Background: an optimization exercise with open tools, aiming at small area. Do not read the settings as production practice. Where RTL was checked, it was by simulation tests only, not by an equivalence proof against the original. The series may have gaps, and a smaller design here may also do less where the tests do not look. No functional check of the RTL was part of runs 2 and 3.

[design/flow/run.sh]
#!/bin/bash
# synth_recipe.tcl (not shown) runs the flow's synth.tcl, then flattens the netlist and writes it again
# the make line also repeats each setting of config.mk as NAME=value (left out here)
make -C /OpenROAD-flow-scripts/flow DESIGN_CONFIG=/design/flow/config.mk WORK_HOME=/design/flow/orfs CLKGATE_MAP_FILE= SYNTH_SCRIPT=/design/flow/synth_recipe.tcl finish
[design/flow/config.mk]
export PLATFORM = sky130hd
export DESIGN_NAME = CPU
export DESIGN_NICKNAME = CPU
export VERILOG_FILES = /design/flow/design.v
export SDC_FILE = /design/flow/constraint.sdc
export NUM_CORES = 8
export LEC_CHECK = 0
export ABC_AREA = 1
export CAP_MARGIN = 20
export CORE_MARGIN = 2
export CORE_UTILIZATION = 55
export CTS_BUF_LIST = sky130_fd_sc_hd__clkbuf_4 sky130_fd_sc_hd__clkbuf_8
export PLACE_DENSITY = 0.65
export SLEW_MARGIN = 20
[design/flow/constraint.sdc]
create_clock -name core_clock -period 200.0 [get_ports {clk}]
set_input_delay 40.0000 -clock core_clock [delete_from_list [all_inputs] [get_ports {clk}]]
set_output_delay 40.0000 -clock core_clock [all_outputs]
set_load 0.01 [all_outputs]
[design/flow/design.v]
module mc_cneg (
    input  logic [31:0] v,
    input  logic        n,
    output logic [31:0] o
);
    logic [32:0] c;
    assign c[0] = n;
    for (genvar i = 0; i < 32; i++) begin : g
        wire t = v[i] ^ n;
        assign o[i]   = t ^ c[i];
        assign c[i+1] = t & c[i];
    end
endmodule
module mc_add #(parameter W = 32) (
    input  logic [W-1:0] a, b,
    input  logic         ci,
    output logic [W-1:0] s,
    output logic         co
);
    logic [W:0] c;
    assign c[0] = ci;
    for (genvar i = 0; i < W; i++) begin : g
        assign s[i]   = a[i] ^ b[i] ^ c[i];
        assign c[i+1] = (a[i] & b[i]) | (c[i] & (a[i] | b[i]));
    end
    assign co = c[W];
endmodule
module mc_sub #(parameter int W = 8, parameter int FB = 8, parameter int B = 8) (
    input  logic [W-1:0] a, b,
    output logic [W-1:0] d,
    output logic         co
);
    if (W <= FB) begin : grip
        logic [W:0] c;
        assign c[0] = 1'b1;
        for (genvar i = 0; i < W; i++) begin : g
            wire nb = ~b[i];
            assign d[i]   = a[i] ^ nb ^ c[i];
            assign c[i+1] = (a[i] & nb) | (c[i] & (a[i] | nb));
        end
        assign co = c[W];
    end else begin : gblk
        localparam int NB = (W - FB + B - 1) / B;     
        logic [NB:0] cb;                              
        logic [FB:0] c;
        assign c[0] = 1'b1;
        for (genvar i = 0; i < FB; i++) begin : g0
            wire nb = ~b[i];
            assign d[i]   = a[i] ^ nb ^ c[i];
            assign c[i+1] = (a[i] & nb) | (c[i] & (a[i] | nb));
        end
        assign cb[0] = c[FB];
        for (genvar k = 0; k < NB; k++) begin : gb
            localparam int LO = FB + k * B;
            localparam int HI = (LO + B < W) ? LO + B : W;
            localparam int N  = HI - LO;
            logic [N:0] cc;
            logic [N-1:0] s0;
            logic [N:0] ic;
            assign cc[0] = 1'b0;
            for (genvar i = 0; i < N; i++) begin : g
                wire nb = ~b[LO+i];
                assign s0[i]   = a[LO+i] ^ nb ^ cc[i];
                assign cc[i+1] = (a[LO+i] & nb) | (cc[i] & (a[LO+i] | nb));
            end
            assign ic[0] = cb[k];
            for (genvar i = 0; i < N; i++) begin : gi
                assign d[LO+i]  = s0[i] ^ ic[i];
                assign ic[i+1] = s0[i] & ic[i];
            end
            assign cb[k+1] = cc[N] | (cb[k] & (&s0));
        end
        assign co = cb[NB];
    end
endmodule
module mc_div (
    input  logic        clk,
    input  logic [31:0] x, y,
    input  logic        isdiv,    
    input  logic        ph1,
    output logic [31:0] res
);
    wire sa = x[31], sb = y[31];
    logic [31:0] ua, ub;
    for (genvar i = 0; i < 32; i++) begin : gabs
        if (i == 0) begin : g0
            assign ua[i] = x[i];
        end else begin : gn
            assign ua[i] = x[i] ^ (sa & (|x[i-1:0]));
        end
    end
    mc_cneg nb (.v(y), .n(sb), .o(ub));
    logic [32:0] hz;
    assign hz[32] = 1'b1;
    for (genvar w = 1; w < 32; w++) begin : ghz
        assign hz[w] = sb ? ((&y[31:w]) & (|y[w-1:0])) : ~(|y[31:w]);
    end
    assign hz[0] = ~(|y);
    logic [31:0] dr;           
    logic [31:0] R [0:15];
    logic [15:0] q;
    logic [31:0] rp0, d0;      
    for (genvar r = 0; r < 16; r++) begin : row
        localparam int W = r + 17;
        logic [W-1:0] rp, d;
        wire nbit = ph1 ? ua[31-r] : ua[15-r];
        if (r == 0) begin : g0
            assign rp = {(ph1 ? 16'b0 : dr[31:16]), nbit};
        end else begin : gn
            assign rp = {R[r-1][W-2:0], nbit};
        end
        logic co;
        mc_sub #(.W(W), .FB(11), .B(8)) sub (.a(rp), .b(ub[W-1:0]), .d(d), .co(co));
        assign q[15-r] = co & hz[W];
        if (W < 32) begin : gpad
            assign R[r] = {{(32-W){1'b0}}, (q[15-r] ? d : rp)};
        end else begin : gfull
            assign R[r] = q[15-r] ? d : rp;
            assign rp0 = rp;
            assign d0  = d;
        end
    end
    always_ff @(negedge clk) dr <= {R[15][15:0], q};
    wire [31:0] qa = {dr[15:0], q};
    wire negq = (sa ^ sb) & ~hz[0];
    logic [31:0] qr, rr;
    for (genvar i = 0; i < 32; i++) begin : gout
        if (i == 0) begin : g0
            assign qr[i] = qa[i];
            assign rr[i] = R[15][i];
        end else begin : gn
            wire t = qa[0] ? (|d0[i-1:0]) : (|rp0[i-1:0]);
            assign qr[i] = qa[i] ^ (negq & (|qa[i-1:0]));
            assign rr[i] = R[15][i] ^ (sa & t);
        end
    end
    assign res = isdiv ? qr : rr;
endmodule
module mc_mul (
    input  logic        clk,
    input  logic [31:0] a, b,
    input  logic        s,
    input  logic        ph1,
    output logic [63:0] p
);
    logic [48:0] mr;    
    logic [32:0] acc [0:15];
    logic [15:0] lsb;
    for (genvar r = 0; r < 16; r++) begin : row
        wire bs = ph1 ? b[r] : b[r+16];
        logic [31:0] pp, A;
        for (genvar i = 0; i < 32; i++) begin : gpp
            if (r < 15) begin : gl
                if (i == 31) begin : gi
                    assign pp[i] = (a[i] & bs) ^ s;
                end else begin : gn
                    assign pp[i] = a[i] & bs;
                end
            end else begin : gl15
                if (i == 31) begin : gi
                    assign pp[i] = (a[i] & bs) ^ (s & ph1);
                end else begin : gn
                    assign pp[i] = (a[i] & bs) ^ (s & ~ph1);
                end
            end
        end
        if (r == 0) begin : ga0
            assign A = ph1 ? 32'b0 : mr[48:17];
        end else if (r == 1) begin : ga1
            assign A = {acc[0][32] | (s & ph1), acc[0][31:1]};
        end else begin : gan
            assign A = acc[r-1][32:1];
        end
        logic [31:0] sum;
        logic        co;
        mc_add #(32) add (.a(A), .b(pp), .ci(1'b0), .s(sum), .co(co));
        assign acc[r] = {co, sum};
        assign lsb[r] = sum[0];
    end
    always_ff @(negedge clk) mr <= {acc[15], lsb};
    assign p = {acc[15][32] ^ s, acc[15][31:1], lsb, mr[15:0]};
endmodule
module CPU (
    input  logic        clk, rst_n,
    output logic [13:0] imem_addr,
    input  logic [31:0] imem_rdata,
    output logic [13:0] dmem_addr,
    output logic [31:0] dmem_wdata,
    output logic        dmem_we,
    input  logic [31:0] dmem_rdata,
    input  logic [7:0]  switches1, switches2, switches3,
    input  logic        bt1, bt2, bt3, bt4, bt5,
    input  logic [4:0]  kb_idx,
    output logic [7:0]  led1_out, led2_out,
    output logic [31:0] seg1_out
);
    wire rst = ~rst_n;
    function automatic [31:0] immgen(input [31:0] i);
        case (i[6:0])
            7'b0010011, 7'b0000011, 7'b1100111: immgen = {{20{i[31]}}, i[31:20]};
            7'b0100011: immgen = {{20{i[31]}}, i[31:25], i[11:7]};
            7'b1100011: immgen = {{19{i[31]}}, i[31], i[7], i[30:25], i[11:8], 1'b0};
            7'b0110111, 7'b0010111: immgen = {i[31:12], 12'b0};
            7'b1101111: immgen = {{11{i[31]}}, i[31], i[19:12], i[20], i[30:21], 1'b0};
            default: immgen = 32'b0;
        endcase
    endfunction
    function automatic [31:0] rom(input [15:0] a);
        case (a)
            16'h0000: rom = 32'hff810113;
            16'h0004: rom = 32'h00512223;
            16'h0008: rom = 32'h00612023;
            16'h000c: rom = 32'h00a00293;
            16'h0010: rom = 32'h02588c63;
            16'h0014: rom = 32'h00100293;
            16'h0018: rom = 32'h04588663;
            16'h001c: rom = 32'h00200293;
            16'h0020: rom = 32'h04588663;
            16'h0024: rom = 32'h00300293;
            16'h0028: rom = 32'h04588663;
            16'h002c: rom = 32'h00500293;
            16'h0030: rom = 32'h00588e63;
            16'h0034: rom = 32'h00600293;
            16'h0038: rom = 32'h00588e63;
            16'h003c: rom = 32'h00700293;
            16'h0040: rom = 32'h00588e63;
            16'h0044: rom = 32'h0380006f;
            16'h0048: rom = 32'h0000006f;
            16'h004c: rom = 32'h0001a503;
            16'h0050: rom = 32'h02c0006f;
            16'h0054: rom = 32'h0041a503;
            16'h0058: rom = 32'h0240006f;
            16'h005c: rom = 32'h0081a503;
            16'h0060: rom = 32'h01c0006f;
            16'h0064: rom = 32'h00a1a623;
            16'h0068: rom = 32'h0140006f;
            16'h006c: rom = 32'h00a1a823;
            16'h0070: rom = 32'h00c0006f;
            16'h0074: rom = 32'h02a1a423;
            16'h0078: rom = 32'h0040006f;
            16'h007c: rom = 32'h00012303;
            16'h0080: rom = 32'h00412283;
            16'h0084: rom = 32'h00810113;
            16'h0088: rom = 32'h10200073;
            default:  rom = 32'h00000000;
        endcase
    endfunction
    function automatic [31:0] rstval(input [4:0] r);
        rstval = (r == 5'd2) ? 32'h00007ffc : (r == 5'd3) ? 32'hffffff00 : 32'h0;
    endfunction
    logic [31:0] pc;
    logic [31:0] d_inst, d_pc, d_ppc;      
    logic        d_pred;
    logic [31:0] e_inst, e_pc, e_d1, e_d2, e_ppc;   
    logic        e_pred;
    logic [31:0] m_alu, m_d2;              
    logic [4:0]  m_rd;
    logic [2:0]  m_op;
    logic        m_we, m_re, m_rw;
    logic [31:0] w_data;                   
    logic [4:0]  w_rd;
    logic        w_rw;
    logic icache_stall, dcache_stall, hz_stall, predict_fail;
    logic [31:0] old_pc;
    logic        old_branch, old_actual;
    logic ph_p, ph_n;
    always_ff @(posedge clk) ph_p <= ~ph_p;
    always_ff @(negedge clk) ph_n <= ph_p;
    wire ph1 = ph_p ^ ph_n;
    logic [15:0] ic_v;
    logic [15:0][9:0]  ic_tag;
    logic [15:0][31:0] ic_dat;
    logic [1:0]  ic_rs;
    wire [3:0] ic_off = pc[5:2];
    wire [9:0] ic_t   = pc[15:6];
    wire unc_i = pc[31:16] == 16'h1c09;
    wire ic_lv = ic_v[ic_off];
    wire ic_hit = ic_lv && ic_tag[ic_off] == ic_t;
    wire [31:0] mem_inst = unc_i ? rom(pc[15:0]) : imem_rdata;
    wire [31:0] inst = (ic_rs == 2'd2 || unc_i) ? mem_inst : (ic_lv ? ic_dat[ic_off] : 32'b0);
    assign icache_stall = !unc_i && !predict_fail && !ic_hit && ic_rs != 2'd3;
    assign imem_addr = pc[15:2];
    always_ff @(negedge clk) ic_rs <= (rst || !icache_stall) ? 2'd0 : ic_rs + 2'd1;
    always_ff @(posedge clk)
        for (int i = 0; i < 16; i++)
            if (rst || (ic_rs == 2'd2 && ic_off == i)) ic_v[i] <= !rst;
    always_ff @(posedge clk)
        for (int i = 0; i < 16; i++)
            if (ic_rs == 2'd2 && ic_off == i) begin
                ic_tag[i] <= ic_t;
                ic_dat[i] <= mem_inst;
            end
    logic [31:0] sepc;
    logic        start_flag;
    logic [15:0][1:0]  bht;
    logic [15:0][31:0] ras;
    logic [3:0]  ras_top;
    wire [6:0] opc_i = inst[6:0];
    wire jal_i  = opc_i == 7'b1101111;
    wire jalr_i = opc_i == 7'b1100111;
    wire br_i   = opc_i == 7'b1100011;
    wire jump_i = jal_i | jalr_i;
    wire excp   = opc_i == 7'b1110011;
    wire sret   = excp && inst[31:25] == 7'b0001000;
    wire rs1_is1 = !jal_i && inst[19:15] == 5'd1;
    wire rd_is1  = inst[11:7] == 5'd1;
    wire [31:0] imm_i = immgen(inst);
    wire [31:0] pc4, pcimm;
    wire c_unused0, c_unused1;
    mc_add #(30) inc4 (.a(pc[31:2]), .b(30'd1), .ci(1'b0), .s(pc4[31:2]), .co(c_unused0));
    assign pc4[1:0] = pc[1:0];
    mc_add #(32) addi (.a(pc), .b(imm_i), .ci(1'b0), .s(pcimm), .co(c_unused1));
    wire [1:0] bht_cur = bht[pc[5:2]];
    wire taken_i = bht_cur[1];
    logic        pred_res;
    logic [31:0] tgt0;
    always_comb begin
        if (!start_flag) begin
            pred_res = 1'b0; tgt0 = 32'b0;
        end else if (predict_fail) begin
            pred_res = 1'b0; tgt0 = old_pc;
        end else if (jump_i) begin
            pred_res = 1'b1; tgt0 = rs1_is1 ? ras[ras_top] : pcimm;
        end else if (br_i) begin
            pred_res = taken_i; tgt0 = taken_i ? pcimm : pc4;
        end else begin
            pred_res = 1'b0; tgt0 = pc4;
        end
    end
    wire [31:0] target = excp ? (sret ? sepc : 32'h1c090000) : tgt0;
    wire bp_stall = icache_stall || dcache_stall || hz_stall;
    always_ff @(posedge clk)
        if (rst || (excp && !sret)) sepc <= rst ? 32'b0 : pc4;
    always_ff @(posedge clk) start_flag <= !rst;
    wire [3:0] upd = e_pc[5:2];
    wire [1:0] bht_old = bht[upd];
    wire [1:0] bht_new = old_actual ? ((bht_old == 2'b11) ? 2'b11 : bht_old + 2'b01)
                                    : ((bht_old == 2'b00) ? 2'b00 : bht_old - 2'b01);
    wire bht_we = old_branch && !bp_stall;
    always_ff @(posedge clk)
        for (int i = 0; i < 16; i++)
            if (rst || (bht_we && upd == i)) bht[i] <= rst ? 2'b01 : bht_new;
    wire ras_op = start_flag && jump_i && !bp_stall && !predict_fail;
    wire [3:0] ras_up = ras_top + 4'd1;
    always_ff @(posedge clk) begin
        if (rst || !start_flag) ras_top <= 4'd0;
        else if (ras_op) begin
            if (rd_is1) ras_top <= ras_up;
            else if (rs1_is1) ras_top <= ras_top - 4'd1;
        end
    end
    wire [31:0] ras_d = rst ? 32'b0 : pc4;
    always_ff @(posedge clk)
        for (int i = 0; i < 16; i++)
            if (rst || (ras_op && rd_is1 && ras_up == i)) ras[i] <= ras_d;
    always_ff @(posedge clk)
        if (rst || !(hz_stall || icache_stall || dcache_stall)) pc <= rst ? 32'b0 : target;
    wire d_clr = rst || (icache_stall && !dcache_stall && !hz_stall) || predict_fail;
    wire d_ld  = !(dcache_stall || hz_stall);
    always_ff @(posedge clk) begin
        if (d_clr || d_ld) begin
            d_inst <= d_clr ? 32'b0 : inst;
            d_pred <= d_clr ? 1'b0 : pred_res;
        end
        if (d_ld) begin
            d_pc <= pc; d_ppc <= target;
        end
    end
    wire [4:0] d_rs1 = d_inst[19:15];
    wire [4:0] d_rs2 = d_inst[24:20];
    wire [4:0] e_rd  = e_inst[11:7];
    wire e_load = e_inst[6:0] == 7'b0000011;
    assign hz_stall = e_load && (e_rd == d_rs1 || e_rd == d_rs2);
    logic rst_neg;                 
    always_ff @(negedge clk) rst_neg <= rst;
    logic [31:1][31:0] rf;
    wire w_wr = w_rw && w_rd != 5'd0;
    wire [31:0] rf_d = rst_neg ? 32'b0 : w_data;
    always_ff @(posedge clk)
        for (int i = 1; i < 32; i++)
            if (rst_neg || (w_wr && w_rd == i))
                rf[i] <= (i == 2 || i == 3) ? (rst_neg ? rstval(i[4:0]) : w_data) : rf_d;
    wire [31:0][31:0] regs = {rf, 32'b0};
    wire [4:0]  raddr = ph1 ? d_rs1 : d_rs2;
    wire [31:0] rport = regs[raddr];
    wire [31:0] rval  = (w_wr && w_rd == raddr) ? w_data : rport;
    logic [31:0] r1tmp;
    always_ff @(negedge clk) r1tmp <= rst ? rstval(d_rs1) : rval;
    wire [31:0] r2val = rst_neg ? rstval(d_rs2) : rval;
    wire e_clr = rst || ((hz_stall || predict_fail) && !dcache_stall);
    wire e_ld  = !dcache_stall;
    always_ff @(posedge clk) begin
        if (e_clr || e_ld) begin
            e_inst <= e_clr ? 32'b0 : d_inst;
            e_pred <= e_clr ? 1'b0 : d_pred;
            e_d1   <= e_clr ? 32'b0 : r1tmp;
        end
        if (e_ld) begin
            e_pc <= d_pc; e_d2 <= r2val; e_ppc <= d_ppc;
        end
    end
    logic [3:0] aluop;
    logic [2:0] bruop, memop;
    logic [1:0] alusrc;
    logic jalr_e, memwrite, memread, regwrite;
    wire [6:0] opc = e_inst[6:0];
    wire [2:0] f3  = e_inst[14:12];
    wire [6:0] f7  = e_inst[31:25];
    always_comb begin
        aluop = 4'd3; bruop = 3'd0; memop = 3'd0; alusrc = 2'd0;
        jalr_e = 1'b0; memwrite = 1'b0; memread = 1'b0; regwrite = 1'b0;
        case (opc)
            7'b0110011: begin
                regwrite = 1'b1;
                if (f7 == 7'h01) begin
                    case (f3)
                        3'd0: aluop = 4'd10;
                        3'd1: aluop = 4'd11;
                        3'd2: aluop = 4'd12;
                        3'd3: aluop = 4'd13;
                        3'd4: aluop = 4'd14;
                        3'd6: aluop = 4'd15;
                        default: aluop = 4'd0;
                    endcase
                end else begin
                    case (f3)
                        3'd0: aluop = (f7 == 7'h20) ? 4'd4 : 4'd3;
                        3'd1: aluop = 4'd5;
                        3'd2: aluop = 4'd8;
                        3'd3: aluop = 4'd9;
                        3'd4: aluop = 4'd2;
                        3'd5: aluop = (f7 == 7'h20) ? 4'd7 : 4'd6;
                        3'd6: aluop = 4'd1;
                        default: aluop = 4'd0;
                    endcase
                end
            end
            7'b0010011: begin
                regwrite = 1'b1; alusrc = 2'd1;
                case (f3)
                    3'd0: aluop = 4'd3;
                    3'd1: aluop = 4'd5;
                    3'd2: aluop = 4'd8;
                    3'd3: aluop = 4'd9;
                    3'd4: aluop = 4'd2;
                    3'd5: aluop = (f7 == 7'h20) ? 4'd7 : 4'd6;
                    3'd6: aluop = 4'd1;
                    default: aluop = 4'd0;
                endcase
            end
            7'b0000011: begin
                alusrc = 2'd1; memread = 1'b1; regwrite = 1'b1;
                case (f3)
                    3'd0: memop = 3'd0;
                    3'd1: memop = 3'd1;
                    3'd2: memop = 3'd2;
                    3'd4: memop = 3'd3;
                    3'd5: memop = 3'd4;
                    default: memop = 3'd0;
                endcase
            end
            7'b0100011: begin
                alusrc = 2'd1; memwrite = 1'b1;
                case (f3)
                    3'd0: memop = 3'd5;
                    3'd1: memop = 3'd6;
                    3'd2: memop = 3'd7;
                    default: memop = 3'd0;
                endcase
            end
            7'b1100011: begin
                case (f3)
                    3'd0: bruop = 3'd1;
                    3'd1: bruop = 3'd2;
                    3'd4: bruop = 3'd3;
                    3'd5: bruop = 3'd4;
                    3'd6: bruop = 3'd5;
                    3'd7: bruop = 3'd6;
                    default: bruop = 3'd0;
                endcase
            end
            7'b1100111: begin bruop = 3'd7; jalr_e = 1'b1; alusrc = 2'd1; regwrite = 1'b1; end
            7'b1101111: begin bruop = 3'd7; alusrc = 2'd2; regwrite = 1'b1; end
            7'b0110111: begin alusrc = 2'd1; regwrite = 1'b1; end
            7'b0010111: begin alusrc = 2'd3; regwrite = 1'b1; end
            7'b1110011: begin end
            default: aluop = 4'd0;
        endcase
    end
    wire [31:0] imm = immgen(e_inst);
    wire [4:0] e_rs1 = e_inst[19:15];
    wire [4:0] e_rs2 = e_inst[24:20];
    logic [31:0] mem_addr;
    wire fa_m = m_rw && m_rd != 5'd0 && m_rd == e_rs1;
    wire fa_w = !fa_m && w_wr && w_rd == e_rs1;
    wire fb_m = m_rw && m_rd != 5'd0 && m_rd == e_rs2;
    wire fb_w = !fb_m && w_wr && w_rd == e_rs2;
    wire [31:0] s1r = fa_m ? mem_addr : fa_w ? w_data : e_d1;
    wire [31:0] s2r = fb_m ? mem_addr : fb_w ? w_data : e_d2;
    wire [31:0] s1c = fa_m ? m_alu : fa_w ? w_data : e_d1;
    wire [31:0] s2c = fb_m ? m_alu : fb_w ? w_data : e_d2;
    wire [31:0] bx = s1r ^ s2r;
    wire beq = bx == 32'b0;
    logic [31:0] bd;
    logic bco;
    mc_add #(32) bcmp (.a(s1r), .b(~s2r), .ci(1'b1), .s(bd), .co(bco));
    wire bltu = !bco;
    wire blt  = (s1r[31] ^ s2r[31]) ? s1r[31] : bd[31];
    always_comb begin
        case (bruop)
            3'd1: old_actual = beq;
            3'd2: old_actual = !beq;
            3'd3: old_actual = blt;
            3'd4: old_actual = !blt;
            3'd5: old_actual = bltu;
            3'd6: old_actual = !bltu;
            3'd7: old_actual = 1'b1;
            default: old_actual = 1'b0;
        endcase
    end
    assign old_branch = bruop != 3'd0;
    wire [31:0] ta = (old_actual && jalr_e) ? s1r : e_pc;
    wire [31:0] tb = old_actual ? imm : 32'd4;
    wire c_unused2;
    mc_add #(32) tadd (.a(ta), .b(tb), .ci(1'b0), .s(old_pc), .co(c_unused2));
    assign predict_fail = (old_actual != e_pred) || (old_branch && e_ppc != old_pc);
    wire [31:0] x = alusrc[1] ? e_pc : s1c;
    logic [31:0] y;
    always_comb begin
        case (alusrc)
            2'd0: y = s2c;
            2'd2: y = 32'd4;
            default: y = imm;
        endcase
    end
    wire is_sub = aluop == 4'd4 || aluop == 4'd8 || aluop == 4'd9;
    logic [31:0] asum;
    logic aco;
    mc_add #(32) aadd (.a(x), .b(y ^ {32{is_sub}}), .ci(is_sub), .s(asum), .co(aco));
    wire slt  = (x[31] ^ y[31]) ? x[31] : asum[31];
    wire sltu = !aco;
    wire sh_left = aluop == 4'd5;
    logic [31:0] xr, shr;
    for (genvar i = 0; i < 32; i++) begin : grev
        assign xr[i] = x[31-i];
    end
    wire [31:0] shin = sh_left ? xr : x;
    wire shfill = (aluop == 4'd7) & x[31];
    wire [32:0] shr33 = $signed({shfill, shin}) >>> y[4:0];
    assign shr = shr33[31:0];
    logic [31:0] shl;
    for (genvar i = 0; i < 32; i++) begin : grev2
        assign shl[i] = shr[31-i];
    end
    logic [63:0] prod;
    mc_mul mul (.clk(clk), .a(s1c), .b(s2c), .s(aluop == 4'd11), .ph1(ph1), .p(prod));
    logic [31:0] dres;
    mc_div div (.clk(clk), .x(s1c), .y(s2c), .isdiv(aluop == 4'd14), .ph1(ph1), .res(dres));
    logic [31:0] alu_res;
    always_comb begin
        case (aluop)
            4'd0:  alu_res = x & y;
            4'd1:  alu_res = x | y;
            4'd2:  alu_res = x ^ y;
            4'd3, 4'd4: alu_res = asum;
            4'd5:  alu_res = shl;
            4'd6, 4'd7: alu_res = shr;
            4'd8:  alu_res = {31'b0, slt};
            4'd9:  alu_res = {31'b0, sltu};
            4'd10: alu_res = prod[31:0];
            4'd11, 4'd12, 4'd13: alu_res = prod[63:32];
            default: alu_res = dres;
        endcase
    end
    always_ff @(posedge clk) begin
        if (rst || !dcache_stall) begin
            m_alu <= rst ? 32'b0 : alu_res;
            m_we <= !rst && memwrite; m_re <= !rst && memread; m_rw <= !rst && regwrite;
        end
        if (!dcache_stall) begin
            m_d2 <= s2c; m_rd <= e_rd; m_op <= memop;
        end
    end
    logic [15:0] dc_v, dc_dt;
    logic [15:0][9:0]  dc_tag;
    logic [15:0][31:0] dc_dat;
    logic [2:0]  cs;             
    logic        od;             
    logic [9:0]  otag;
    logic [31:0] odata;
    wire [3:0] off = m_alu[5:2];
    wire [9:0] tg  = m_alu[15:6];
    wire unc = m_alu[19:16] == 4'hf;
    wire lv = dc_v[off];
    wire [9:0] ltag = dc_tag[off];
    wire [31:0] ldat = dc_dat[off];
    wire hit = lv && ltag == tg;
    wire wbn = od && otag != tg;
    wire acc_ = m_re || m_we;
    assign dcache_stall = !unc && acc_ && (cs != (wbn ? 3'd4 : 3'd2)) && (!hit || wbn);
    wire cs2 = cs == 3'd2;
    wire io = m_alu[31:16] == 16'hffff;
    logic [31:0] io_data;
    always_comb begin
        case (m_alu)
            32'hffffff00: io_data = {24'b0, switches1};
            32'hffffff04: io_data = {24'b0, switches2};
            32'hffffff08: io_data = {24'b0, switches3};
            32'hffffff14: io_data = {31'b0, bt1};
            32'hffffff18: io_data = {31'b0, bt2};
            32'hffffff1c: io_data = {31'b0, bt3};
            32'hffffff20: io_data = {31'b0, bt4};
            32'hffffff24: io_data = {31'b0, bt5};
            32'hffffff2c: io_data = {31'b0, kb_idx[4]};
            32'hffffff30: io_data = {28'b0, kb_idx[3:0]};
            default:      io_data = 32'b0;
        endcase
    end
    wire [31:0] mem_data = io ? io_data : dmem_rdata;
    wire [31:0] rin = (cs2 || unc) ? mem_data : ldat;
    logic [31:0] rout;
    always_comb begin
        case (m_op)
            3'd2: rout = rin;
            3'd1: rout = m_alu[1] ? {{16{rin[31]}}, rin[31:16]} : {{16{rin[15]}}, rin[15:0]};
            3'd4: rout = {16'b0, m_alu[1] ? rin[31:16] : rin[15:0]};
            3'd3: case (m_alu[1:0])
                      2'd0: rout = {24'b0, rin[7:0]};
                      2'd1: rout = {24'b0, rin[15:8]};
                      2'd2: rout = {24'b0, rin[23:16]};
                      default: rout = {24'b0, rin[31:24]};
                  endcase
            3'd0: case (m_alu[1:0])
                      2'd0: rout = {{24{rin[7]}}, rin[7:0]};
                      2'd1: rout = {{24{rin[15]}}, rin[15:8]};
                      2'd2: rout = {{24{rin[23]}}, rin[23:16]};
                      default: rout = {{24{rin[31]}}, rin[31:24]};
                  endcase
            3'd7: rout = m_d2;
            3'd6: rout = m_alu[1] ? {m_d2[15:0], rin[15:0]} : {rin[31:16], m_d2[15:0]};
            default: case (m_alu[1:0])
                      2'd0: rout = {rin[31:8], m_d2[7:0]};
                      2'd1: rout = {rin[31:16], m_d2[7:0], rin[7:0]};
                      2'd2: rout = {rin[31:24], m_d2[7:0], rin[15:0]};
                      default: rout = {m_d2[7:0], rin[23:0]};
                  endcase
        endcase
    end
    wire cweb = (acc_ && cs2) || (m_we && hit && cs == 3'd0);
    wire [31:0] cwdata = (m_re && cs2) ? mem_data : rout;
    always_ff @(negedge clk) begin
        if (rst || !dcache_stall) begin
            cs <= 3'd0; od <= 1'b0;
        end else begin
            cs <= cs + 3'd1;
            if (cs == 3'd0) od <= lv & dc_dt[off];
        end
        if (cs == 3'd0) begin
            otag  <= lv ? ltag : 10'b0;
            odata <= ldat;
        end
    end
    always_ff @(posedge clk)
        for (int i = 0; i < 16; i++)
            if (rst || (cweb && off == i)) dc_v[i] <= !rst;
    always_ff @(posedge clk)
        for (int i = 0; i < 16; i++)
            if (cweb && off == i) begin
                dc_dt[i]  <= m_we;
                dc_tag[i] <= tg;
                dc_dat[i] <= cwdata;
            end
    always_comb begin
        case (cs)
            3'd0, 3'd1: mem_addr = m_alu;
            3'd2, 3'd3: mem_addr = {16'b0, otag, m_alu[5:0]};
            default:    mem_addr = 32'b0;
        endcase
    end
    assign dmem_addr  = mem_addr[15:2];
    assign dmem_we    = (cs2 && wbn) || cs == 3'd3;
    assign dmem_wdata = odata;
    logic [7:0]  led1, led2;
    logic [31:0] seg1;
    wire [31:0] io_wd = rst ? 32'b0 : m_d2;
    always_ff @(posedge clk) begin
        if (rst || m_alu == 32'hffffff0c) led1 <= io_wd[7:0];
        if (rst || m_alu == 32'hffffff10) led2 <= io_wd[7:0];
        if (rst || m_alu == 32'hffffff28) seg1 <= io_wd;
    end
    assign led1_out = led1;
    assign led2_out = led2;
    assign seg1_out = seg1;
    always_ff @(posedge clk) begin
        if (rst || !dcache_stall) w_rw <= !rst && m_rw;
        if (!dcache_stall) begin
            w_data <= m_re ? rout : m_alu; w_rd <= m_rd;
        end
    end
endmodule
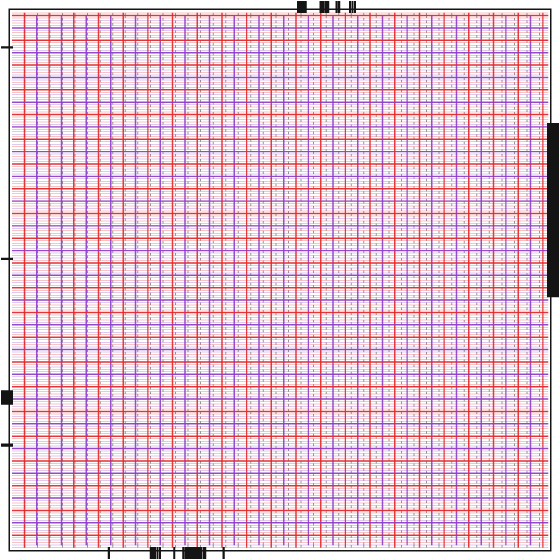
**Above:** run 1 (PDN straps and rails).
Pins as bars on the die edge. Tap cells in grey.
VSS -> red
VDD -> purple
met4 straps = 43
met5 straps = 43

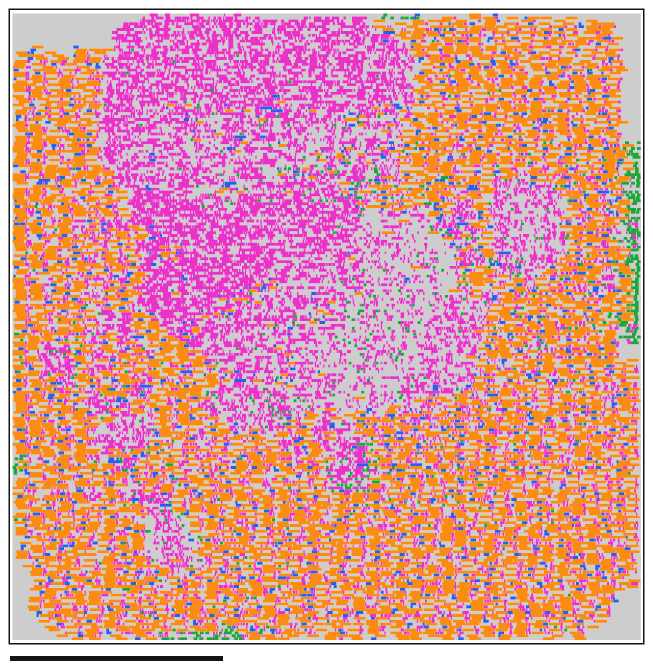
**Above:** run 1 (cells coloured by class).
Bar = 200 um. Fill, decap, tap and diode cells in grey.
flip-flops -> orange  # cells 3,579, share of their area 51%
other buffers and delay cells -> green  # cells 684, share of their area 2.8%
all other logic -> magenta  # cells 13,168, share of their area 40%
clock drivers and dummy loads -> blue  # cells 1,204, share of their area 6.0%

==> flow_metrics.py, run 1 <==
metrics = {
    "layout": {
        "nFlopsAndLatches": 3579,
        "multiInputGateArea_mm2": 0.07705,
        "multi_input_area_share_pct": 36.28,
        "regMostFlops": "rf",
        "nFillCells": 28600,
        "layout_commonest_cell": "edfxtp_1",
        "sh_seq_area_pct": 50.02,
        "clkCellAreaFrac_pct": 5.809,
        "antennaDiodeCount": 26,
        "buffers": 684,
        "nets": 19670,
        "largest_reg_flops": 992,
        "num-multi-input-gates": 11790,
        "clock_buffers": 802,
        "dominant-cell-class": "flip-flops and latches",
        "drive_above_1_share_pct": 10.18,
        "mostFrequentLayoutCells": "edfxtp_1 (3,453), nand2_1 (2,446), nor2_1 (2,247)",
        "syn_to_final_growth_pct": 11.06,
        "seq_area_mm2": 0.1062,
        "num-nonclk-inverters": 1377,
        "signal_buffer_area_fraction_pct": 2.702,
    },
    "setup_path": {
        "criticalPathCategory": "reg -> reg",
        "crit_fanout": 59,
        "endpoint_kind": "flop",
        "cp_slowest_cell": "edfxtp_1",
        "cp.required_ns": 100.97,
        "path_buf_inv": 56,
        "crit_arrival_ns": 95.60,
        "cp_slowest_stage_delay_ns": 0.50,
        "cp-start-kind": "flop",
        "crit_family": "adder cells",
        "cpMostUsedCell": "fa_1",
    },
    "sta": {
        "maxSlewViolCount": 0,
        "finalSetupViolCount": 0,
        "finalHoldViolations": 0,
        "setup_tns_ns": 0,
        "rsz0062_at_grt": "no",
        "finalClockSkew_ns": 0.2422,
        "setup_ws_ns": 5.369,
        "worst_pin_slew_ns": 1.371,
        "slew_headroom_pct": 8.594,
    },
    "routing": {
        "top_layer_used": "met5",
        "wl_met3_um": 78320,
        "first_pass_iters": 6,
        "finalWirelength_um": 678300,
        "vias": 146100,
        "avgViaCountPerCell": 6.287,
        "post_drt_wl_per_cell_um": 29.19,
        "final_antenna_net_count": 0,
        "drc": 0,
        "drt-initial-drc-count": 19560,
        "wl_met2_um": 295500,
        "wl_met1_um": 263100,
    },
    "floorplanning": {
        "die_h_um": 593.6,
        "initial_core_util_pct": 55.23,
        "num_rows": 216,
        "core_mm2": 0.3462,
        "ios": 209,
        "tapCellCount": 4578,
        "fp.dieW_um": 593.6,
        "die_area_mm2": 0.3524,
    },
    "cts": {
        "htreeDepth": 6,
        "clkSinkCount": 3579,
        "clk-insertion-delay-late_ns": 1.26,
        "path_clk_slew_ns": 0.06,
        "cts_buffers": 589,
        "post-cts-setup-buffer-count": 0,
        "cts_resized": 0,
        "root_buffer": "clkbuf_8",
        "clockBufferDepth": 4,
        "cts-hold-fix-buffers": 0,
        "cts_tree": "built",
    },
    "logic_synthesis": {
        "synthMuxAreaShare_pct": 0.05824,
        "ys_warn_count": 5,
        "synthCells": 17790,
        "synth_top_family_by_area": "simple AND/OR/NAND/NOR gates",
        "synth_nets": 19280,
        "async_flop_share_pct": 0,
        "synth_cell_types": 76,
        "synth-compound-area-share_pct": 12.47,
        "mappedNetlistArea_mm2": 0.1912,
        "synth-edff-count": 3453,
        "syn_area_per_cell_um2": 10.75,
        "synth.largest_area_cell": "edfxtp_1",
        "synth_fa_ha_area_share_pct": 12.66,
        "synth_xor_area_share_pct": 1.108,
        "yosysSeqAreaShare_pct": 55.55,
        "synth_ff_type": "edfxtp_1",
        "synth_top_cells_by_area": "edfxtp_1 (54%), fa_1 (9.6%), o21ai_0 (5.4%)",
        "ys_seq_elements": 3579,
        "synth.top_cell.area_share_pct": 54.23,
        "yosys.area_share.simple_pct": 13.28,
    },
    "global_route": {
        "gr-total-overflow": 0,
        "globalRouteMet3Util_pct": 9.293,
        "grtUsageMet1_pct": 51.76,
        "grtUsageTotal_pct": 37.76,
        "antenna_found_initial": 38,
        "grt_use_met2_pct": 56.03,
        "busiest_layer": "met2",
        "grt_max_degree": 202,
        "grt_first_pass_wirelength_um": 970600,
        "grt_pass1_vias": 138500,
    },
    "min_path": {
        "hold_class": "reg -> reg",
    },
    "placed_design": {
        "place.gp.congestion": 1.119,
        "pre_cts_ws_ns": 4.642,
        "hpwl_um": 455300,
        "io_buffers": 208,
    },
    "status": {
        "status": "finished clean",
    },
    "job": {
        "maxCapViolations": 0,
    },
}
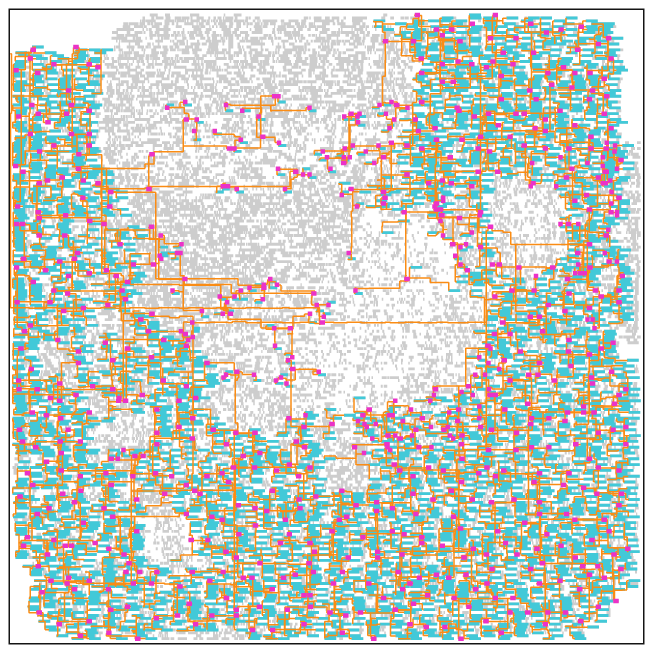
**Above:** run 1 (clock wires, drivers and flops).
cells driving clock nets -> magenta  # count 751
clock wires -> orange  # length 46.3 mm
flip-flops -> cyan  # count 3,579
routed clock nets = 752
flops lie = widely spread

run 1: path summary, 6_finish.rpt:
kind | end | startpoint | cells after the start | slack (ns)
max | div.dr[23] | w_rd[3] | 361 | 5.37
min | e_ppc[18] | d_ppc[18] | 0 | 0.32
min reg2reg | e_ppc[18] | d_ppc[18] | 0 | 0.32
max reg2reg | div.dr[23] | w_rd[3] | 361 | 5.37
run 1: stage by stage:
step	cells	hold WS, ns	cell area (um^2)	util (%)
final	23240	0.3189	212400	61.34
after floorplan	17790	0.3712	191200	-
after global routing	23210	0.3227	212300	61.32
after detailed placement	22000	0.3924	199800	57.70
after CTS	23210	0.2958	212100	61.27
after global placement	22000	0.3868	199700	57.69
run 1: Yosys cell counts (all sizes together) (97+ instances only):
cell type  number
a21oi         434
a22oi         411
buf           177
clkbuf        868
dfxtp         126
edfxtp       3453
fa            919
ha            465
inv          1357
nand2        2482
nand3         659
nand4         130
nor2         2333
nor3          124
o211ai         97
o21ai        2141
o22ai         588
or2           190
xor2          178
--- run 2 (diff from run 1) ---
--- a/design/flow/design.v
+++ b/design/flow/design.v
@@ -76,6 +76,4 @@
 module mc_div (
-    input  logic        clk,
     input  logic [31:0] x, y,
     input  logic        isdiv,    
-    input  logic        ph1,
     output logic [31:0] res
@@ -98,22 +96,20 @@
     assign hz[0] = ~(|y);
-    logic [31:0] dr;           
-    logic [31:0] R [0:15];
-    logic [15:0] q;
+    logic [31:0] R [0:31];
+    logic [31:0] q;
     logic [31:0] rp0, d0;      
-    for (genvar r = 0; r < 16; r++) begin : row
-        localparam int W = r + 17;
+    for (genvar k = 31; k >= 0; k--) begin : row
+        localparam int W = 32 - k;
         logic [W-1:0] rp, d;
-        wire nbit = ph1 ? ua[31-r] : ua[15-r];
-        if (r == 0) begin : g0
-            assign rp = {(ph1 ? 16'b0 : dr[31:16]), nbit};
+        if (W == 1) begin : g1
+            assign rp = ua[k];
         end else begin : gn
-            assign rp = {R[r-1][W-2:0], nbit};
+            assign rp = {R[k+1][W-2:0], ua[k]};
         end
         logic co;
-        mc_sub #(.W(W), .FB(11), .B(8)) sub (.a(rp), .b(ub[W-1:0]), .d(d), .co(co));
-        assign q[15-r] = co & hz[W];
+        mc_sub #(.W(W), .FB(22), .B(10)) sub (.a(rp), .b(ub[W-1:0]), .d(d), .co(co));
+        assign q[k] = co & hz[W];
         if (W < 32) begin : gpad
-            assign R[r] = {{(32-W){1'b0}}, (q[15-r] ? d : rp)};
+            assign R[k] = {{(32-W){1'b0}}, (q[k] ? d : rp)};
         end else begin : gfull
-            assign R[r] = q[15-r] ? d : rp;
+            assign R[k] = q[k] ? d : rp;
             assign rp0 = rp;
@@ -122,4 +118,2 @@
     end
-    always_ff @(negedge clk) dr <= {R[15][15:0], q};
-    wire [31:0] qa = {dr[15:0], q};
     wire negq = (sa ^ sb) & ~hz[0];
@@ -128,8 +122,8 @@
         if (i == 0) begin : g0
-            assign qr[i] = qa[i];
-            assign rr[i] = R[15][i];
+            assign qr[i] = q[i];
+            assign rr[i] = R[0][i];
         end else begin : gn
-            wire t = qa[0] ? (|d0[i-1:0]) : (|rp0[i-1:0]);
-            assign qr[i] = qa[i] ^ (negq & (|qa[i-1:0]));
-            assign rr[i] = R[15][i] ^ (sa & t);
+            wire t = q[0] ? (|d0[i-1:0]) : (|rp0[i-1:0]);
+            assign qr[i] = q[i] ^ (negq & (|q[i-1:0]));
+            assign rr[i] = R[0][i] ^ (sa & t);
         end
@@ -557,3 +551,3 @@
     logic [31:0] dres;
-    mc_div div (.clk(clk), .x(s1c), .y(s2c), .isdiv(aluop == 4'd14), .ph1(ph1), .res(dres));
+    mc_div div (.x(s1c), .y(s2c), .isdiv(aluop == 4'd14), .res(dres));
     logic [31:0] alu_res;
==> run 2 against run 1 <==
Via count rose by 3.3%. Cell count increased by 6.8%. Setup slack better by 2.6 ns. Non-clock buffer count grew 1209. Critical endpoint is now m_alu[31].
==> flow_metrics.py, run 2 <==
metrics = {
    "status": {
        "status": "finished clean",
    },
    "floorplanning": {
        "die_area_mm2": 0.3569,
        "num_rows": 217,
        "initial_core_util_pct": 55.33,
        "die_h_um": 597.4,
        "ios": 209,
        "fp.dieW_um": 597.4,
    },
    "layout": {
        "nFillCells": 28220,
        "nets": 21260,
        "largest_reg_flops": 992,
    },
    "min_path": {
        "hp-start": "d_ppc[14]",
        "min_to": "e_ppc[14]",
    },
    "logic_synthesis": {
        "synth.top_cell.area_share_pct": 53.54,
        "ys_warn_count": 5,
        "synth.largest_area_cell": "edfxtp_1",
        "synth_top_cells_by_area": "edfxtp_1 (54%), fa_1 (11%), o21ai_0 (5.3%)",
        "synthCells": 18210,
        "synth_most_common_cell": "edfxtp_1",
        "synth-edff-count": 3453,
        "mappedNetlistArea_mm2": 0.1937,
        "yosysSeqAreaShare_pct": 54.52,
        "synth_ff_type": "edfxtp_1",
        "synth_nets": 19690,
    },
    "placed_design": {
        "hpwl_um": 481500,
        "io_buffers": 208,
        "pre_cts_ws_ns": -6.976,
        "placed_cell_area_mm2": 0.2118,
    },
    "setup_path": {
        "path_depth": 946,
        "path_buf_inv": 125,
        "reg2reg_slack_ns": 7.93,
        "crit_fanout": 12,
        "r2r_end": "m_alu[31]",
        "cp.required_ns": 200.90,
        "r2r-start": "w_rd[2]",
        "reg2reg_depth": 738,
        "crit_arrival_ns": 192.96,
        "endpoint_kind": "flop",
        "crit_family": "adder cells",
        "criticalPathCategory": "reg -> reg",
        "cp_slowest_stage_delay_ns": 0.46,
        "cp-start-kind": "flop",
    },
    "routing": {
        "wl_met2_um": 305700,
        "vias": 150900,
        "drc": 0,
        "finalWirelength_um": 697400,
        "avgViaCountPerCell": 6.077,
        "first_pass_iters": 8,
    },
    "sta": {
        "finalHoldViolations": 0,
        "finalClockSkew_ns": 0.2541,
        "slew_headroom_pct": 12.70,
        "finalSetupViolCount": 0,
    },
    "cts": {
        "cts_tree": "built",
        "root_buffer": "clkbuf_8",
        "post-cts-setup-buffer-count": 3,
        "htreeDepth": 6,
        "path_clk_slew_ns": 0.06,
    },
    "global_route": {
        "gr-total-overflow": 0,
        "grt_pass1_vias": 145200,
        "grt_max_degree": 194,
        "grt_first_pass_wirelength_um": 1002000,
    },
    "job": {
        "maxCapViolations": 0,
    },
}
run 2: cell types whose count changed after synthesis, sizes merged, moves of 32 or more:
| cell | previous run | this run |
|---|---|---|
| o21ai | 2141 | 2091 |
| inv | 1357 | 1478 |
| clkbuf | 868 | 835 |
| a21oi | 434 | 393 |
| or2 | 190 | 270 |
| nand3 | 659 | 798 |
| nor2 | 2333 | 2455 |
| xor2 | 178 | 221 |
| nand2 | 2482 | 2574 |
| ha | 465 | 337 |
| dfxtp | 126 | 94 |
| fa | 919 | 1046 |
run 2: kinds of logic (layout without fill, tap and decap cells):
kind of cell	count (synthesis)	after routing	synth area share, %
AO/OA/AOI/OAI	3962	3962	11.92
XOR/XNOR	280	280	1.270
adder cells (fa/ha/maj)	1383	1383	12.99
buffers and inverters	2534	4540	5.056
flip-flops	3547	3547	54.52
multiplexers	24	24	0.1247
other	0	12	0
AND/OR/NAND/NOR	6479	6479	14.12
run 2: area by class of cell:
type	count	share of cell area (%)
well taps	4599	2.561
clock buffers	772	4.205
repair buffers	1893	6.776
diodes	12	0.01336
flip-flops and latches	3547	46.98
inverters	1502	2.529
multi-input cells	12130	35.85
clock inverters	373	1.080
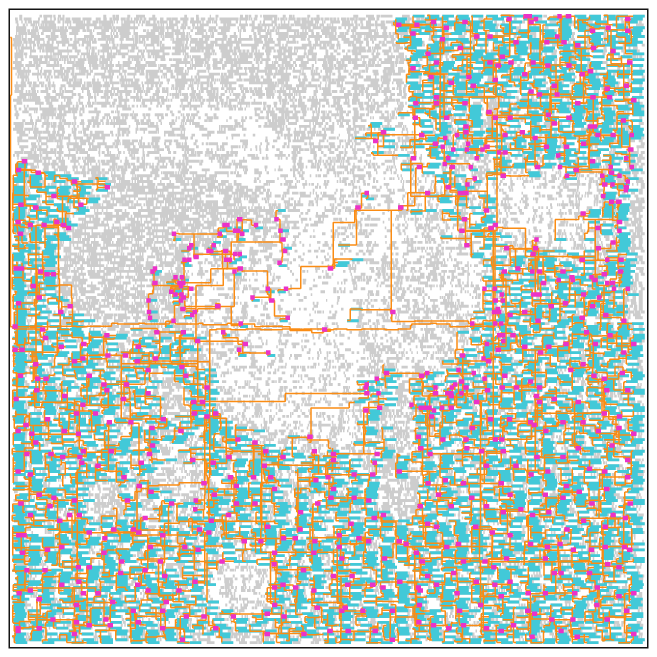
**Above:** run 2 (clock wires, drivers and flops).
flip-flops -> cyan  # count 3,547
cells driving clock nets -> magenta  # count 704
clock wires -> orange  # length 43.6 mm
routed clock nets = 705
flops lie = widely spread

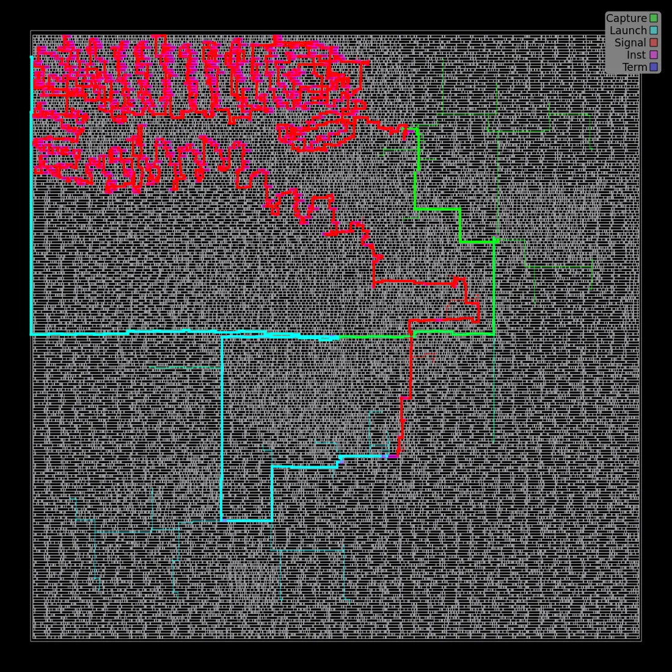
**Above:** run 2 (worst path highlighted).
setup_tns: 0 ns
Non-Filler Instances: 24,830
PnR worst setup slack: 7.935 ns
Final Util: 64.21%

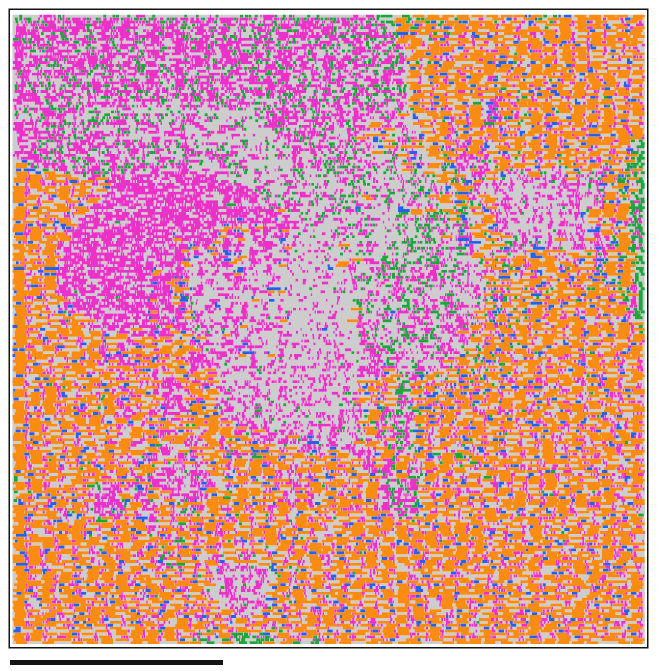
**Above:** run 2 (cells coloured by class).
Bar = 200 um. Fill, decap, tap and diode cells in grey.
flip-flops -> orange  # cells 3,547, share of their area 48%
clock drivers and dummy loads -> blue  # cells 1,145, share of their area 5.4%
all other logic -> magenta  # cells 13,630, share of their area 39%
other buffers and delay cells -> green  # cells 1,893, share of their area 7.0%

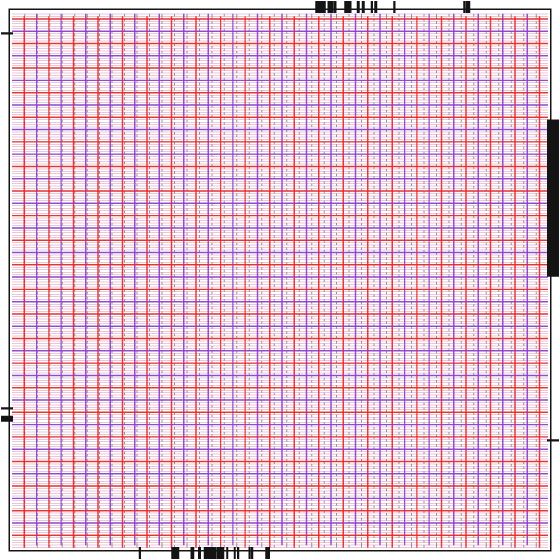
**Above:** run 2 (PDN straps and rails).
Pins as bars on the die edge. Tap cells in grey.
VSS -> red
VDD -> purple
signal pins = 209
met5 straps = 43
tap cells = 4,599
rows = 217

--- run 3 (diff from run 2) ---
--- a/design/flow/design.v
+++ b/design/flow/design.v
@@ -27,50 +27,2 @@
 endmodule
-module mc_sub #(parameter int W = 8, parameter int FB = 8, parameter int B = 8) (
-    input  logic [W-1:0] a, b,
-    output logic [W-1:0] d,
-    output logic         co
-);
-    if (W <= FB) begin : grip
-        logic [W:0] c;
-        assign c[0] = 1'b1;
-        for (genvar i = 0; i < W; i++) begin : g
-            wire nb = ~b[i];
-            assign d[i]   = a[i] ^ nb ^ c[i];
-            assign c[i+1] = (a[i] & nb) | (c[i] & (a[i] | nb));
-        end
-        assign co = c[W];
-    end else begin : gblk
-        localparam int NB = (W - FB + B - 1) / B;     
-        logic [NB:0] cb;                              
-        logic [FB:0] c;
-        assign c[0] = 1'b1;
-        for (genvar i = 0; i < FB; i++) begin : g0
-            wire nb = ~b[i];
-            assign d[i]   = a[i] ^ nb ^ c[i];
-            assign c[i+1] = (a[i] & nb) | (c[i] & (a[i] | nb));
-        end
-        assign cb[0] = c[FB];
-        for (genvar k = 0; k < NB; k++) begin : gb
-            localparam int LO = FB + k * B;
-            localparam int HI = (LO + B < W) ? LO + B : W;
-            localparam int N  = HI - LO;
-            logic [N:0] cc;
-            logic [N-1:0] s0;
-            logic [N:0] ic;
-            assign cc[0] = 1'b0;
-            for (genvar i = 0; i < N; i++) begin : g
-                wire nb = ~b[LO+i];
-                assign s0[i]   = a[LO+i] ^ nb ^ cc[i];
-                assign cc[i+1] = (a[LO+i] & nb) | (cc[i] & (a[LO+i] | nb));
-            end
-            assign ic[0] = cb[k];
-            for (genvar i = 0; i < N; i++) begin : gi
-                assign d[LO+i]  = s0[i] ^ ic[i];
-                assign ic[i+1] = s0[i] & ic[i];
-            end
-            assign cb[k+1] = cc[N] | (cb[k] & (&s0));
-        end
-        assign co = cb[NB];
-    end
-endmodule
 module mc_div (
@@ -82,9 +34,3 @@
     logic [31:0] ua, ub;
-    for (genvar i = 0; i < 32; i++) begin : gabs
-        if (i == 0) begin : g0
-            assign ua[i] = x[i];
-        end else begin : gn
-            assign ua[i] = x[i] ^ (sa & (|x[i-1:0]));
-        end
-    end
+    mc_cneg na (.v(x), .n(sa), .o(ua));
     mc_cneg nb (.v(y), .n(sb), .o(ub));
@@ -92,9 +38,7 @@
     assign hz[32] = 1'b1;
-    for (genvar w = 1; w < 32; w++) begin : ghz
-        assign hz[w] = sb ? ((&y[31:w]) & (|y[w-1:0])) : ~(|y[31:w]);
+    for (genvar g = 31; g >= 0; g--) begin : ghz
+        assign hz[g] = hz[g+1] & ~ub[g];
     end
-    assign hz[0] = ~(|y);
     logic [31:0] R [0:31];
     logic [31:0] q;
-    logic [31:0] rp0, d0;      
     for (genvar k = 31; k >= 0; k--) begin : row
@@ -102,2 +46,3 @@
         logic [W-1:0] rp, d;
+        logic [W:0]   c;
         if (W == 1) begin : g1
@@ -107,5 +52,9 @@
         end
-        logic co;
-        mc_sub #(.W(W), .FB(22), .B(10)) sub (.a(rp), .b(ub[W-1:0]), .d(d), .co(co));
-        assign q[k] = co & hz[W];
+        assign c[0] = 1'b1;
+        for (genvar i = 0; i < W; i++) begin : bit_
+            wire nb_ = ~ub[i];
+            assign d[i]   = rp[i] ^ nb_ ^ c[i];
+            assign c[i+1] = (rp[i] & nb_) | (c[i] & (rp[i] | nb_));
+        end
+        assign q[k] = c[W] & hz[W];
         if (W < 32) begin : gpad
@@ -114,19 +63,8 @@
             assign R[k] = q[k] ? d : rp;
-            assign rp0 = rp;
-            assign d0  = d;
-        end
-    end
-    wire negq = (sa ^ sb) & ~hz[0];
-    logic [31:0] qr, rr;
-    for (genvar i = 0; i < 32; i++) begin : gout
-        if (i == 0) begin : g0
-            assign qr[i] = q[i];
-            assign rr[i] = R[0][i];
-        end else begin : gn
-            wire t = q[0] ? (|d0[i-1:0]) : (|rp0[i-1:0]);
-            assign qr[i] = q[i] ^ (negq & (|q[i-1:0]));
-            assign rr[i] = R[0][i] ^ (sa & t);
         end
     end
-    assign res = isdiv ? qr : rr;
+    wire bz = hz[0];
+    wire [31:0] sel = isdiv ? q : R[0];
+    wire n = isdiv ? ((sa ^ sb) & ~bz) : sa;
+    mc_cneg no (.v(sel), .n(n), .o(res));
 endmodule
@@ -277,5 +215,6 @@
     always_ff @(negedge clk) ic_rs <= (rst || !icache_stall) ? 2'd0 : ic_rs + 2'd1;
-    always_ff @(posedge clk)
-        for (int i = 0; i < 16; i++)
-            if (rst || (ic_rs == 2'd2 && ic_off == i)) ic_v[i] <= !rst;
+    always_ff @(posedge clk) begin
+        if (rst) ic_v <= 16'b0;
+        else if (ic_rs == 2'd2) ic_v[ic_off] <= 1'b1;
+    end
     always_ff @(posedge clk)
@@ -325,13 +264,19 @@
     wire bp_stall = icache_stall || dcache_stall || hz_stall;
-    always_ff @(posedge clk)
-        if (rst || (excp && !sret)) sepc <= rst ? 32'b0 : pc4;
+    always_ff @(posedge clk) begin
+        if (rst) sepc <= 32'b0;
+        else if (excp && !sret) sepc <= pc4;
+    end
     always_ff @(posedge clk) start_flag <= !rst;
     wire [3:0] upd = e_pc[5:2];
-    wire [1:0] bht_old = bht[upd];
-    wire [1:0] bht_new = old_actual ? ((bht_old == 2'b11) ? 2'b11 : bht_old + 2'b01)
-                                    : ((bht_old == 2'b00) ? 2'b00 : bht_old - 2'b01);
-    wire bht_we = old_branch && !bp_stall;
     always_ff @(posedge clk)
-        for (int i = 0; i < 16; i++)
-            if (rst || (bht_we && upd == i)) bht[i] <= rst ? 2'b01 : bht_new;
+        for (int i = 0; i < 16; i++) begin
+            if (rst) bht[i] <= 2'b01;
+            else if (old_branch && !bp_stall && upd == i) begin
+                if (old_actual) begin
+                    if (bht[i] != 2'b11) bht[i] <= bht[i] + 2'b01;
+                end else begin
+                    if (bht[i] != 2'b00) bht[i] <= bht[i] - 2'b01;
+                end
+            end
+        end
     wire ras_op = start_flag && jump_i && !bp_stall && !predict_fail;
@@ -345,17 +290,16 @@
     end
-    wire [31:0] ras_d = rst ? 32'b0 : pc4;
     always_ff @(posedge clk)
-        for (int i = 0; i < 16; i++)
-            if (rst || (ras_op && rd_is1 && ras_up == i)) ras[i] <= ras_d;
-    always_ff @(posedge clk)
-        if (rst || !(hz_stall || icache_stall || dcache_stall)) pc <= rst ? 32'b0 : target;
-    wire d_clr = rst || (icache_stall && !dcache_stall && !hz_stall) || predict_fail;
-    wire d_ld  = !(dcache_stall || hz_stall);
-    always_ff @(posedge clk) begin
-        if (d_clr || d_ld) begin
-            d_inst <= d_clr ? 32'b0 : inst;
-            d_pred <= d_clr ? 1'b0 : pred_res;
+        for (int i = 0; i < 16; i++) begin
+            if (rst) ras[i] <= 32'b0;
+            else if (ras_op && rd_is1 && ras_up == i) ras[i] <= pc4;
         end
-        if (d_ld) begin
-            d_pc <= pc; d_ppc <= target;
+    always_ff @(posedge clk) begin
+        if (rst) pc <= 32'b0;
+        else if (!(hz_stall || icache_stall || dcache_stall)) pc <= target;
+    end
+    always_ff @(posedge clk) begin
+        if (rst || (icache_stall && !dcache_stall && !hz_stall) || predict_fail) begin
+            d_inst <= 32'b0; d_pc <= 32'b0; d_pred <= 1'b0; d_ppc <= 32'b0;
+        end else if (!(dcache_stall || hz_stall)) begin
+            d_inst <= inst; d_pc <= pc; d_pred <= pred_res; d_ppc <= target;
         end
@@ -371,7 +315,7 @@
     wire w_wr = w_rw && w_rd != 5'd0;
-    wire [31:0] rf_d = rst_neg ? 32'b0 : w_data;
     always_ff @(posedge clk)
-        for (int i = 1; i < 32; i++)
-            if (rst_neg || (w_wr && w_rd == i))
-                rf[i] <= (i == 2 || i == 3) ? (rst_neg ? rstval(i[4:0]) : w_data) : rf_d;
+        for (int i = 1; i < 32; i++) begin
+            if (rst_neg) rf[i] <= rstval(i[4:0]);
+            else if (w_wr && w_rd == i) rf[i] <= w_data;
+        end
     wire [31:0][31:0] regs = {rf, 32'b0};
@@ -383,12 +327,9 @@
     wire [31:0] r2val = rst_neg ? rstval(d_rs2) : rval;
-    wire e_clr = rst || ((hz_stall || predict_fail) && !dcache_stall);
-    wire e_ld  = !dcache_stall;
     always_ff @(posedge clk) begin
-        if (e_clr || e_ld) begin
-            e_inst <= e_clr ? 32'b0 : d_inst;
-            e_pred <= e_clr ? 1'b0 : d_pred;
-            e_d1   <= e_clr ? 32'b0 : r1tmp;
-        end
-        if (e_ld) begin
-            e_pc <= d_pc; e_d2 <= r2val; e_ppc <= d_ppc;
+        if (rst || ((hz_stall || predict_fail) && !dcache_stall)) begin
+            e_inst <= 32'b0; e_pc <= 32'b0; e_d1 <= 32'b0; e_d2 <= 32'b0;
+            e_pred <= 1'b0; e_ppc <= 32'b0;
+        end else if (!dcache_stall) begin
+            e_inst <= d_inst; e_pc <= d_pc; e_d1 <= r1tmp; e_d2 <= r2val;
+            e_pred <= d_pred; e_ppc <= d_ppc;
         end
@@ -569,8 +510,8 @@
     always_ff @(posedge clk) begin
-        if (rst || !dcache_stall) begin
-            m_alu <= rst ? 32'b0 : alu_res;
-            m_we <= !rst && memwrite; m_re <= !rst && memread; m_rw <= !rst && regwrite;
-        end
-        if (!dcache_stall) begin
-            m_d2 <= s2c; m_rd <= e_rd; m_op <= memop;
+        if (rst) begin
+            m_alu <= 32'b0; m_d2 <= 32'b0; m_rd <= 5'b0; m_op <= 3'b0;
+            m_we <= 1'b0; m_re <= 1'b0; m_rw <= 1'b0;
+        end else if (!dcache_stall) begin
+            m_alu <= alu_res; m_d2 <= s2c; m_rd <= e_rd; m_op <= memop;
+            m_we <= memwrite; m_re <= memread; m_rw <= regwrite;
         end
@@ -656,5 +597,6 @@
     end
-    always_ff @(posedge clk)
-        for (int i = 0; i < 16; i++)
-            if (rst || (cweb && off == i)) dc_v[i] <= !rst;
+    always_ff @(posedge clk) begin
+        if (rst) dc_v <= 16'b0;
+        else if (cweb) dc_v[off] <= 1'b1;
+    end
     always_ff @(posedge clk)
@@ -678,7 +620,10 @@
     logic [31:0] seg1;
-    wire [31:0] io_wd = rst ? 32'b0 : m_d2;
     always_ff @(posedge clk) begin
-        if (rst || m_alu == 32'hffffff0c) led1 <= io_wd[7:0];
-        if (rst || m_alu == 32'hffffff10) led2 <= io_wd[7:0];
-        if (rst || m_alu == 32'hffffff28) seg1 <= io_wd;
+        if (rst) begin
+            led1 <= 8'b0; led2 <= 8'b0; seg1 <= 32'b0;
+        end else begin
+            if (m_alu == 32'hffffff0c) led1 <= m_d2[7:0];
+            if (m_alu == 32'hffffff10) led2 <= m_d2[7:0];
+            if (m_alu == 32'hffffff28) seg1 <= m_d2;
+        end
     end
@@ -688,5 +633,6 @@
     always_ff @(posedge clk) begin
-        if (rst || !dcache_stall) w_rw <= !rst && m_rw;
-        if (!dcache_stall) begin
-            w_data <= m_re ? rout : m_alu; w_rd <= m_rd;
+        if (rst) begin
+            w_data <= 32'b0; w_rd <= 5'b0; w_rw <= 1'b0;
+        end else if (!dcache_stall) begin
+            w_data <= m_re ? rout : m_alu; w_rd <= m_rd; w_rw <= m_rw;
         end
--- a/design/flow/config.mk
+++ b/design/flow/config.mk
@@ -10,5 +10,3 @@
 export CORE_MARGIN = 2
-export CORE_UTILIZATION = 55
-export CTS_BUF_LIST = sky130_fd_sc_hd__clkbuf_4 sky130_fd_sc_hd__clkbuf_8
-export PLACE_DENSITY = 0.65
+export CORE_UTILIZATION = 30
 export SLEW_MARGIN = 20
==> run 3 against run 2 <==
Now fails the layout checks on negative setup slack. Critical endpoint is now m_alu[31]. Synthesized cell count is 29% higher. Setup slack got worse by 8.9 ns. Design area rose by 2.5%.
==> flow_metrics.py, run 3 <==
metrics = {
    "placed_design": {
        "hpwl_um": 529900,
        "io_buffers": 208,
        "place.gp.congestion": 0.9960,
        "placed_cell_area_mm2": 0.2155,
    },
    "setup_path": {
        "startpoint": "e_inst[21]",
        "cp.required_ns": 200.84,
        "crit_family": "adder cells",
        "cp-start-kind": "flop",
        "reg2reg_depth": 791,
        "reg2reg_slack_ns": -0.96,
        "path_buf_inv": 127,
        "criticalPathCategory": "reg -> reg",
        "r2r_end": "m_alu[31]",
        "cpMostUsedCell": "fa_2",
        "r2r-start": "e_inst[21]",
        "critPathCapture": "m_alu[31]",
        "crit_fanout": 7,
        "path_depth": 933,
        "crit_arrival_ns": 201.80,
        "endpoint_kind": "flop",
        "cp_slowest_stage_delay_ns": 0.41,
        "cp_slowest_cell": "fa_2",
    },
    "global_route": {
        "gr-total-overflow": 0,
        "grt_first_pass_wirelength_um": 1148000,
        "grtUsageTotal_pct": 22.76,
        "grt_pass1_vias": 166000,
        "antenna_found_initial": 67,
        "grt_max_degree": 243,
    },
    "sta": {
        "setup_tns_ns": -3.273,
        "rsz0062_at_grt": "yes",
        "worst_pin_slew_ns": 1.245,
        "setup_ws_ns": -0.9588,
        "finalHoldViolations": 0,
        "finalSetupViolCount": 6,
        "maxSlewViolCount": 0,
        "finalClockSkew_ns": 0.1601,
        "slew_headroom_pct": 16.09,
    },
    "cts": {
        "cts_resized": 44,
        "path_clk_slew_ns": 0.06,
        "htreeDepth": 5,
        "root_buffer": "clkbuf_16",
        "cts-hold-fix-buffers": 0,
        "cts_buffers": 374,
        "clkSinkCount": 3547,
        "cts_tree": "built",
        "clockBufferDepth": 4,
        "clk-insertion-delay-late_ns": 1.07,
        "post-cts-setup-buffer-count": 6,
    },
    "layout": {
        "sh_seq_area_pct": 36.95,
        "mostFrequentLayoutCells": "o21ai_0 (3,504), nor2_1 (2,889), nand2_1 (2,860)",
        "nets": 25260,
        "seq_area_mm2": 0.08508,
        "multi_input_area_share_pct": 43.68,
        "nFlopsAndLatches": 3547,
        "num-multi-input-gates": 15990,
        "dominant-cell-class": "multi-input combinational cells",
        "clock_buffers": 526,
        "signal_buffer_area_fraction_pct": 5.443,
        "nFillCells": 67650,
        "layout_commonest_cell": "o21ai_0",
        "postLayoutCellArea_mm2": 0.2303,
        "drive_above_1_share_pct": 13.29,
        "clkCellAreaFrac_pct": 5.602,
        "syn_to_final_growth_pct": 16.62,
        "buffers": 1545,
        "largest_reg_flops": 992,
        "antennaDiodeCount": 32,
        "multiInputGateArea_mm2": 0.1006,
        "regMostFlops": "rf",
        "num-nonclk-inverters": 2159,
    },
    "logic_synthesis": {
        "yosysSeqAreaShare_pct": 43.07,
        "synth.top_cell.area_share_pct": 21.75,
        "synth.largest_area_cell": "dfxtp_1",
        "synth-edff-count": 1402,
        "synth_top_cells_by_area": "dfxtp_1 (22%), edfxtp_1 (21%), fa_1 (11%)",
        "syn_area_per_cell_um2": 8.396,
        "synth_ff_type": "dfxtp_1",
        "mappedNetlistArea_mm2": 0.1975,
        "synth_common_cells": "o21ai_0 (3,597), nor2_1 (2,967), nand2_1 (2,902), dfxtp_1 (2,145), inv_1 (2,105)",
        "synthCells": 23520,
        "ys_seq_elements": 3547,
        "synth_cell_types": 75,
        "async_flop_share_pct": 0,
        "synth_most_common_cell": "o21ai_0",
        "synth_nets": 25020,
        "ys_warn_count": 5,
    },
    "floorplanning": {
        "fp.dieW_um": 815.3,
        "tapCellCount": 8700,
        "num_rows": 298,
        "core_mm2": 0.6573,
        "die_area_mm2": 0.6647,
        "initial_core_util_pct": 30.04,
        "die_h_um": 815.3,
        "ios": 209,
    },
    "status": {
        "so_faults": "negative setup slack",
        "status": "finished with violations",
    },
    "routing": {
        "vias": 175100,
        "finalWirelength_um": 791000,
        "first_pass_iters": 8,
        "drt-initial-drc-count": 20570,
        "post_drt_wl_per_cell_um": 24.12,
        "drc": 0,
        "avgViaCountPerCell": 5.341,
        "final_antenna_net_count": 0,
    },
    "min_path": {
        "hold_class": "reg -> reg",
        "hold_depth": 1,
        "hp-start": "ph_p",
        "min_to": "ph_p",
    },
    "job": {
        "maxCapViolations": 0,
    },
}
-- run 3: stage by stage --
step / cells / hold WS, ns / worst slack (ns)
after floorplan: 23520 / 0.3705 / -0.4721
after global placement: 31890 / 0.3793 / -3.097
after detailed placement: 31900 / 0.3872 / -4.653
after CTS: 32720 / 0.4016 / -3.974
after global routing: 32770 / 0.4142 / -7.585
final: 32790 / 0.4021 / -0.9588
-- run 3: per-layer routing --
layer,wire [um],GRT usage (%),part of all wire (%),vias up
met5,195,0,0.025,-
met4,41200,10.28,5.2,32
met3,71800,4.539,9.1,1452
met2,347500,35.09,44,7846
met1,330400,30.84,42,86090
li1,-,-,-,79720
-- run 3: kinds of logic (layout without fill, tap and decap cells) --
logic type | after synthesis | after routing | synth area share [%]
buffers and inverters | 3979 | 4522 | 7.935
XOR/XNOR | 266 | 266 | 1.180
AO/OA/AOI/OAI | 7195 | 7195 | 20.05
adder cells (fa/ha/maj) | 1405 | 1405 | 12.91
AND/OR/NAND/NOR | 7089 | 7089 | 14.65
other | 0 | 32 | 0
flip-flops | 3547 | 3547 | 43.07
multiplexers | 38 | 38 | 0.1990
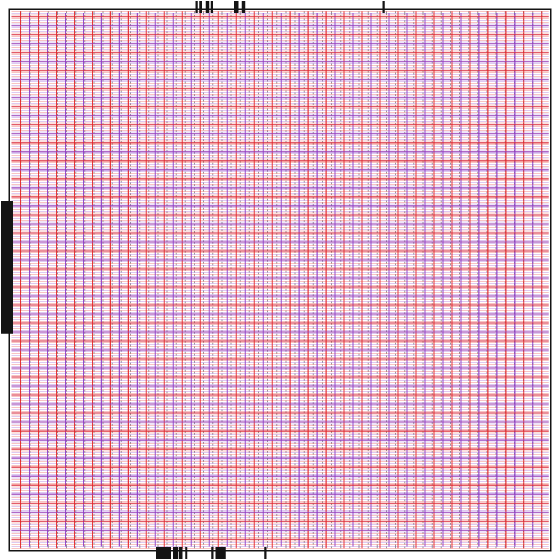
**Above:** run 3 (PDN straps and rails).
Pins as bars on the die edge. Tap cells in grey.
VDD -> purple
VSS -> red
met5 straps = 59
signal pins = 209
met1 rails = 299
rows = 298
tap cells = 8,700

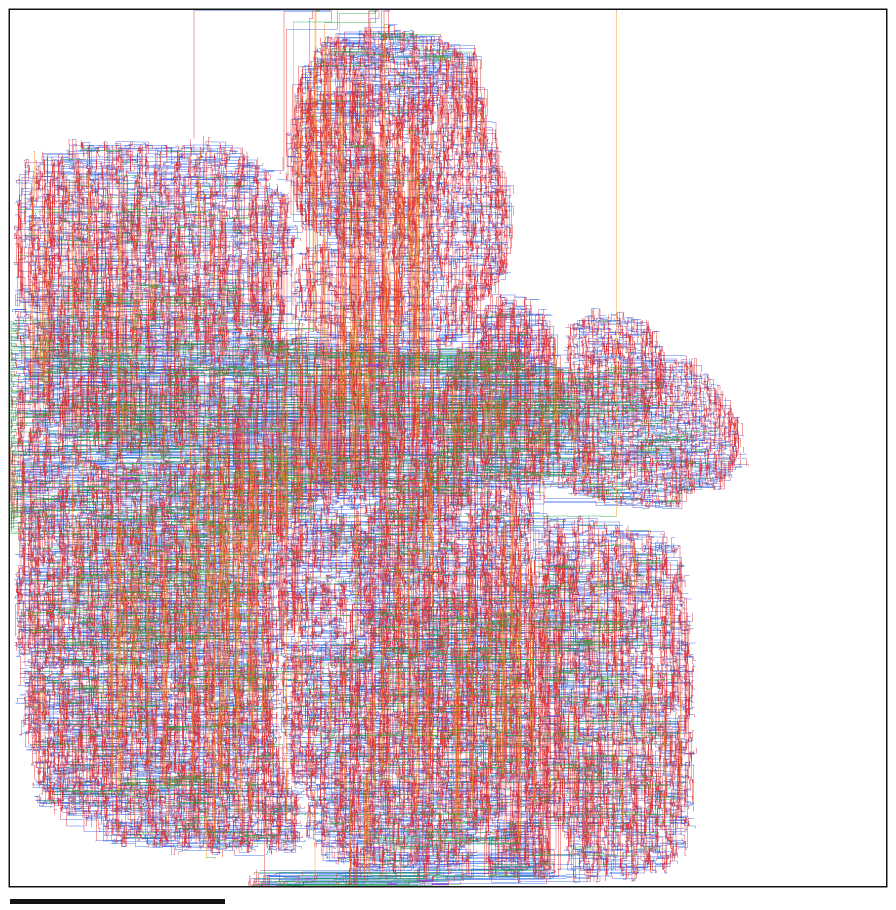
**Above:** run 3 (wiring by layer).
Bar = 200 um.
met4 -> orange  # wire length 41.2 mm
met1 -> blue  # wire length 330 mm
met3 -> green  # wire length 71.8 mm
met2 -> red  # wire length 347 mm
met5 -> purple  # wire length 196 um

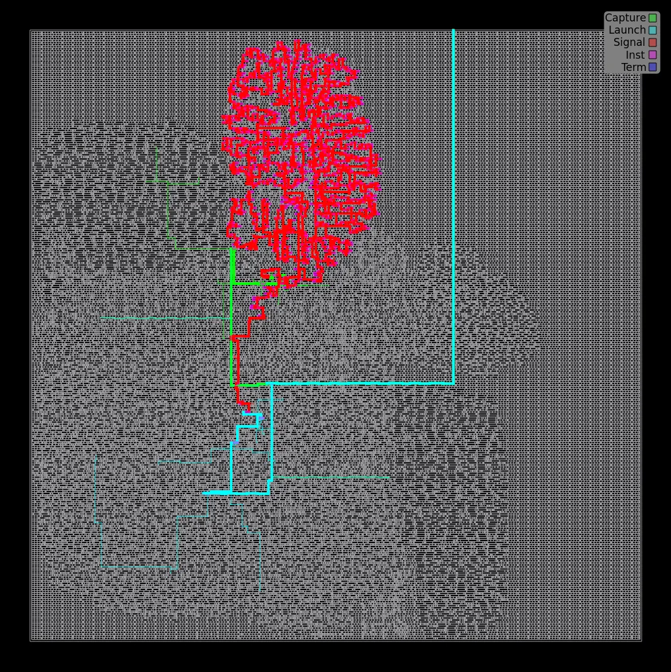
**Above:** run 3 (worst path highlighted).
Final Util: 35.03%
Non-Filler Instances: 32,790

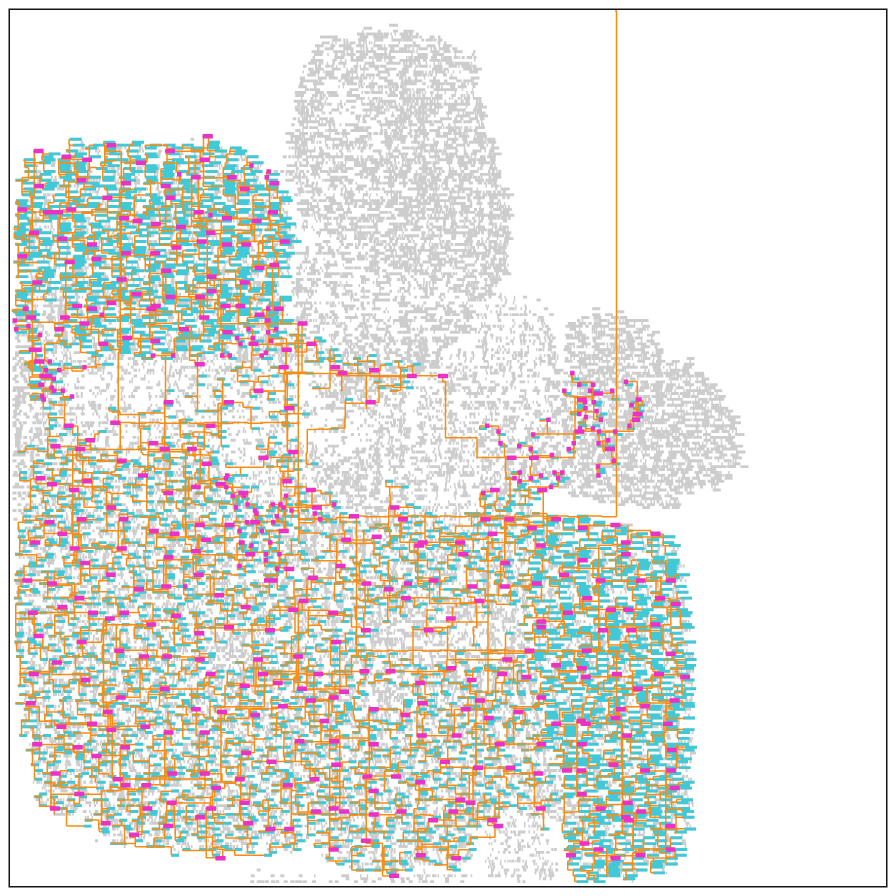
**Above:** run 3 (clock wires, drivers and flops).
clock wires -> orange  # length 46.8 mm
cells driving clock nets -> magenta  # count 504
flip-flops -> cyan  # count 3,547
flops lie = widely spread

--- run 4: outline of the changes from run 3 ---
design/flow/design.v: 640 -> 768 lines; modules unchanged: 2
  mc_sub: new, 48 lines
  mc_row: new, 42 lines
  mc_md: new, 88 lines
  CPU: edited, 526 -> 563 lines
  removed: mc_div, mc_mul
==> module mc_row as of run 4 <==
module mc_row #(parameter int W = 17, parameter int FB = 9, parameter int B = 7) (
    input  logic [31:0] a, b,
    input  logic        ci,
    output logic [31:0] s,
    output logic        cw, c32
);
    localparam int NB = (W - FB + B - 1) / B;
    logic [NB:0] cb;
    logic [FB:0] c;
    assign c[0] = ci;
    for (genvar i = 0; i < FB; i++) begin : g0
        assign s[i]   = a[i] ^ b[i] ^ c[i];
        assign c[i+1] = (a[i] & b[i]) | (c[i] & (a[i] | b[i]));
    end
    assign cb[0] = c[FB];
    for (genvar k = 0; k < NB; k++) begin : gb
        localparam int LO = FB + k * B;
        localparam int HI = (LO + B < W) ? LO + B : W;
        localparam int N  = HI - LO;
        logic [N:0] cc, ic;
        logic [N-1:0] s0;
        assign cc[0] = 1'b0;
        for (genvar i = 0; i < N; i++) begin : g
            assign s0[i]   = a[LO+i] ^ b[LO+i] ^ cc[i];
            assign cc[i+1] = (a[LO+i] & b[LO+i]) | (cc[i] & (a[LO+i] | b[LO+i]));
        end
        assign ic[0] = cb[k];
        for (genvar i = 0; i < N; i++) begin : gi
            assign s[LO+i] = s0[i] ^ ic[i];
            assign ic[i+1] = s0[i] & ic[i];
        end
        assign cb[k+1] = cc[N] | (cb[k] & (&s0));
    end
    assign cw = cb[NB];
    logic [32-W:0] ct;
    assign ct[0] = cw;
    for (genvar i = W; i < 32; i++) begin : gt
        assign s[i]       = a[i] ^ b[i] ^ ct[i-W];
        assign ct[i-W+1]  = (a[i] & b[i]) | (ct[i-W] & (a[i] | b[i]));
    end
    assign c32 = ct[32-W];
endmodule
==> module mc_sub as of run 4 <==
module mc_sub #(parameter int W = 8, parameter int FB = 8, parameter int B = 8) (
    input  logic [W-1:0] a, b,
    output logic [W-1:0] d,
    output logic         co
);
    if (W <= FB) begin : grip
        logic [W:0] c;
        assign c[0] = 1'b1;
        for (genvar i = 0; i < W; i++) begin : g
            wire nb = ~b[i];
            assign d[i]   = a[i] ^ nb ^ c[i];
            assign c[i+1] = (a[i] & nb) | (c[i] & (a[i] | nb));
        end
        assign co = c[W];
    end else begin : gblk
        localparam int NB = (W - FB + B - 1) / B;     
        logic [NB:0] cb;                              
        logic [FB:0] c;
        assign c[0] = 1'b1;
        for (genvar i = 0; i < FB; i++) begin : g0
            wire nb = ~b[i];
            assign d[i]   = a[i] ^ nb ^ c[i];
            assign c[i+1] = (a[i] & nb) | (c[i] & (a[i] | nb));
        end
        assign cb[0] = c[FB];
        for (genvar k = 0; k < NB; k++) begin : gb
            localparam int LO = FB + k * B;
            localparam int HI = (LO + B < W) ? LO + B : W;
            localparam int N  = HI - LO;
            logic [N:0] cc;
            logic [N-1:0] s0;
            logic [N:0] ic;
            assign cc[0] = 1'b0;
            for (genvar i = 0; i < N; i++) begin : g
                wire nb = ~b[LO+i];
                assign s0[i]   = a[LO+i] ^ nb ^ cc[i];
                assign cc[i+1] = (a[LO+i] & nb) | (cc[i] & (a[LO+i] | nb));
            end
            assign ic[0] = cb[k];
            for (genvar i = 0; i < N; i++) begin : gi
                assign d[LO+i]  = s0[i] ^ ic[i];
                assign ic[i+1] = s0[i] & ic[i];
            end
            assign cb[k+1] = cc[N] | (cb[k] & (&s0));
        end
        assign co = cb[NB];
    end
endmodule
==> module mc_md as of run 4 <==
module mc_md (
    input  logic        clk,
    input  logic [31:0] a, b,
    input  logic        s, div, isq, ph1,
    output logic [63:0] p,
    output logic [31:0] dres
);
    wire sa = a[31], sb = b[31];
    logic [31:0] ua;
    mc_cneg na (.v(a), .n(sa), .o(ua));
    wire [31:0] m = div ? (b ^ {32{~sb}}) : a;
    wire sm = s & ~div;     
    logic [32:17] hz;
    assign hz[32] = 1'b1;
    for (genvar w = 17; w < 32; w++) begin : ghz
        assign hz[w] = sb ? ((&b[31:w]) & (|b[w-1:0])) : ~(|b[31:w]);
    end
    wire bz = ~(|b);
    logic [48:0] mr;      
    logic [31:0] O [0:15];
    logic [15:0] co, lsb, q;
    for (genvar r = 0; r < 16; r++) begin : row
        localparam int W = r + 17;
        wire bs = div | (ph1 ? b[r] : b[r+16]);
        wire nbit = ph1 ? ua[31-r] : ua[15-r];
        logic [31:0] A, B, S;
        for (genvar i = 0; i < 32; i++) begin : gpp
            wire inv;
            if (r < 15) begin : gl
                assign inv = (i == 31) ? sm : 1'b0;
            end else begin : gl15
                assign inv = (i == 31) ? (sm & ph1) : (sm & ~ph1);
            end
            assign B[i] = (m[i] & bs) ^ inv;
        end
        for (genvar i = 0; i < 32; i++) begin : ga
            wire am, ad;    
            if (r == 0) begin : g0
                if (i < 31) begin : gm
                    assign am = ph1 ? 1'b0 : mr[17+i];
                end else begin : gm31
                    assign am = ph1 ? 1'b0 : mr[48];
                end
                if (i == 0) begin : gd0
                    assign ad = nbit;
                end else if (i <= 16) begin : gd
                    assign ad = ph1 ? 1'b0 : mr[16+i-1];
                end else begin : gdx
                    assign ad = 1'b0;
                end
            end else begin : gn
                if (r == 1 && i == 31) begin : gm1
                    assign am = co[0] | (s & ph1);     
                end else if (i == 31) begin : gm31
                    assign am = co[r-1];
                end else begin : gm
                    assign am = O[r-1][i+1];
                end
                if (i == 0) begin : gd0
                    assign ad = nbit;
                end else if (i < W) begin : gd
                    assign ad = O[r-1][i-1];
                end else begin : gdx
                    assign ad = 1'b0;
                end
            end
            assign A[i] = div ? ad : am;
        end
        logic cw, c32;
        mc_row #(.W(W), .FB(7), .B(6)) add (.a(A), .b(B), .ci(div & ~sb), .s(S), .cw(cw), .c32(c32));
        assign q[15-r] = cw & hz[W];
        assign co[r] = c32;
        assign lsb[r] = S[0];
        wire keep = div & ~q[15-r];     
        for (genvar i = 0; i < 32; i++) begin : go
            if (i < W) begin : gk
                assign O[r][i] = keep ? A[i] : S[i];
            end else begin : gs
                assign O[r][i] = S[i];
            end
        end
    end
    always_ff @(negedge clk) mr <= {co[15], O[15], (div ? q : lsb)};
    assign p = {co[15] ^ s, O[15][31:1], lsb, mr[15:0]};
    wire negq = (sa ^ sb) & ~bz;
    wire [31:0] sel = isq ? {mr[15:0], q} : O[15];
    mc_cneg no (.v(sel), .n(isq ? negq : sa), .o(dres));
endmodule
==> design/flow/flow/run.sh (new file) <==
#!/bin/bash
# Layout flow: the standard ORFS flow (standard.sh), with two changes:
#  - synthesis maps the combinational logic with ABC's area-oriented "&nf"
#    mapper (flow/abc_area.script) instead of "map"; registers are mapped by
#    the unchanged synthesis script before ABC runs, so they are the standard
#    synthesis's, with the same names and cells;
#  - the port buffers are sky130_fd_sc_hd__buf_1 cells.
# Every other step runs ORFS's own scripts unchanged. Each tool's full output
# goes to a log file in this folder (make.log, write_def.log) and ORFS's
# per-step logs under orfs/logs/.
set -euo pipefail
W=$(pwd)
rm -rf "$W/scripts_mod"
cp -r "$FLOW_HOME/scripts" "$W/scripts_mod"
cp "$W/flow/abc_area.script" "$W/scripts_mod/abc_area.script"
# standard.sh's make call, with the copied scripts and the port-buffer cell
sed -e "s#CLKGATE_MAP_FILE= #CLKGATE_MAP_FILE= SCRIPTS_DIR=$W/scripts_mod 'BUFFER_PORTS_ARGS=-buffer_cell sky130_fd_sc_hd__buf_1' #" \
    -e "s#^  openroad -no_init -exit \(.*\)\$#  openroad -no_init -exit \1 > $W/write_def.log 2>\&1#" \
    standard.sh > "$W/own_standard.sh"
grep -q "SCRIPTS_DIR=$W/scripts_mod" "$W/own_standard.sh"
bash "$W/own_standard.sh" > "$W/make.log" 2>&1
test -s "$W/out/final.def"
==> design/flow/flow/abc_area.script (new file) <==
strash
&get -n
&dch -f
&nf -p -R 1000
&put
topo
stime -c
dnsize -c
==> design/flow/standard.sh (new file) <==
#!/bin/bash
# synth_recipe.tcl (not shown) runs the flow's synth.tcl, then flattens the netlist and writes it again
# the make line also repeats each setting of config.mk as NAME=value (left out here)
make -C /OpenROAD-flow-scripts/flow DESIGN_CONFIG=/design/flow/config.mk WORK_HOME=/design/flow/orfs CLKGATE_MAP_FILE= SYNTH_SCRIPT=/design/flow/synth_recipe.tcl "${@:-finish}"
--- a/design/flow/config.mk
+++ b/design/flow/config.mk
@@ -9,4 +9,8 @@
 export CAP_MARGIN = 20
 export CORE_MARGIN = 2
-export CORE_UTILIZATION = 30
+export CORE_UTILIZATION = 60
+export CTS_BUF_LIST = sky130_fd_sc_hd__clkbuf_8
+export CTS_CLUSTER_DIAMETER = 60
+export CTS_CLUSTER_SIZE = 14
+export PLACE_DENSITY = 0.7
 export SLEW_MARGIN = 20
removed: design/flow/run.sh
==> run 4 against run 3 <==
The run now finishes clean. Cell count shrank 46%. Routed wire length is 22% lower. Highest routed layer unchanged. Synthesized area is 13% lower. Sequential share of layout area rose by 20 points. First-iteration DRC count increased by 13%. Worst hold slack worse by 0.045 ns.
==> flow_metrics.py, run 4 <==
metrics = {
    "cts": {
        "htreeDepth": 5,
        "cts_resized": 0,
    },
    "global_route": {
        "grtUsageTotal_pct": 41.97,
        "grtUsageMet1_pct": 58.56,
        "busiest_layer": "met2",
        "antenna_found_initial": 35,
        "grt_pass1_vias": 120800,
    },
    "placed_design": {
        "io_buffers": 208,
        "place.gp.congestion": 1.062,
        "pre_cts_ws_ns": 16.21,
    },
    "logic_synthesis": {
        "synth_nets": 14000,
        "synth_cell_types": 69,
        "synth_common_cells": "edfxtp_1 (3,453), nor2_1 (1,440), nand2_1 (1,124), a21oi_1 (856), o21ai_0 (646)",
        "syn_area_per_cell_um2": 13.33,
        "yosys.area_share.simple_pct": 10.64,
        "synth_fa_ha_area_share_pct": 10.29,
        "synth.largest_area_cell": "edfxtp_1",
        "async_flop_share_pct": 0,
        "ys_warn_count": 3,
        "synth_most_common_cell": "edfxtp_1",
        "synth_xor_area_share_pct": 1.542,
        "synth_top_family_by_area": "compound AO/OA/AOI/OAI gates",
        "synthMuxAreaShare_pct": 1.254,
        "ys_seq_elements": 3571,
        "synthCells": 12830,
    },
    "setup_path": {
        "cp.required_ns": 100.83,
        "endpoint_kind": "flop",
        "cp-start-kind": "flop",
        "crit_family": "adder cells",
    },
    "floorplanning": {
        "fp.dieW_um": 537.8,
        "tapCellCount": 3743,
        "ios": 209,
    },
    "layout": {
        "syn_to_final_growth_pct": 9.849,
        "drive_above_1_share_pct": 8.061,
        "clock_buffers": 329,
        "multiInputGateArea_mm2": 0.06518,
        "nets": 15110,
        "largest_reg_flops": 992,
        "multi_input_area_share_pct": 34.70,
        "num-multi-input-gates": 8882,
        "nFlopsAndLatches": 3571,
        "dominant-cell-class": "flip-flops and latches",
        "buffers": 686,
        "mostFrequentLayoutCells": "edfxtp_1 (3,453), nor2_1 (1,396), nand2_1 (1,115)",
        "regMostFlops": "rf",
    },
    "sta": {
        "finalSetupViolCount": 0,
        "slew_headroom_pct": 9.373,
        "maxSlewViolCount": 0,
    },
    "routing": {
        "wl_met1_um": 222600,
        "finalWirelength_um": 615600,
        "final_antenna_net_count": 0,
    },
    "status": {
        "status": "finished clean",
    },
    "min_path": {
        "hold_class": "reg -> reg",
    },
}
run 4: cell types whose count changed after synthesis, sizes merged, moves of 327 or more:
cell / before / now
clkinv: 35 / 362
dfxtp: 2145 / 118
inv: 2125 / 0
nor2: 2987 / 1440
a21oi: 2002 / 856
a222oi: 0 / 492
fa: 1055 / 553
clkbuf: 1650 / 0
o21ai: 3712 / 646
nand2: 2967 / 1124
edfxtp: 1402 / 3453
nand3: 774 / 241
o22ai: 589 / 89
run 4: path summary, 6_finish.rpt:
kind / start / to / slack (ns) / depth (start not counted)
min reg2reg: d_ppc[12] / e_ppc[12] / 0.36 / 0
min: d_ppc[12] / e_ppc[12] / 0.36 / 0
max reg2reg: m_rd[4] / md.mr[33] / 15.03 / 299
max: m_rd[4] / md.mr[33] / 15.03 / 299
run 4: metrics by stage:
step	cells	utilization [%]	hold slack (ns)
after floorplan	12830	-	0.3935
after global placement	17240	64.16	0.4012
after detailed placement	17240	64.17	0.4045
after CTS	17810	66.32	0.3681
after global routing	17810	66.41	0.3600
final	17830	66.42	0.3566
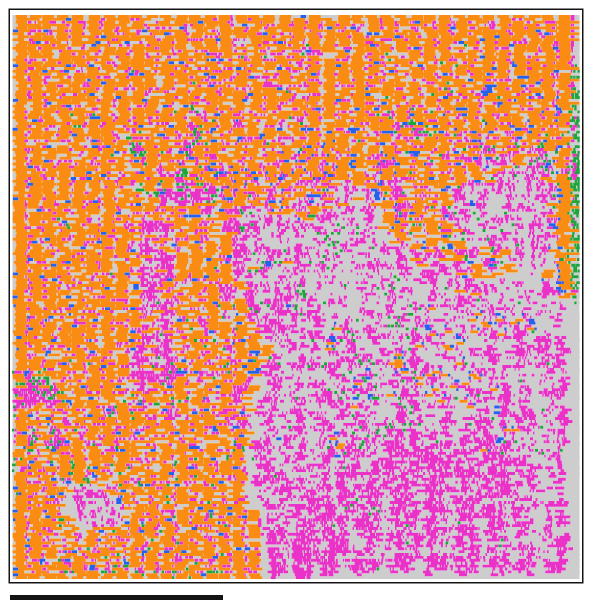
**Above:** run 4 (cells coloured by class).
Bar = 200 um. Fill, decap, tap and diode cells in grey.
other buffers and delay cells -> green  # cells 686, share of their area 2.4%
clock drivers and dummy loads -> blue  # cells 567, share of their area 3.3%
all other logic -> magenta  # cells 9,243, share of their area 36%
flip-flops -> orange  # cells 3,571, share of their area 58%

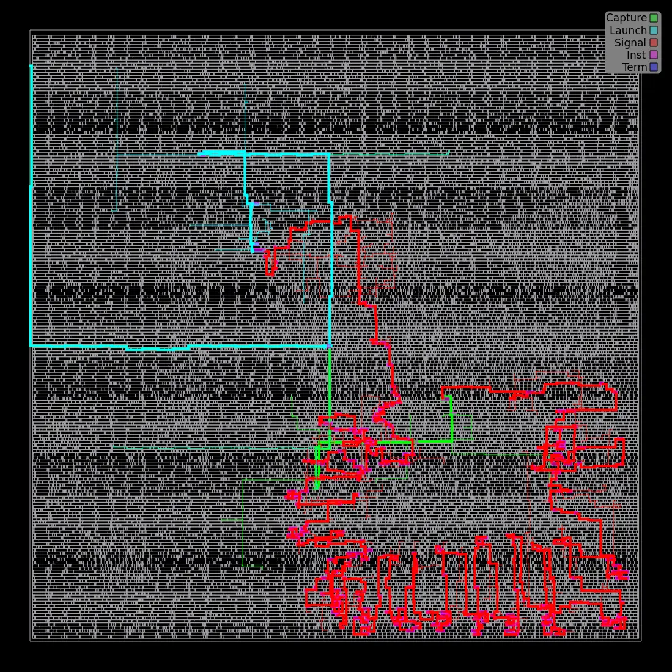
**Above:** run 4 (worst path highlighted).
Final Util: 66.42%
PnR worst setup slack: 15.03 ns

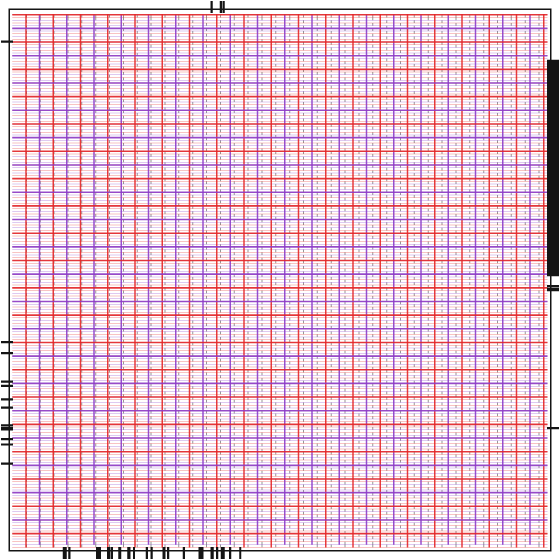
**Above:** run 4 (PDN straps and rails).
Pins as bars on the die edge. Tap cells in grey.
VSS -> red
VDD -> purple
met1 rails = 196
met5 straps = 39
signal pins = 209
tap cells = 3,743
met4 straps = 39

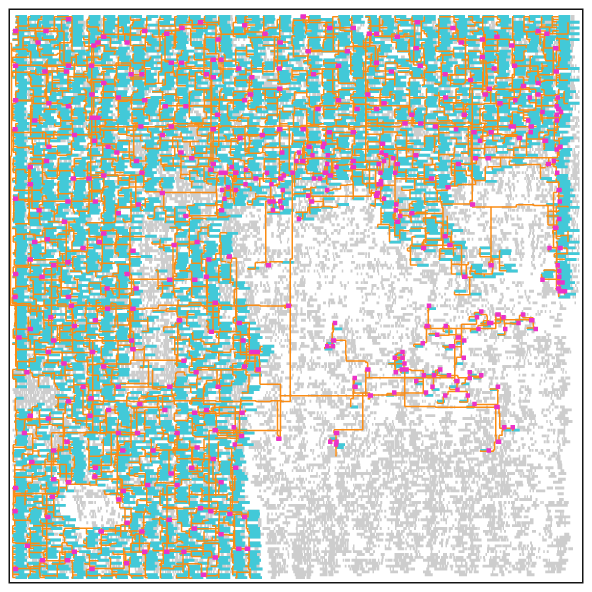
**Above:** run 4 (clock wires, drivers and flops).
cells driving clock nets -> magenta  # count 438
clock wires -> orange  # length 36.3 mm
flip-flops -> cyan  # count 3,571
routed clock nets = 439
flops lie = widely spread

--- run 5 (diff from run 4) ---
--- a/design/flow/config.mk
+++ b/design/flow/config.mk
@@ -10,3 +10,3 @@
 export CORE_MARGIN = 2
-export CORE_UTILIZATION = 60
+export CORE_UTILIZATION = 70
 export CTS_BUF_LIST = sky130_fd_sc_hd__clkbuf_8
@@ -14,3 +14,3 @@
 export CTS_CLUSTER_SIZE = 14
-export PLACE_DENSITY = 0.7
+export PLACE_DENSITY = 0.78
 export SLEW_MARGIN = 20
==> run 5 against run 4 <==
Synthesized cell count did not move. The flow now stops in global routing. Synthesized area did not move.
==> flow_metrics.py, run 5 <==
metrics = {
    "logic_synthesis": {
        "synth_cell_types": 69,
        "synth.largest_area_cell": "edfxtp_1",
        "synth_nets": 14000,
        "synth_ff_type": "edfxtp_1",
        "async_flop_share_pct": 0,
        "synth_xor_area_share_pct": 1.542,
        "yosysSeqAreaShare_pct": 62.03,
        "synthCells": 12830,
        "synthMuxAreaShare_pct": 1.254,
        "synth-compound-area-share_pct": 13.40,
        "synth-edff-count": 3453,
        "ys_warn_count": 3,
        "syn_area_per_cell_um2": 13.33,
        "mappedNetlistArea_mm2": 0.1710,
        "synth_common_cells": "edfxtp_1 (3,453), nor2_1 (1,440), nand2_1 (1,124), a21oi_1 (856), o21ai_0 (646)",
        "synth_top_family_by_area": "compound AO/OA/AOI/OAI gates",
        "synth.top_cell.area_share_pct": 60.64,
        "synth_fa_ha_area_share_pct": 10.29,
        "synth_top_cells_by_area": "edfxtp_1 (61%), fa_1 (6.5%), ha_1 (3.8%)",
        "yosys.area_share.simple_pct": 10.64,
        "synth_most_common_cell": "edfxtp_1",
        "ys_seq_elements": 3571,
    },
    "placed_design": {
        "io_buffers": 208,
        "place.gp.congestion": 1.055,
        "hpwl_um": 442000,
    },
    "floorplanning": {
        "fp.dieW_um": 498.2,
        "die_h_um": 498.2,
        "initial_core_util_pct": 70.36,
        "num_rows": 181,
        "ios": 209,
    },
    "cts": {
        "cts_resized": 0,
        "clockBufferDepth": 4,
        "post-cts-setup-buffer-count": 0,
        "clkSinkCount": 3571,
        "root_buffer": "clkbuf_8",
        "cts-hold-fix-buffers": 0,
        "htreeDepth": 5,
        "cts_buffers": 320,
    },
    "status": {
        "firstError": "[ERROR GRT-0232] Routing congestion too high. Check the congestion heatmap in the GUI.",
        "haltStage": "global routing",
        "status": "stopped before the end",
    },
    "global_route": {
        "gr-total-overflow": 11,
        "antenna_found_initial": 132,
        "grt_max_degree": 121,
        "grtUsageTotal_pct": 69.76,
    },
}
==> run 5: cell counts after synthesis <==
No cell type changed its count.
==> run 5: stage by stage <==
step                      setup slack [ns]  utilization [%]  area (um^2)  std cells
after CTS                            15.42            76.82       186700      17250
after detailed placement             15.86            74.32       180600      16670
after global placement               18.89            74.29       180500      16660
after floorplan                      6.241                -       171000      12830
==> run 5: how the worst max path moves through the flow <==
| stage | startpoint | endpoint | slack, ns |
|---|---|---|---|
| 2_1_floorplan | e_inst[6] | md.mr[18] | 6.24 |
| 3_3_place_gp | w_rd[1] | md.mr[21] | 18.89 |
| 3_5_place_dp | w_rd[1] | md.mr[21] | 15.86 |
| 4_1_cts | w_rd[0] | md.mr[21] | 15.42 |
==> run 5: cell families after synthesis <==
kind of cell / Yosys count
and+or+nand+nor: 3993
DFF: 3571
AOI/OAI and AO/OA: 3303
adders and majority gates: 1074
buffers and inverters: 376
xor gates and xnor gates: 301
muxes: 211
==> run 5: metal layers <==
metal,GRT overflow,global-route usage [%]
met3,0,53.77
met5,0,36.45
met2,4,84.83
met4,7,61.68
met1,0,73.70
--- run 6 (diff from run 5) ---
--- a/design/flow/flow/run.sh
+++ b/design/flow/flow/run.sh
@@ -2,3 +2,4 @@
 # Layout flow: the standard ORFS flow (standard.sh), with two changes:
-#  - synthesis maps the combinational logic with ABC's area-oriented "&nf"
+#  - synthesis optimises the combinational logic with ABC's &deepsyn and maps
+#    it with the area-oriented "&nf"
 #    mapper (flow/abc_area.script) instead of "map"; registers are mapped by
==> design/flow/flow/abc_area.script (replaced) <==
strash
&get -n
&deepsyn -T 60
&put
&get -n
&dch -f
&nf -p -R 1000
&put
topo
stime -c
dnsize -c
--- a/design/flow/config.mk
+++ b/design/flow/config.mk
@@ -10,3 +10,3 @@
 export CORE_MARGIN = 2
-export CORE_UTILIZATION = 70
+export CORE_UTILIZATION = 60
 export CTS_BUF_LIST = sky130_fd_sc_hd__clkbuf_8
@@ -14,3 +14,3 @@
 export CTS_CLUSTER_SIZE = 14
-export PLACE_DENSITY = 0.78
+export PLACE_DENSITY = 0.7
 export SLEW_MARGIN = 20
==> run 6 against run 5 <==
Now clean on timing, DRC and antenna. Synthesized cell count fell by 6.5%. Synthesized area is 2.1% lower.
==> flow_metrics.py, run 6 <==
metrics = {
    "routing": {
        "wl_met3_um": 96080,
        "drt-initial-drc-count": 23860,
        "top_layer_used": "met5",
        "first_pass_iters": 13,
        "avgViaCountPerCell": 7.347,
        "post_drt_wl_per_cell_um": 37.14,
    },
    "setup_path": {
        "criticalPathCategory": "reg -> reg",
        "crit_fanout": 34,
        "cpMostUsedCell": "fa_1",
        "reg2reg_slack_ns": 16.44,
        "path_buf_inv": 26,
        "r2r_end": "md.mr[26]",
        "cp_slowest_cell": "edfxtp_1",
        "startpoint": "w_rd[2]",
        "path_depth": 301,
        "cp-start-kind": "flop",
        "r2r-start": "w_rd[2]",
        "crit_family": "adder cells",
        "crit_arrival_ns": 84.40,
        "reg2reg_depth": 301,
    },
    "cts": {
        "root_buffer": "clkbuf_8",
        "cts_tree": "built",
        "clockBufferDepth": 4,
        "htreeDepth": 5,
        "cts_buffers": 310,
        "post-cts-setup-buffer-count": 0,
        "cts_resized": 0,
        "path_clk_slew_ns": 0.10,
        "clkSinkCount": 3571,
        "cts-hold-fix-buffers": 0,
        "clk-insertion-delay-late_ns": 1.13,
    },
    "layout": {
        "num-nonclk-inverters": 378,
        "layout_commonest_cell": "edfxtp_1",
        "nFillCells": 20140,
        "postLayoutCellArea_mm2": 0.1842,
        "largest_reg_flops": 992,
        "multi_input_area_share_pct": 33.24,
        "dominant-cell-class": "flip-flops and latches",
        "signal_buffer_area_fraction_pct": 2.297,
        "antennaDiodeCount": 49,
        "drive_above_1_share_pct": 8.314,
        "mostFrequentLayoutCells": "edfxtp_1 (3,453), nor2_1 (1,094), nand2_1 (1,054)",
        "num-multi-input-gates": 8035,
        "buffers": 667,
        "clkCellAreaFrac_pct": 3.547,
    },
    "sta": {
        "slew_headroom_pct": 5.464,
        "rsz0062_at_grt": "no",
        "worst_pin_slew_ns": 1.418,
        "setup_tns_ns": 0,
        "finalSetupViolCount": 0,
        "finalClockSkew_ns": 0.1766,
    },
    "logic_synthesis": {
        "mappedNetlistArea_mm2": 0.1674,
        "synth_ff_type": "edfxtp_1",
        "synthMuxAreaShare_pct": 0.7630,
        "synth-edff-count": 3453,
        "synthCells": 12000,
        "synth_common_cells": "edfxtp_1 (3,453), nor2_1 (1,162), nand2_1 (1,055), a22oi_1 (609), a222oi_1 (569)",
        "synth_top_family_by_area": "compound AO/OA/AOI/OAI gates",
        "yosysSeqAreaShare_pct": 63.34,
        "synth_cell_types": 67,
        "synth-compound-area-share_pct": 13.57,
        "ys_warn_count": 3,
        "synth_fa_ha_area_share_pct": 10.50,
        "async_flop_share_pct": 0,
        "syn_area_per_cell_um2": 13.95,
        "synth_top_cells_by_area": "edfxtp_1 (62%), fa_1 (6.6%), ha_1 (3.9%)",
    },
    "placed_design": {
        "io_buffers": 208,
        "placed_cell_area_mm2": 0.1775,
        "place.gp.congestion": 1.105,
    },
    "global_route": {
        "gr-total-overflow": 0,
        "busiest_layer": "met2",
        "grt_first_pass_wirelength_um": 880500,
        "grtUsageMet1_pct": 58.95,
        "antenna_found_initial": 34,
    },
    "floorplanning": {
        "die_area_mm2": 0.2833,
        "die_h_um": 532.2,
        "num_rows": 193,
    },
    "job": {
        "maxCapViolations": 0,
    },
    "status": {
        "status": "finished clean",
    },
    "min_path": {
        "hold_depth": 0,
    },
}
## run 6: cell count changes after synthesis, sizes merged, moves of 71 or more
cell / before / now
o21ai: 646 / 506
nor3: 151 / 80
xor2: 137 / 61
a22oi: 294 / 609
a221o: 118 / 12
nor2: 1440 / 1162
mux2i: 195 / 113
a21o: 14 / 94
a222oi: 492 / 569
a21oi: 856 / 444
## run 6: metrics by stage
step | setup WS (ns) | util (%) | hold WS (ns) | cells
after global placement | 20.34 | 64.09 | 0.4026 | 16350
final | 16.44 | 66.52 | 0.4171 | 17000
after detailed placement | 18.04 | 64.10 | 0.4045 | 16350
after floorplan | 8.500 | - | 0.3935 | 12000
after global routing | 12.55 | 66.48 | 0.4205 | 16950
after CTS | 17.89 | 66.46 | 0.4190 | 16940
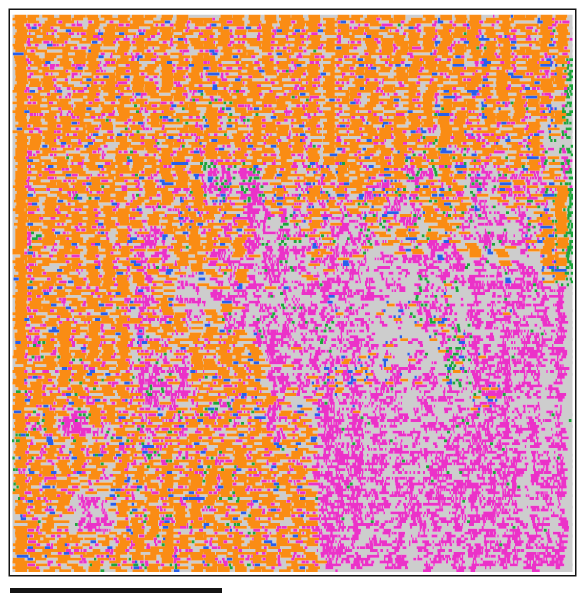
**Above:** run 6 (cells coloured by class).
Bar = 200 um. Fill, decap, tap and diode cells in grey.
flip-flops -> orange  # cells 3,571, share of their area 59%
all other logic -> magenta  # cells 8,413, share of their area 35%
other buffers and delay cells -> green  # cells 667, share of their area 2.4%
clock drivers and dummy loads -> blue  # cells 592, share of their area 3.6%

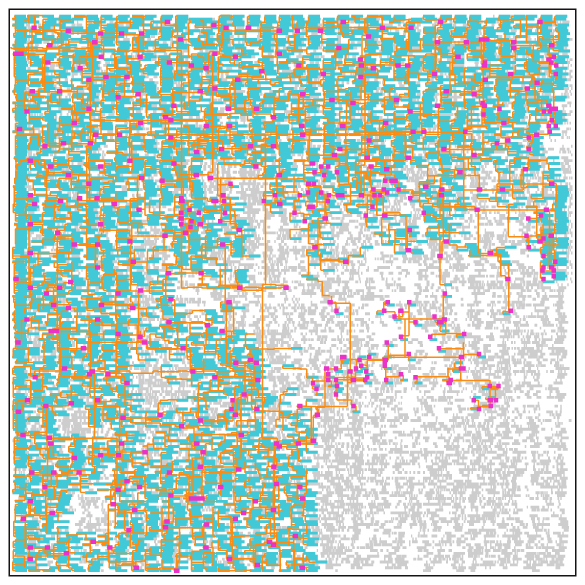
**Above:** run 6 (clock wires, drivers and flops).
clock wires -> orange  # length 37.2 mm
flip-flops -> cyan  # count 3,571
cells driving clock nets -> magenta  # count 441
routed clock nets = 442

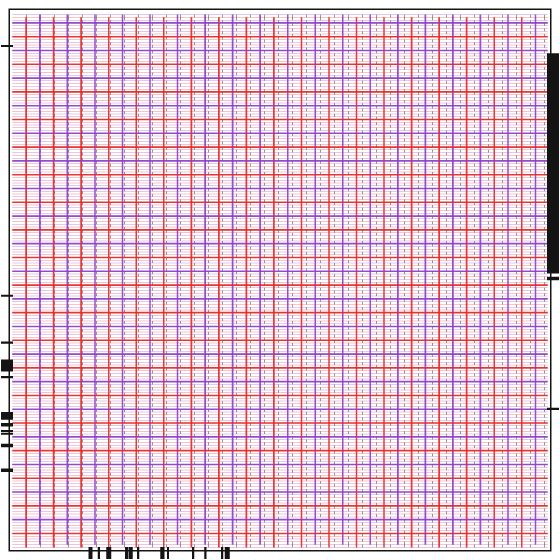
**Above:** run 6 (PDN straps and rails).
Pins as bars on the die edge. Tap cells in grey.
VSS -> red
VDD -> purple
rows = 193
met5 straps = 38
met1 rails = 194
signal pins = 209
met4 straps = 38

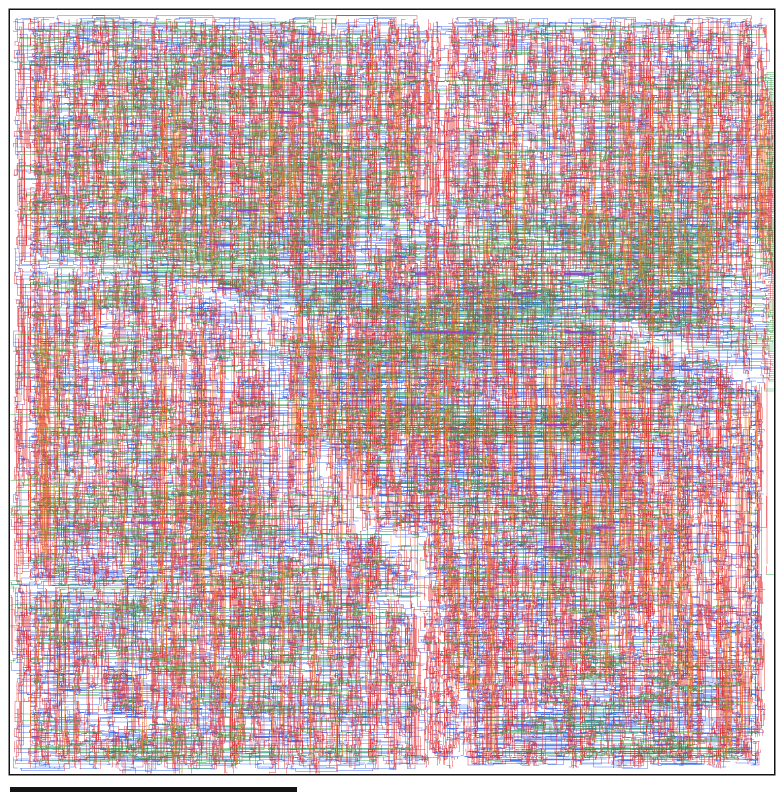
**Above:** run 6 (wiring by layer).
Bar = 200 um.
met2 -> red  # wire length 275 mm
met1 -> blue  # wire length 221 mm
met3 -> green  # wire length 96.1 mm
met4 -> orange  # wire length 38.8 mm
met5 -> purple  # wire length 236 um

--- run 7 (diff from run 6) ---
--- a/design/flow/design.v
+++ b/design/flow/design.v
@@ -249,3 +249,3 @@
     logic ph_p, ph_n;
-    always_ff @(posedge clk) ph_p <= ~ph_p;
+    always_ff @(posedge clk) ph_p <= !rst && !ph_p;
     always_ff @(negedge clk) ph_n <= ph_p;
==> run 7 against run 6 <==
Still clean on timing, DRC and antenna. Worst hold slack lost 0.050 ns. Via count increased by 0.13%. Clock skew up 0.0021 ns. Flip-flop and latch count stayed put. Register-to-register slack gained 2.4 ns.
==> flow_metrics.py, run 7 <==
metrics = {
    "layout": {
        "multi_input_area_share_pct": 33.54,
        "mostFrequentLayoutCells": "edfxtp_1 (3,453), nand2_1 (1,116), nor2_1 (1,057)",
        "clkCellAreaFrac_pct": 3.267,
        "num-nonclk-inverters": 379,
        "nets": 14380,
        "nFlopsAndLatches": 3571,
        "buffers": 662,
        "dominant-cell-class": "flip-flops and latches",
        "nFillCells": 19920,
        "layout_commonest_cell": "edfxtp_1",
        "drive_above_1_share_pct": 8.073,
        "antennaDiodeCount": 38,
        "largest_reg_flops": 992,
        "seq_area_mm2": 0.1061,
        "num-multi-input-gates": 8155,
        "regMostFlops": "rf",
        "clock_buffers": 315,
        "sh_seq_area_pct": 57.56,
        "multiInputGateArea_mm2": 0.06179,
        "postLayoutCellArea_mm2": 0.1842,
        "signal_buffer_area_fraction_pct": 2.273,
        "syn_to_final_growth_pct": 9.642,
    },
    "floorplanning": {
        "ios": 209,
        "num_rows": 194,
        "die_h_um": 533.2,
        "tapCellCount": 3724,
        "core_mm2": 0.2789,
        "die_area_mm2": 0.2843,
        "initial_core_util_pct": 60.25,
        "fp.dieW_um": 533.2,
    },
    "min_path": {
        "hold_class": "reg -> reg",
    },
    "sta": {
        "finalSetupViolCount": 0,
        "maxSlewViolCount": 0,
        "hold_ws_ns": 0.3669,
        "finalHoldViolations": 0,
        "setup_tns_ns": 0,
        "worst_pin_slew_ns": 1.311,
        "rsz0062_at_grt": "no",
        "finalClockSkew_ns": 0.1787,
        "slew_headroom_pct": 11.66,
    },
    "logic_synthesis": {
        "synth.top_cell.area_share_pct": 61.71,
        "synth_cell_types": 70,
        "async_flop_share_pct": 0,
        "ys_seq_elements": 3571,
        "syn_area_per_cell_um2": 13.86,
        "synthCells": 12120,
        "yosysSeqAreaShare_pct": 63.11,
        "synth_nets": 13290,
        "synth-edff-count": 3453,
        "synth.largest_area_cell": "edfxtp_1",
        "synth_ff_type": "edfxtp_1",
        "synth_common_cells": "edfxtp_1 (3,453), nor2_1 (1,119), nand2_1 (1,118), a222oi_1 (571), o21ai_0 (558)",
        "synth_most_common_cell": "edfxtp_1",
        "ys_warn_count": 3,
        "mappedNetlistArea_mm2": 0.1680,
        "synth_top_cells_by_area": "edfxtp_1 (62%), fa_1 (6.6%), ha_1 (3.9%)",
    },
    "global_route": {
        "busiest_layer": "met2",
        "antenna_found_initial": 52,
        "globalRouteMet3Util_pct": 13.59,
        "gr-total-overflow": 0,
        "grt_pass1_vias": 120900,
        "grt_max_degree": 76,
        "grt_first_pass_wirelength_um": 891600,
        "grtUsageTotal_pct": 44.14,
        "grtUsageMet1_pct": 59.61,
        "grt_use_met2_pct": 64.95,
    },
    "cts": {
        "htreeDepth": 5,
        "cts_resized": 0,
        "path_clk_slew_ns": 0.09,
        "root_buffer": "clkbuf_8",
        "post-cts-setup-buffer-count": 0,
        "cts_buffers": 308,
        "cts-hold-fix-buffers": 0,
        "clockBufferDepth": 4,
        "cts_tree": "built",
        "clk-insertion-delay-late_ns": 1.14,
        "clkSinkCount": 3571,
    },
    "setup_path": {
        "criticalPathCategory": "reg -> reg",
        "cp_slowest_cell": "and2_0",
        "crit_arrival_ns": 82.06,
        "cp.required_ns": 100.86,
        "cpMostUsedCell": "fa_1",
        "cp_slowest_stage_delay_ns": 0.84,
        "crit_fanout": 37,
        "endpoint_kind": "flop",
        "cp-start-kind": "flop",
    },
    "status": {
        "status": "finished clean",
    },
    "job": {
        "maxCapViolations": 0,
    },
    "routing": {
        "top_layer_used": "met5",
        "vias": 125000,
        "drt-initial-drc-count": 24910,
        "post_drt_wl_per_cell_um": 37.35,
        "finalWirelength_um": 638700,
        "drc": 0,
        "wl_met1_um": 221200,
        "first_pass_iters": 11,
        "wl_met2_um": 275900,
        "avgViaCountPerCell": 7.311,
        "final_antenna_net_count": 0,
        "wl_met3_um": 100500,
    },
    "placed_design": {
        "io_buffers": 208,
        "place.gp.congestion": 1.087,
        "hpwl_um": 417700,
        "dp.cells": 16490,
        "pre_cts_ws_ns": 20.12,
        "placed_cell_area_mm2": 0.1781,
    },
}
-- run 7: changes by cell type after synthesis, moves of 15 or more --
cell and delta:
o22a_1 -15, xor2_1 -18, a22oi_1 -63, mux2i_1 +20, nand3_1 +35, a22o_1 +30, nand2_1 +63, a21oi_1 +49
or2_0 -19, o21ai_0 +52, xnor2_1 +20, nor2_1 -43
-- run 7: worst max-delay path, delay by kind of cell (launching register included) --
kind            cells  cell delay [ns]
compound gates     86            20.87
xor+xnor            1             0.14
fa+ha+maj         126            41.70
buf+inv            26             4.39
flops               1             0.75
mux                 3             1.29
simple gates       53            11.69
-- run 7: logic make-up after synthesis --
family	count (synthesis)	share of synthesized area [%]
buf+inv	394	0.9114
compound gates	3108	13.50
flops	3571	63.11
fa+ha+maj	1074	10.47
mux	155	0.9397
simple gates	3616	10.01
xor+xnor	202	1.053
-- run 7: worst paths after layout --
path / slack (ns) / depth (start not counted) / end / startpoint
worst min register to register: 0.37 / 0 / e_pc[19] / d_pc[19]
worst max register to register: 18.79 / 295 / md.mr[47] / w_rd[0]
worst max-delay path: 18.79 / 295 / md.mr[47] / w_rd[0]
worst min-delay path: 0.37 / 0 / e_pc[19] / d_pc[19]
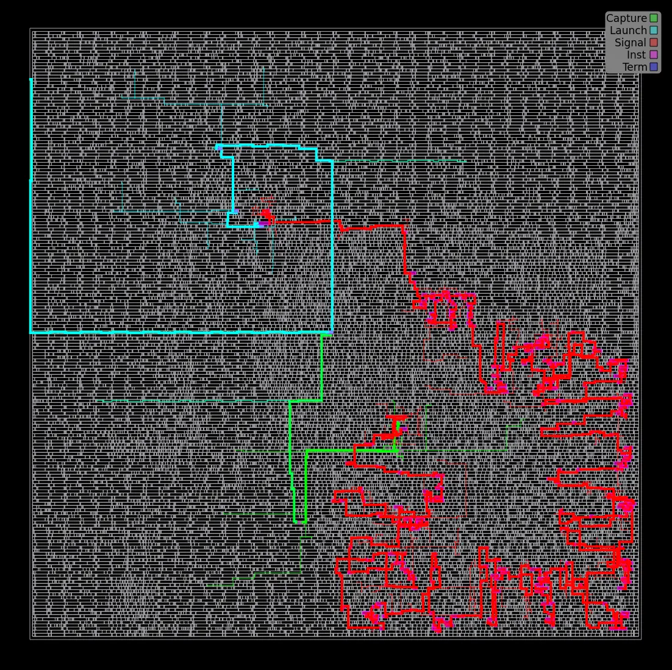
**Above:** run 7 (worst path highlighted).
Final Util: 66.06%
Non-Filler Instances: 17,100
PnR worst setup slack: 18.79 ns

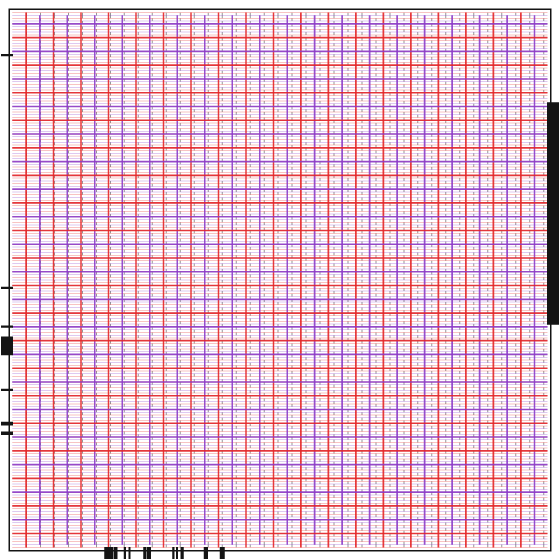
**Above:** run 7 (PDN straps and rails).
Pins as bars on the die edge. Tap cells in grey.
VSS -> red
VDD -> purple
met1 rails = 195
rows = 194
signal pins = 209
met4 straps = 38

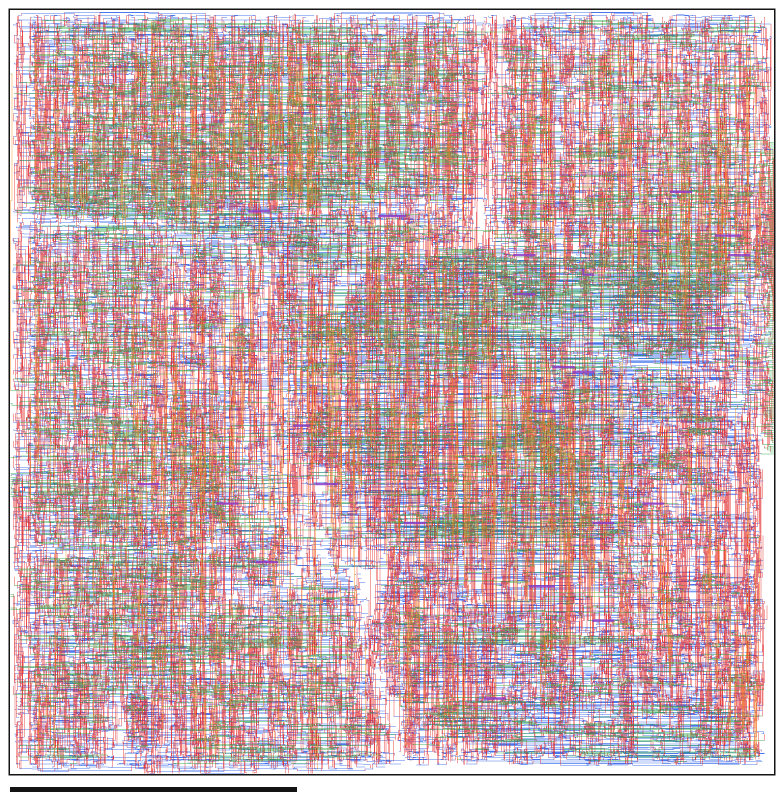
**Above:** run 7 (wiring by layer).
Bar = 200 um.
met3 -> green  # wire length 100 mm
met4 -> orange  # wire length 40.8 mm
met2 -> red  # wire length 276 mm
met1 -> blue  # wire length 221 mm
met5 -> purple  # wire length 342 um

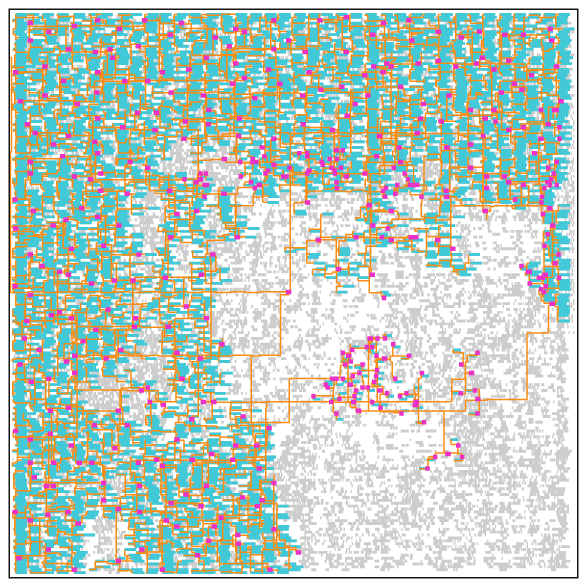
**Above:** run 7 (clock wires, drivers and flops).
flip-flops -> cyan  # count 3,571
cells driving clock nets -> magenta  # count 439
clock wires -> orange  # length 36.7 mm
flops lie = widely spread
routed clock nets = 440


==> notes/layouts.md <==
Pictures saved along the way, in no particular order.

Wiring by layer.
Bar = 200 um.
(a)
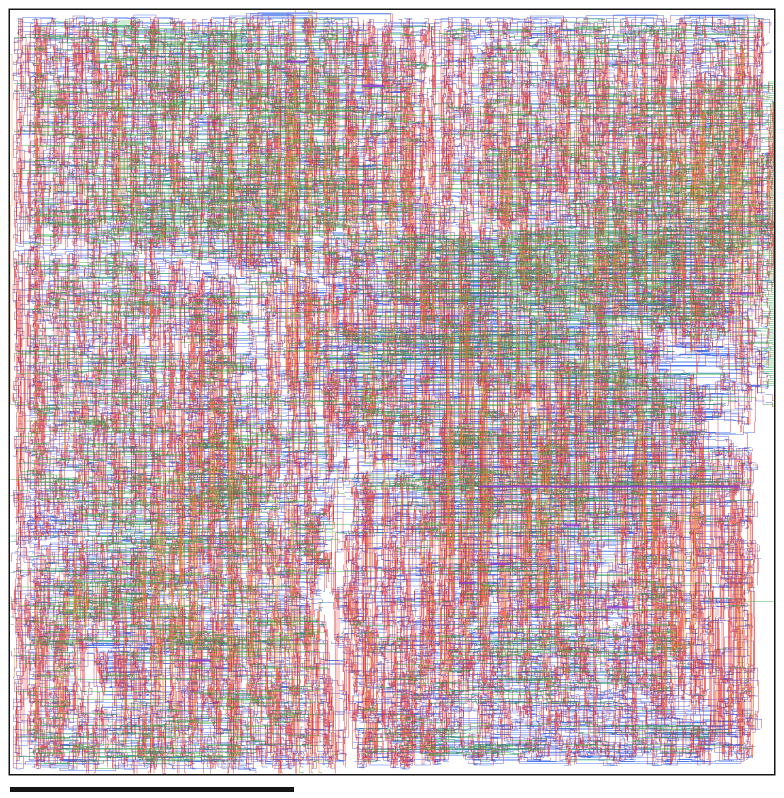
(b)
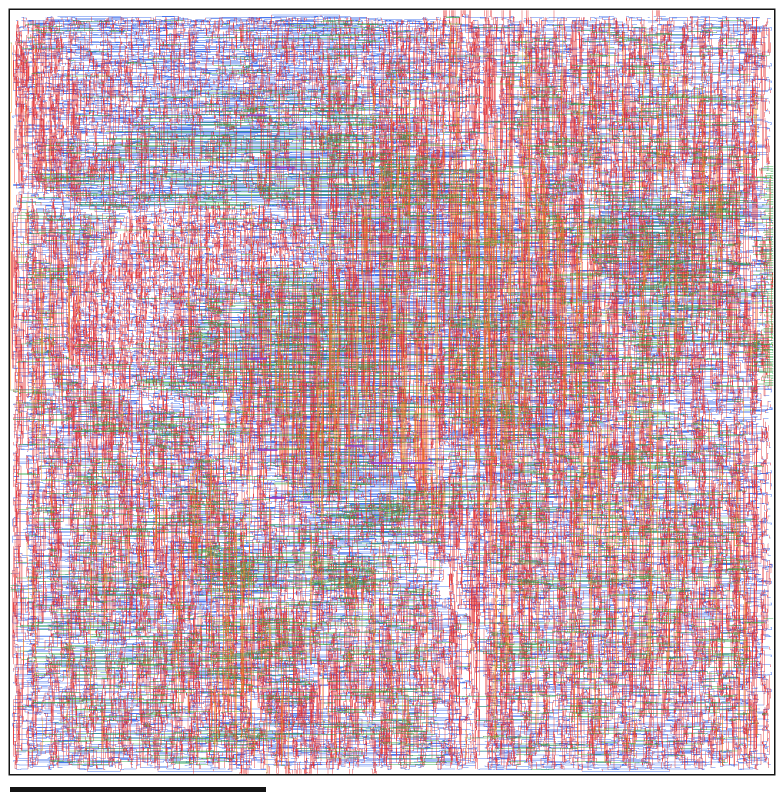
run 4: (a)
run 2: (b)
Of these, largest die: (b)

Key to (a):
met2 -> red  # wire length 264 mm
met5 -> purple  # wire length 328 um
met1 -> blue  # wire length 223 mm
met3 -> green  # wire length 96.7 mm
met4 -> orange  # wire length 31.7 mm

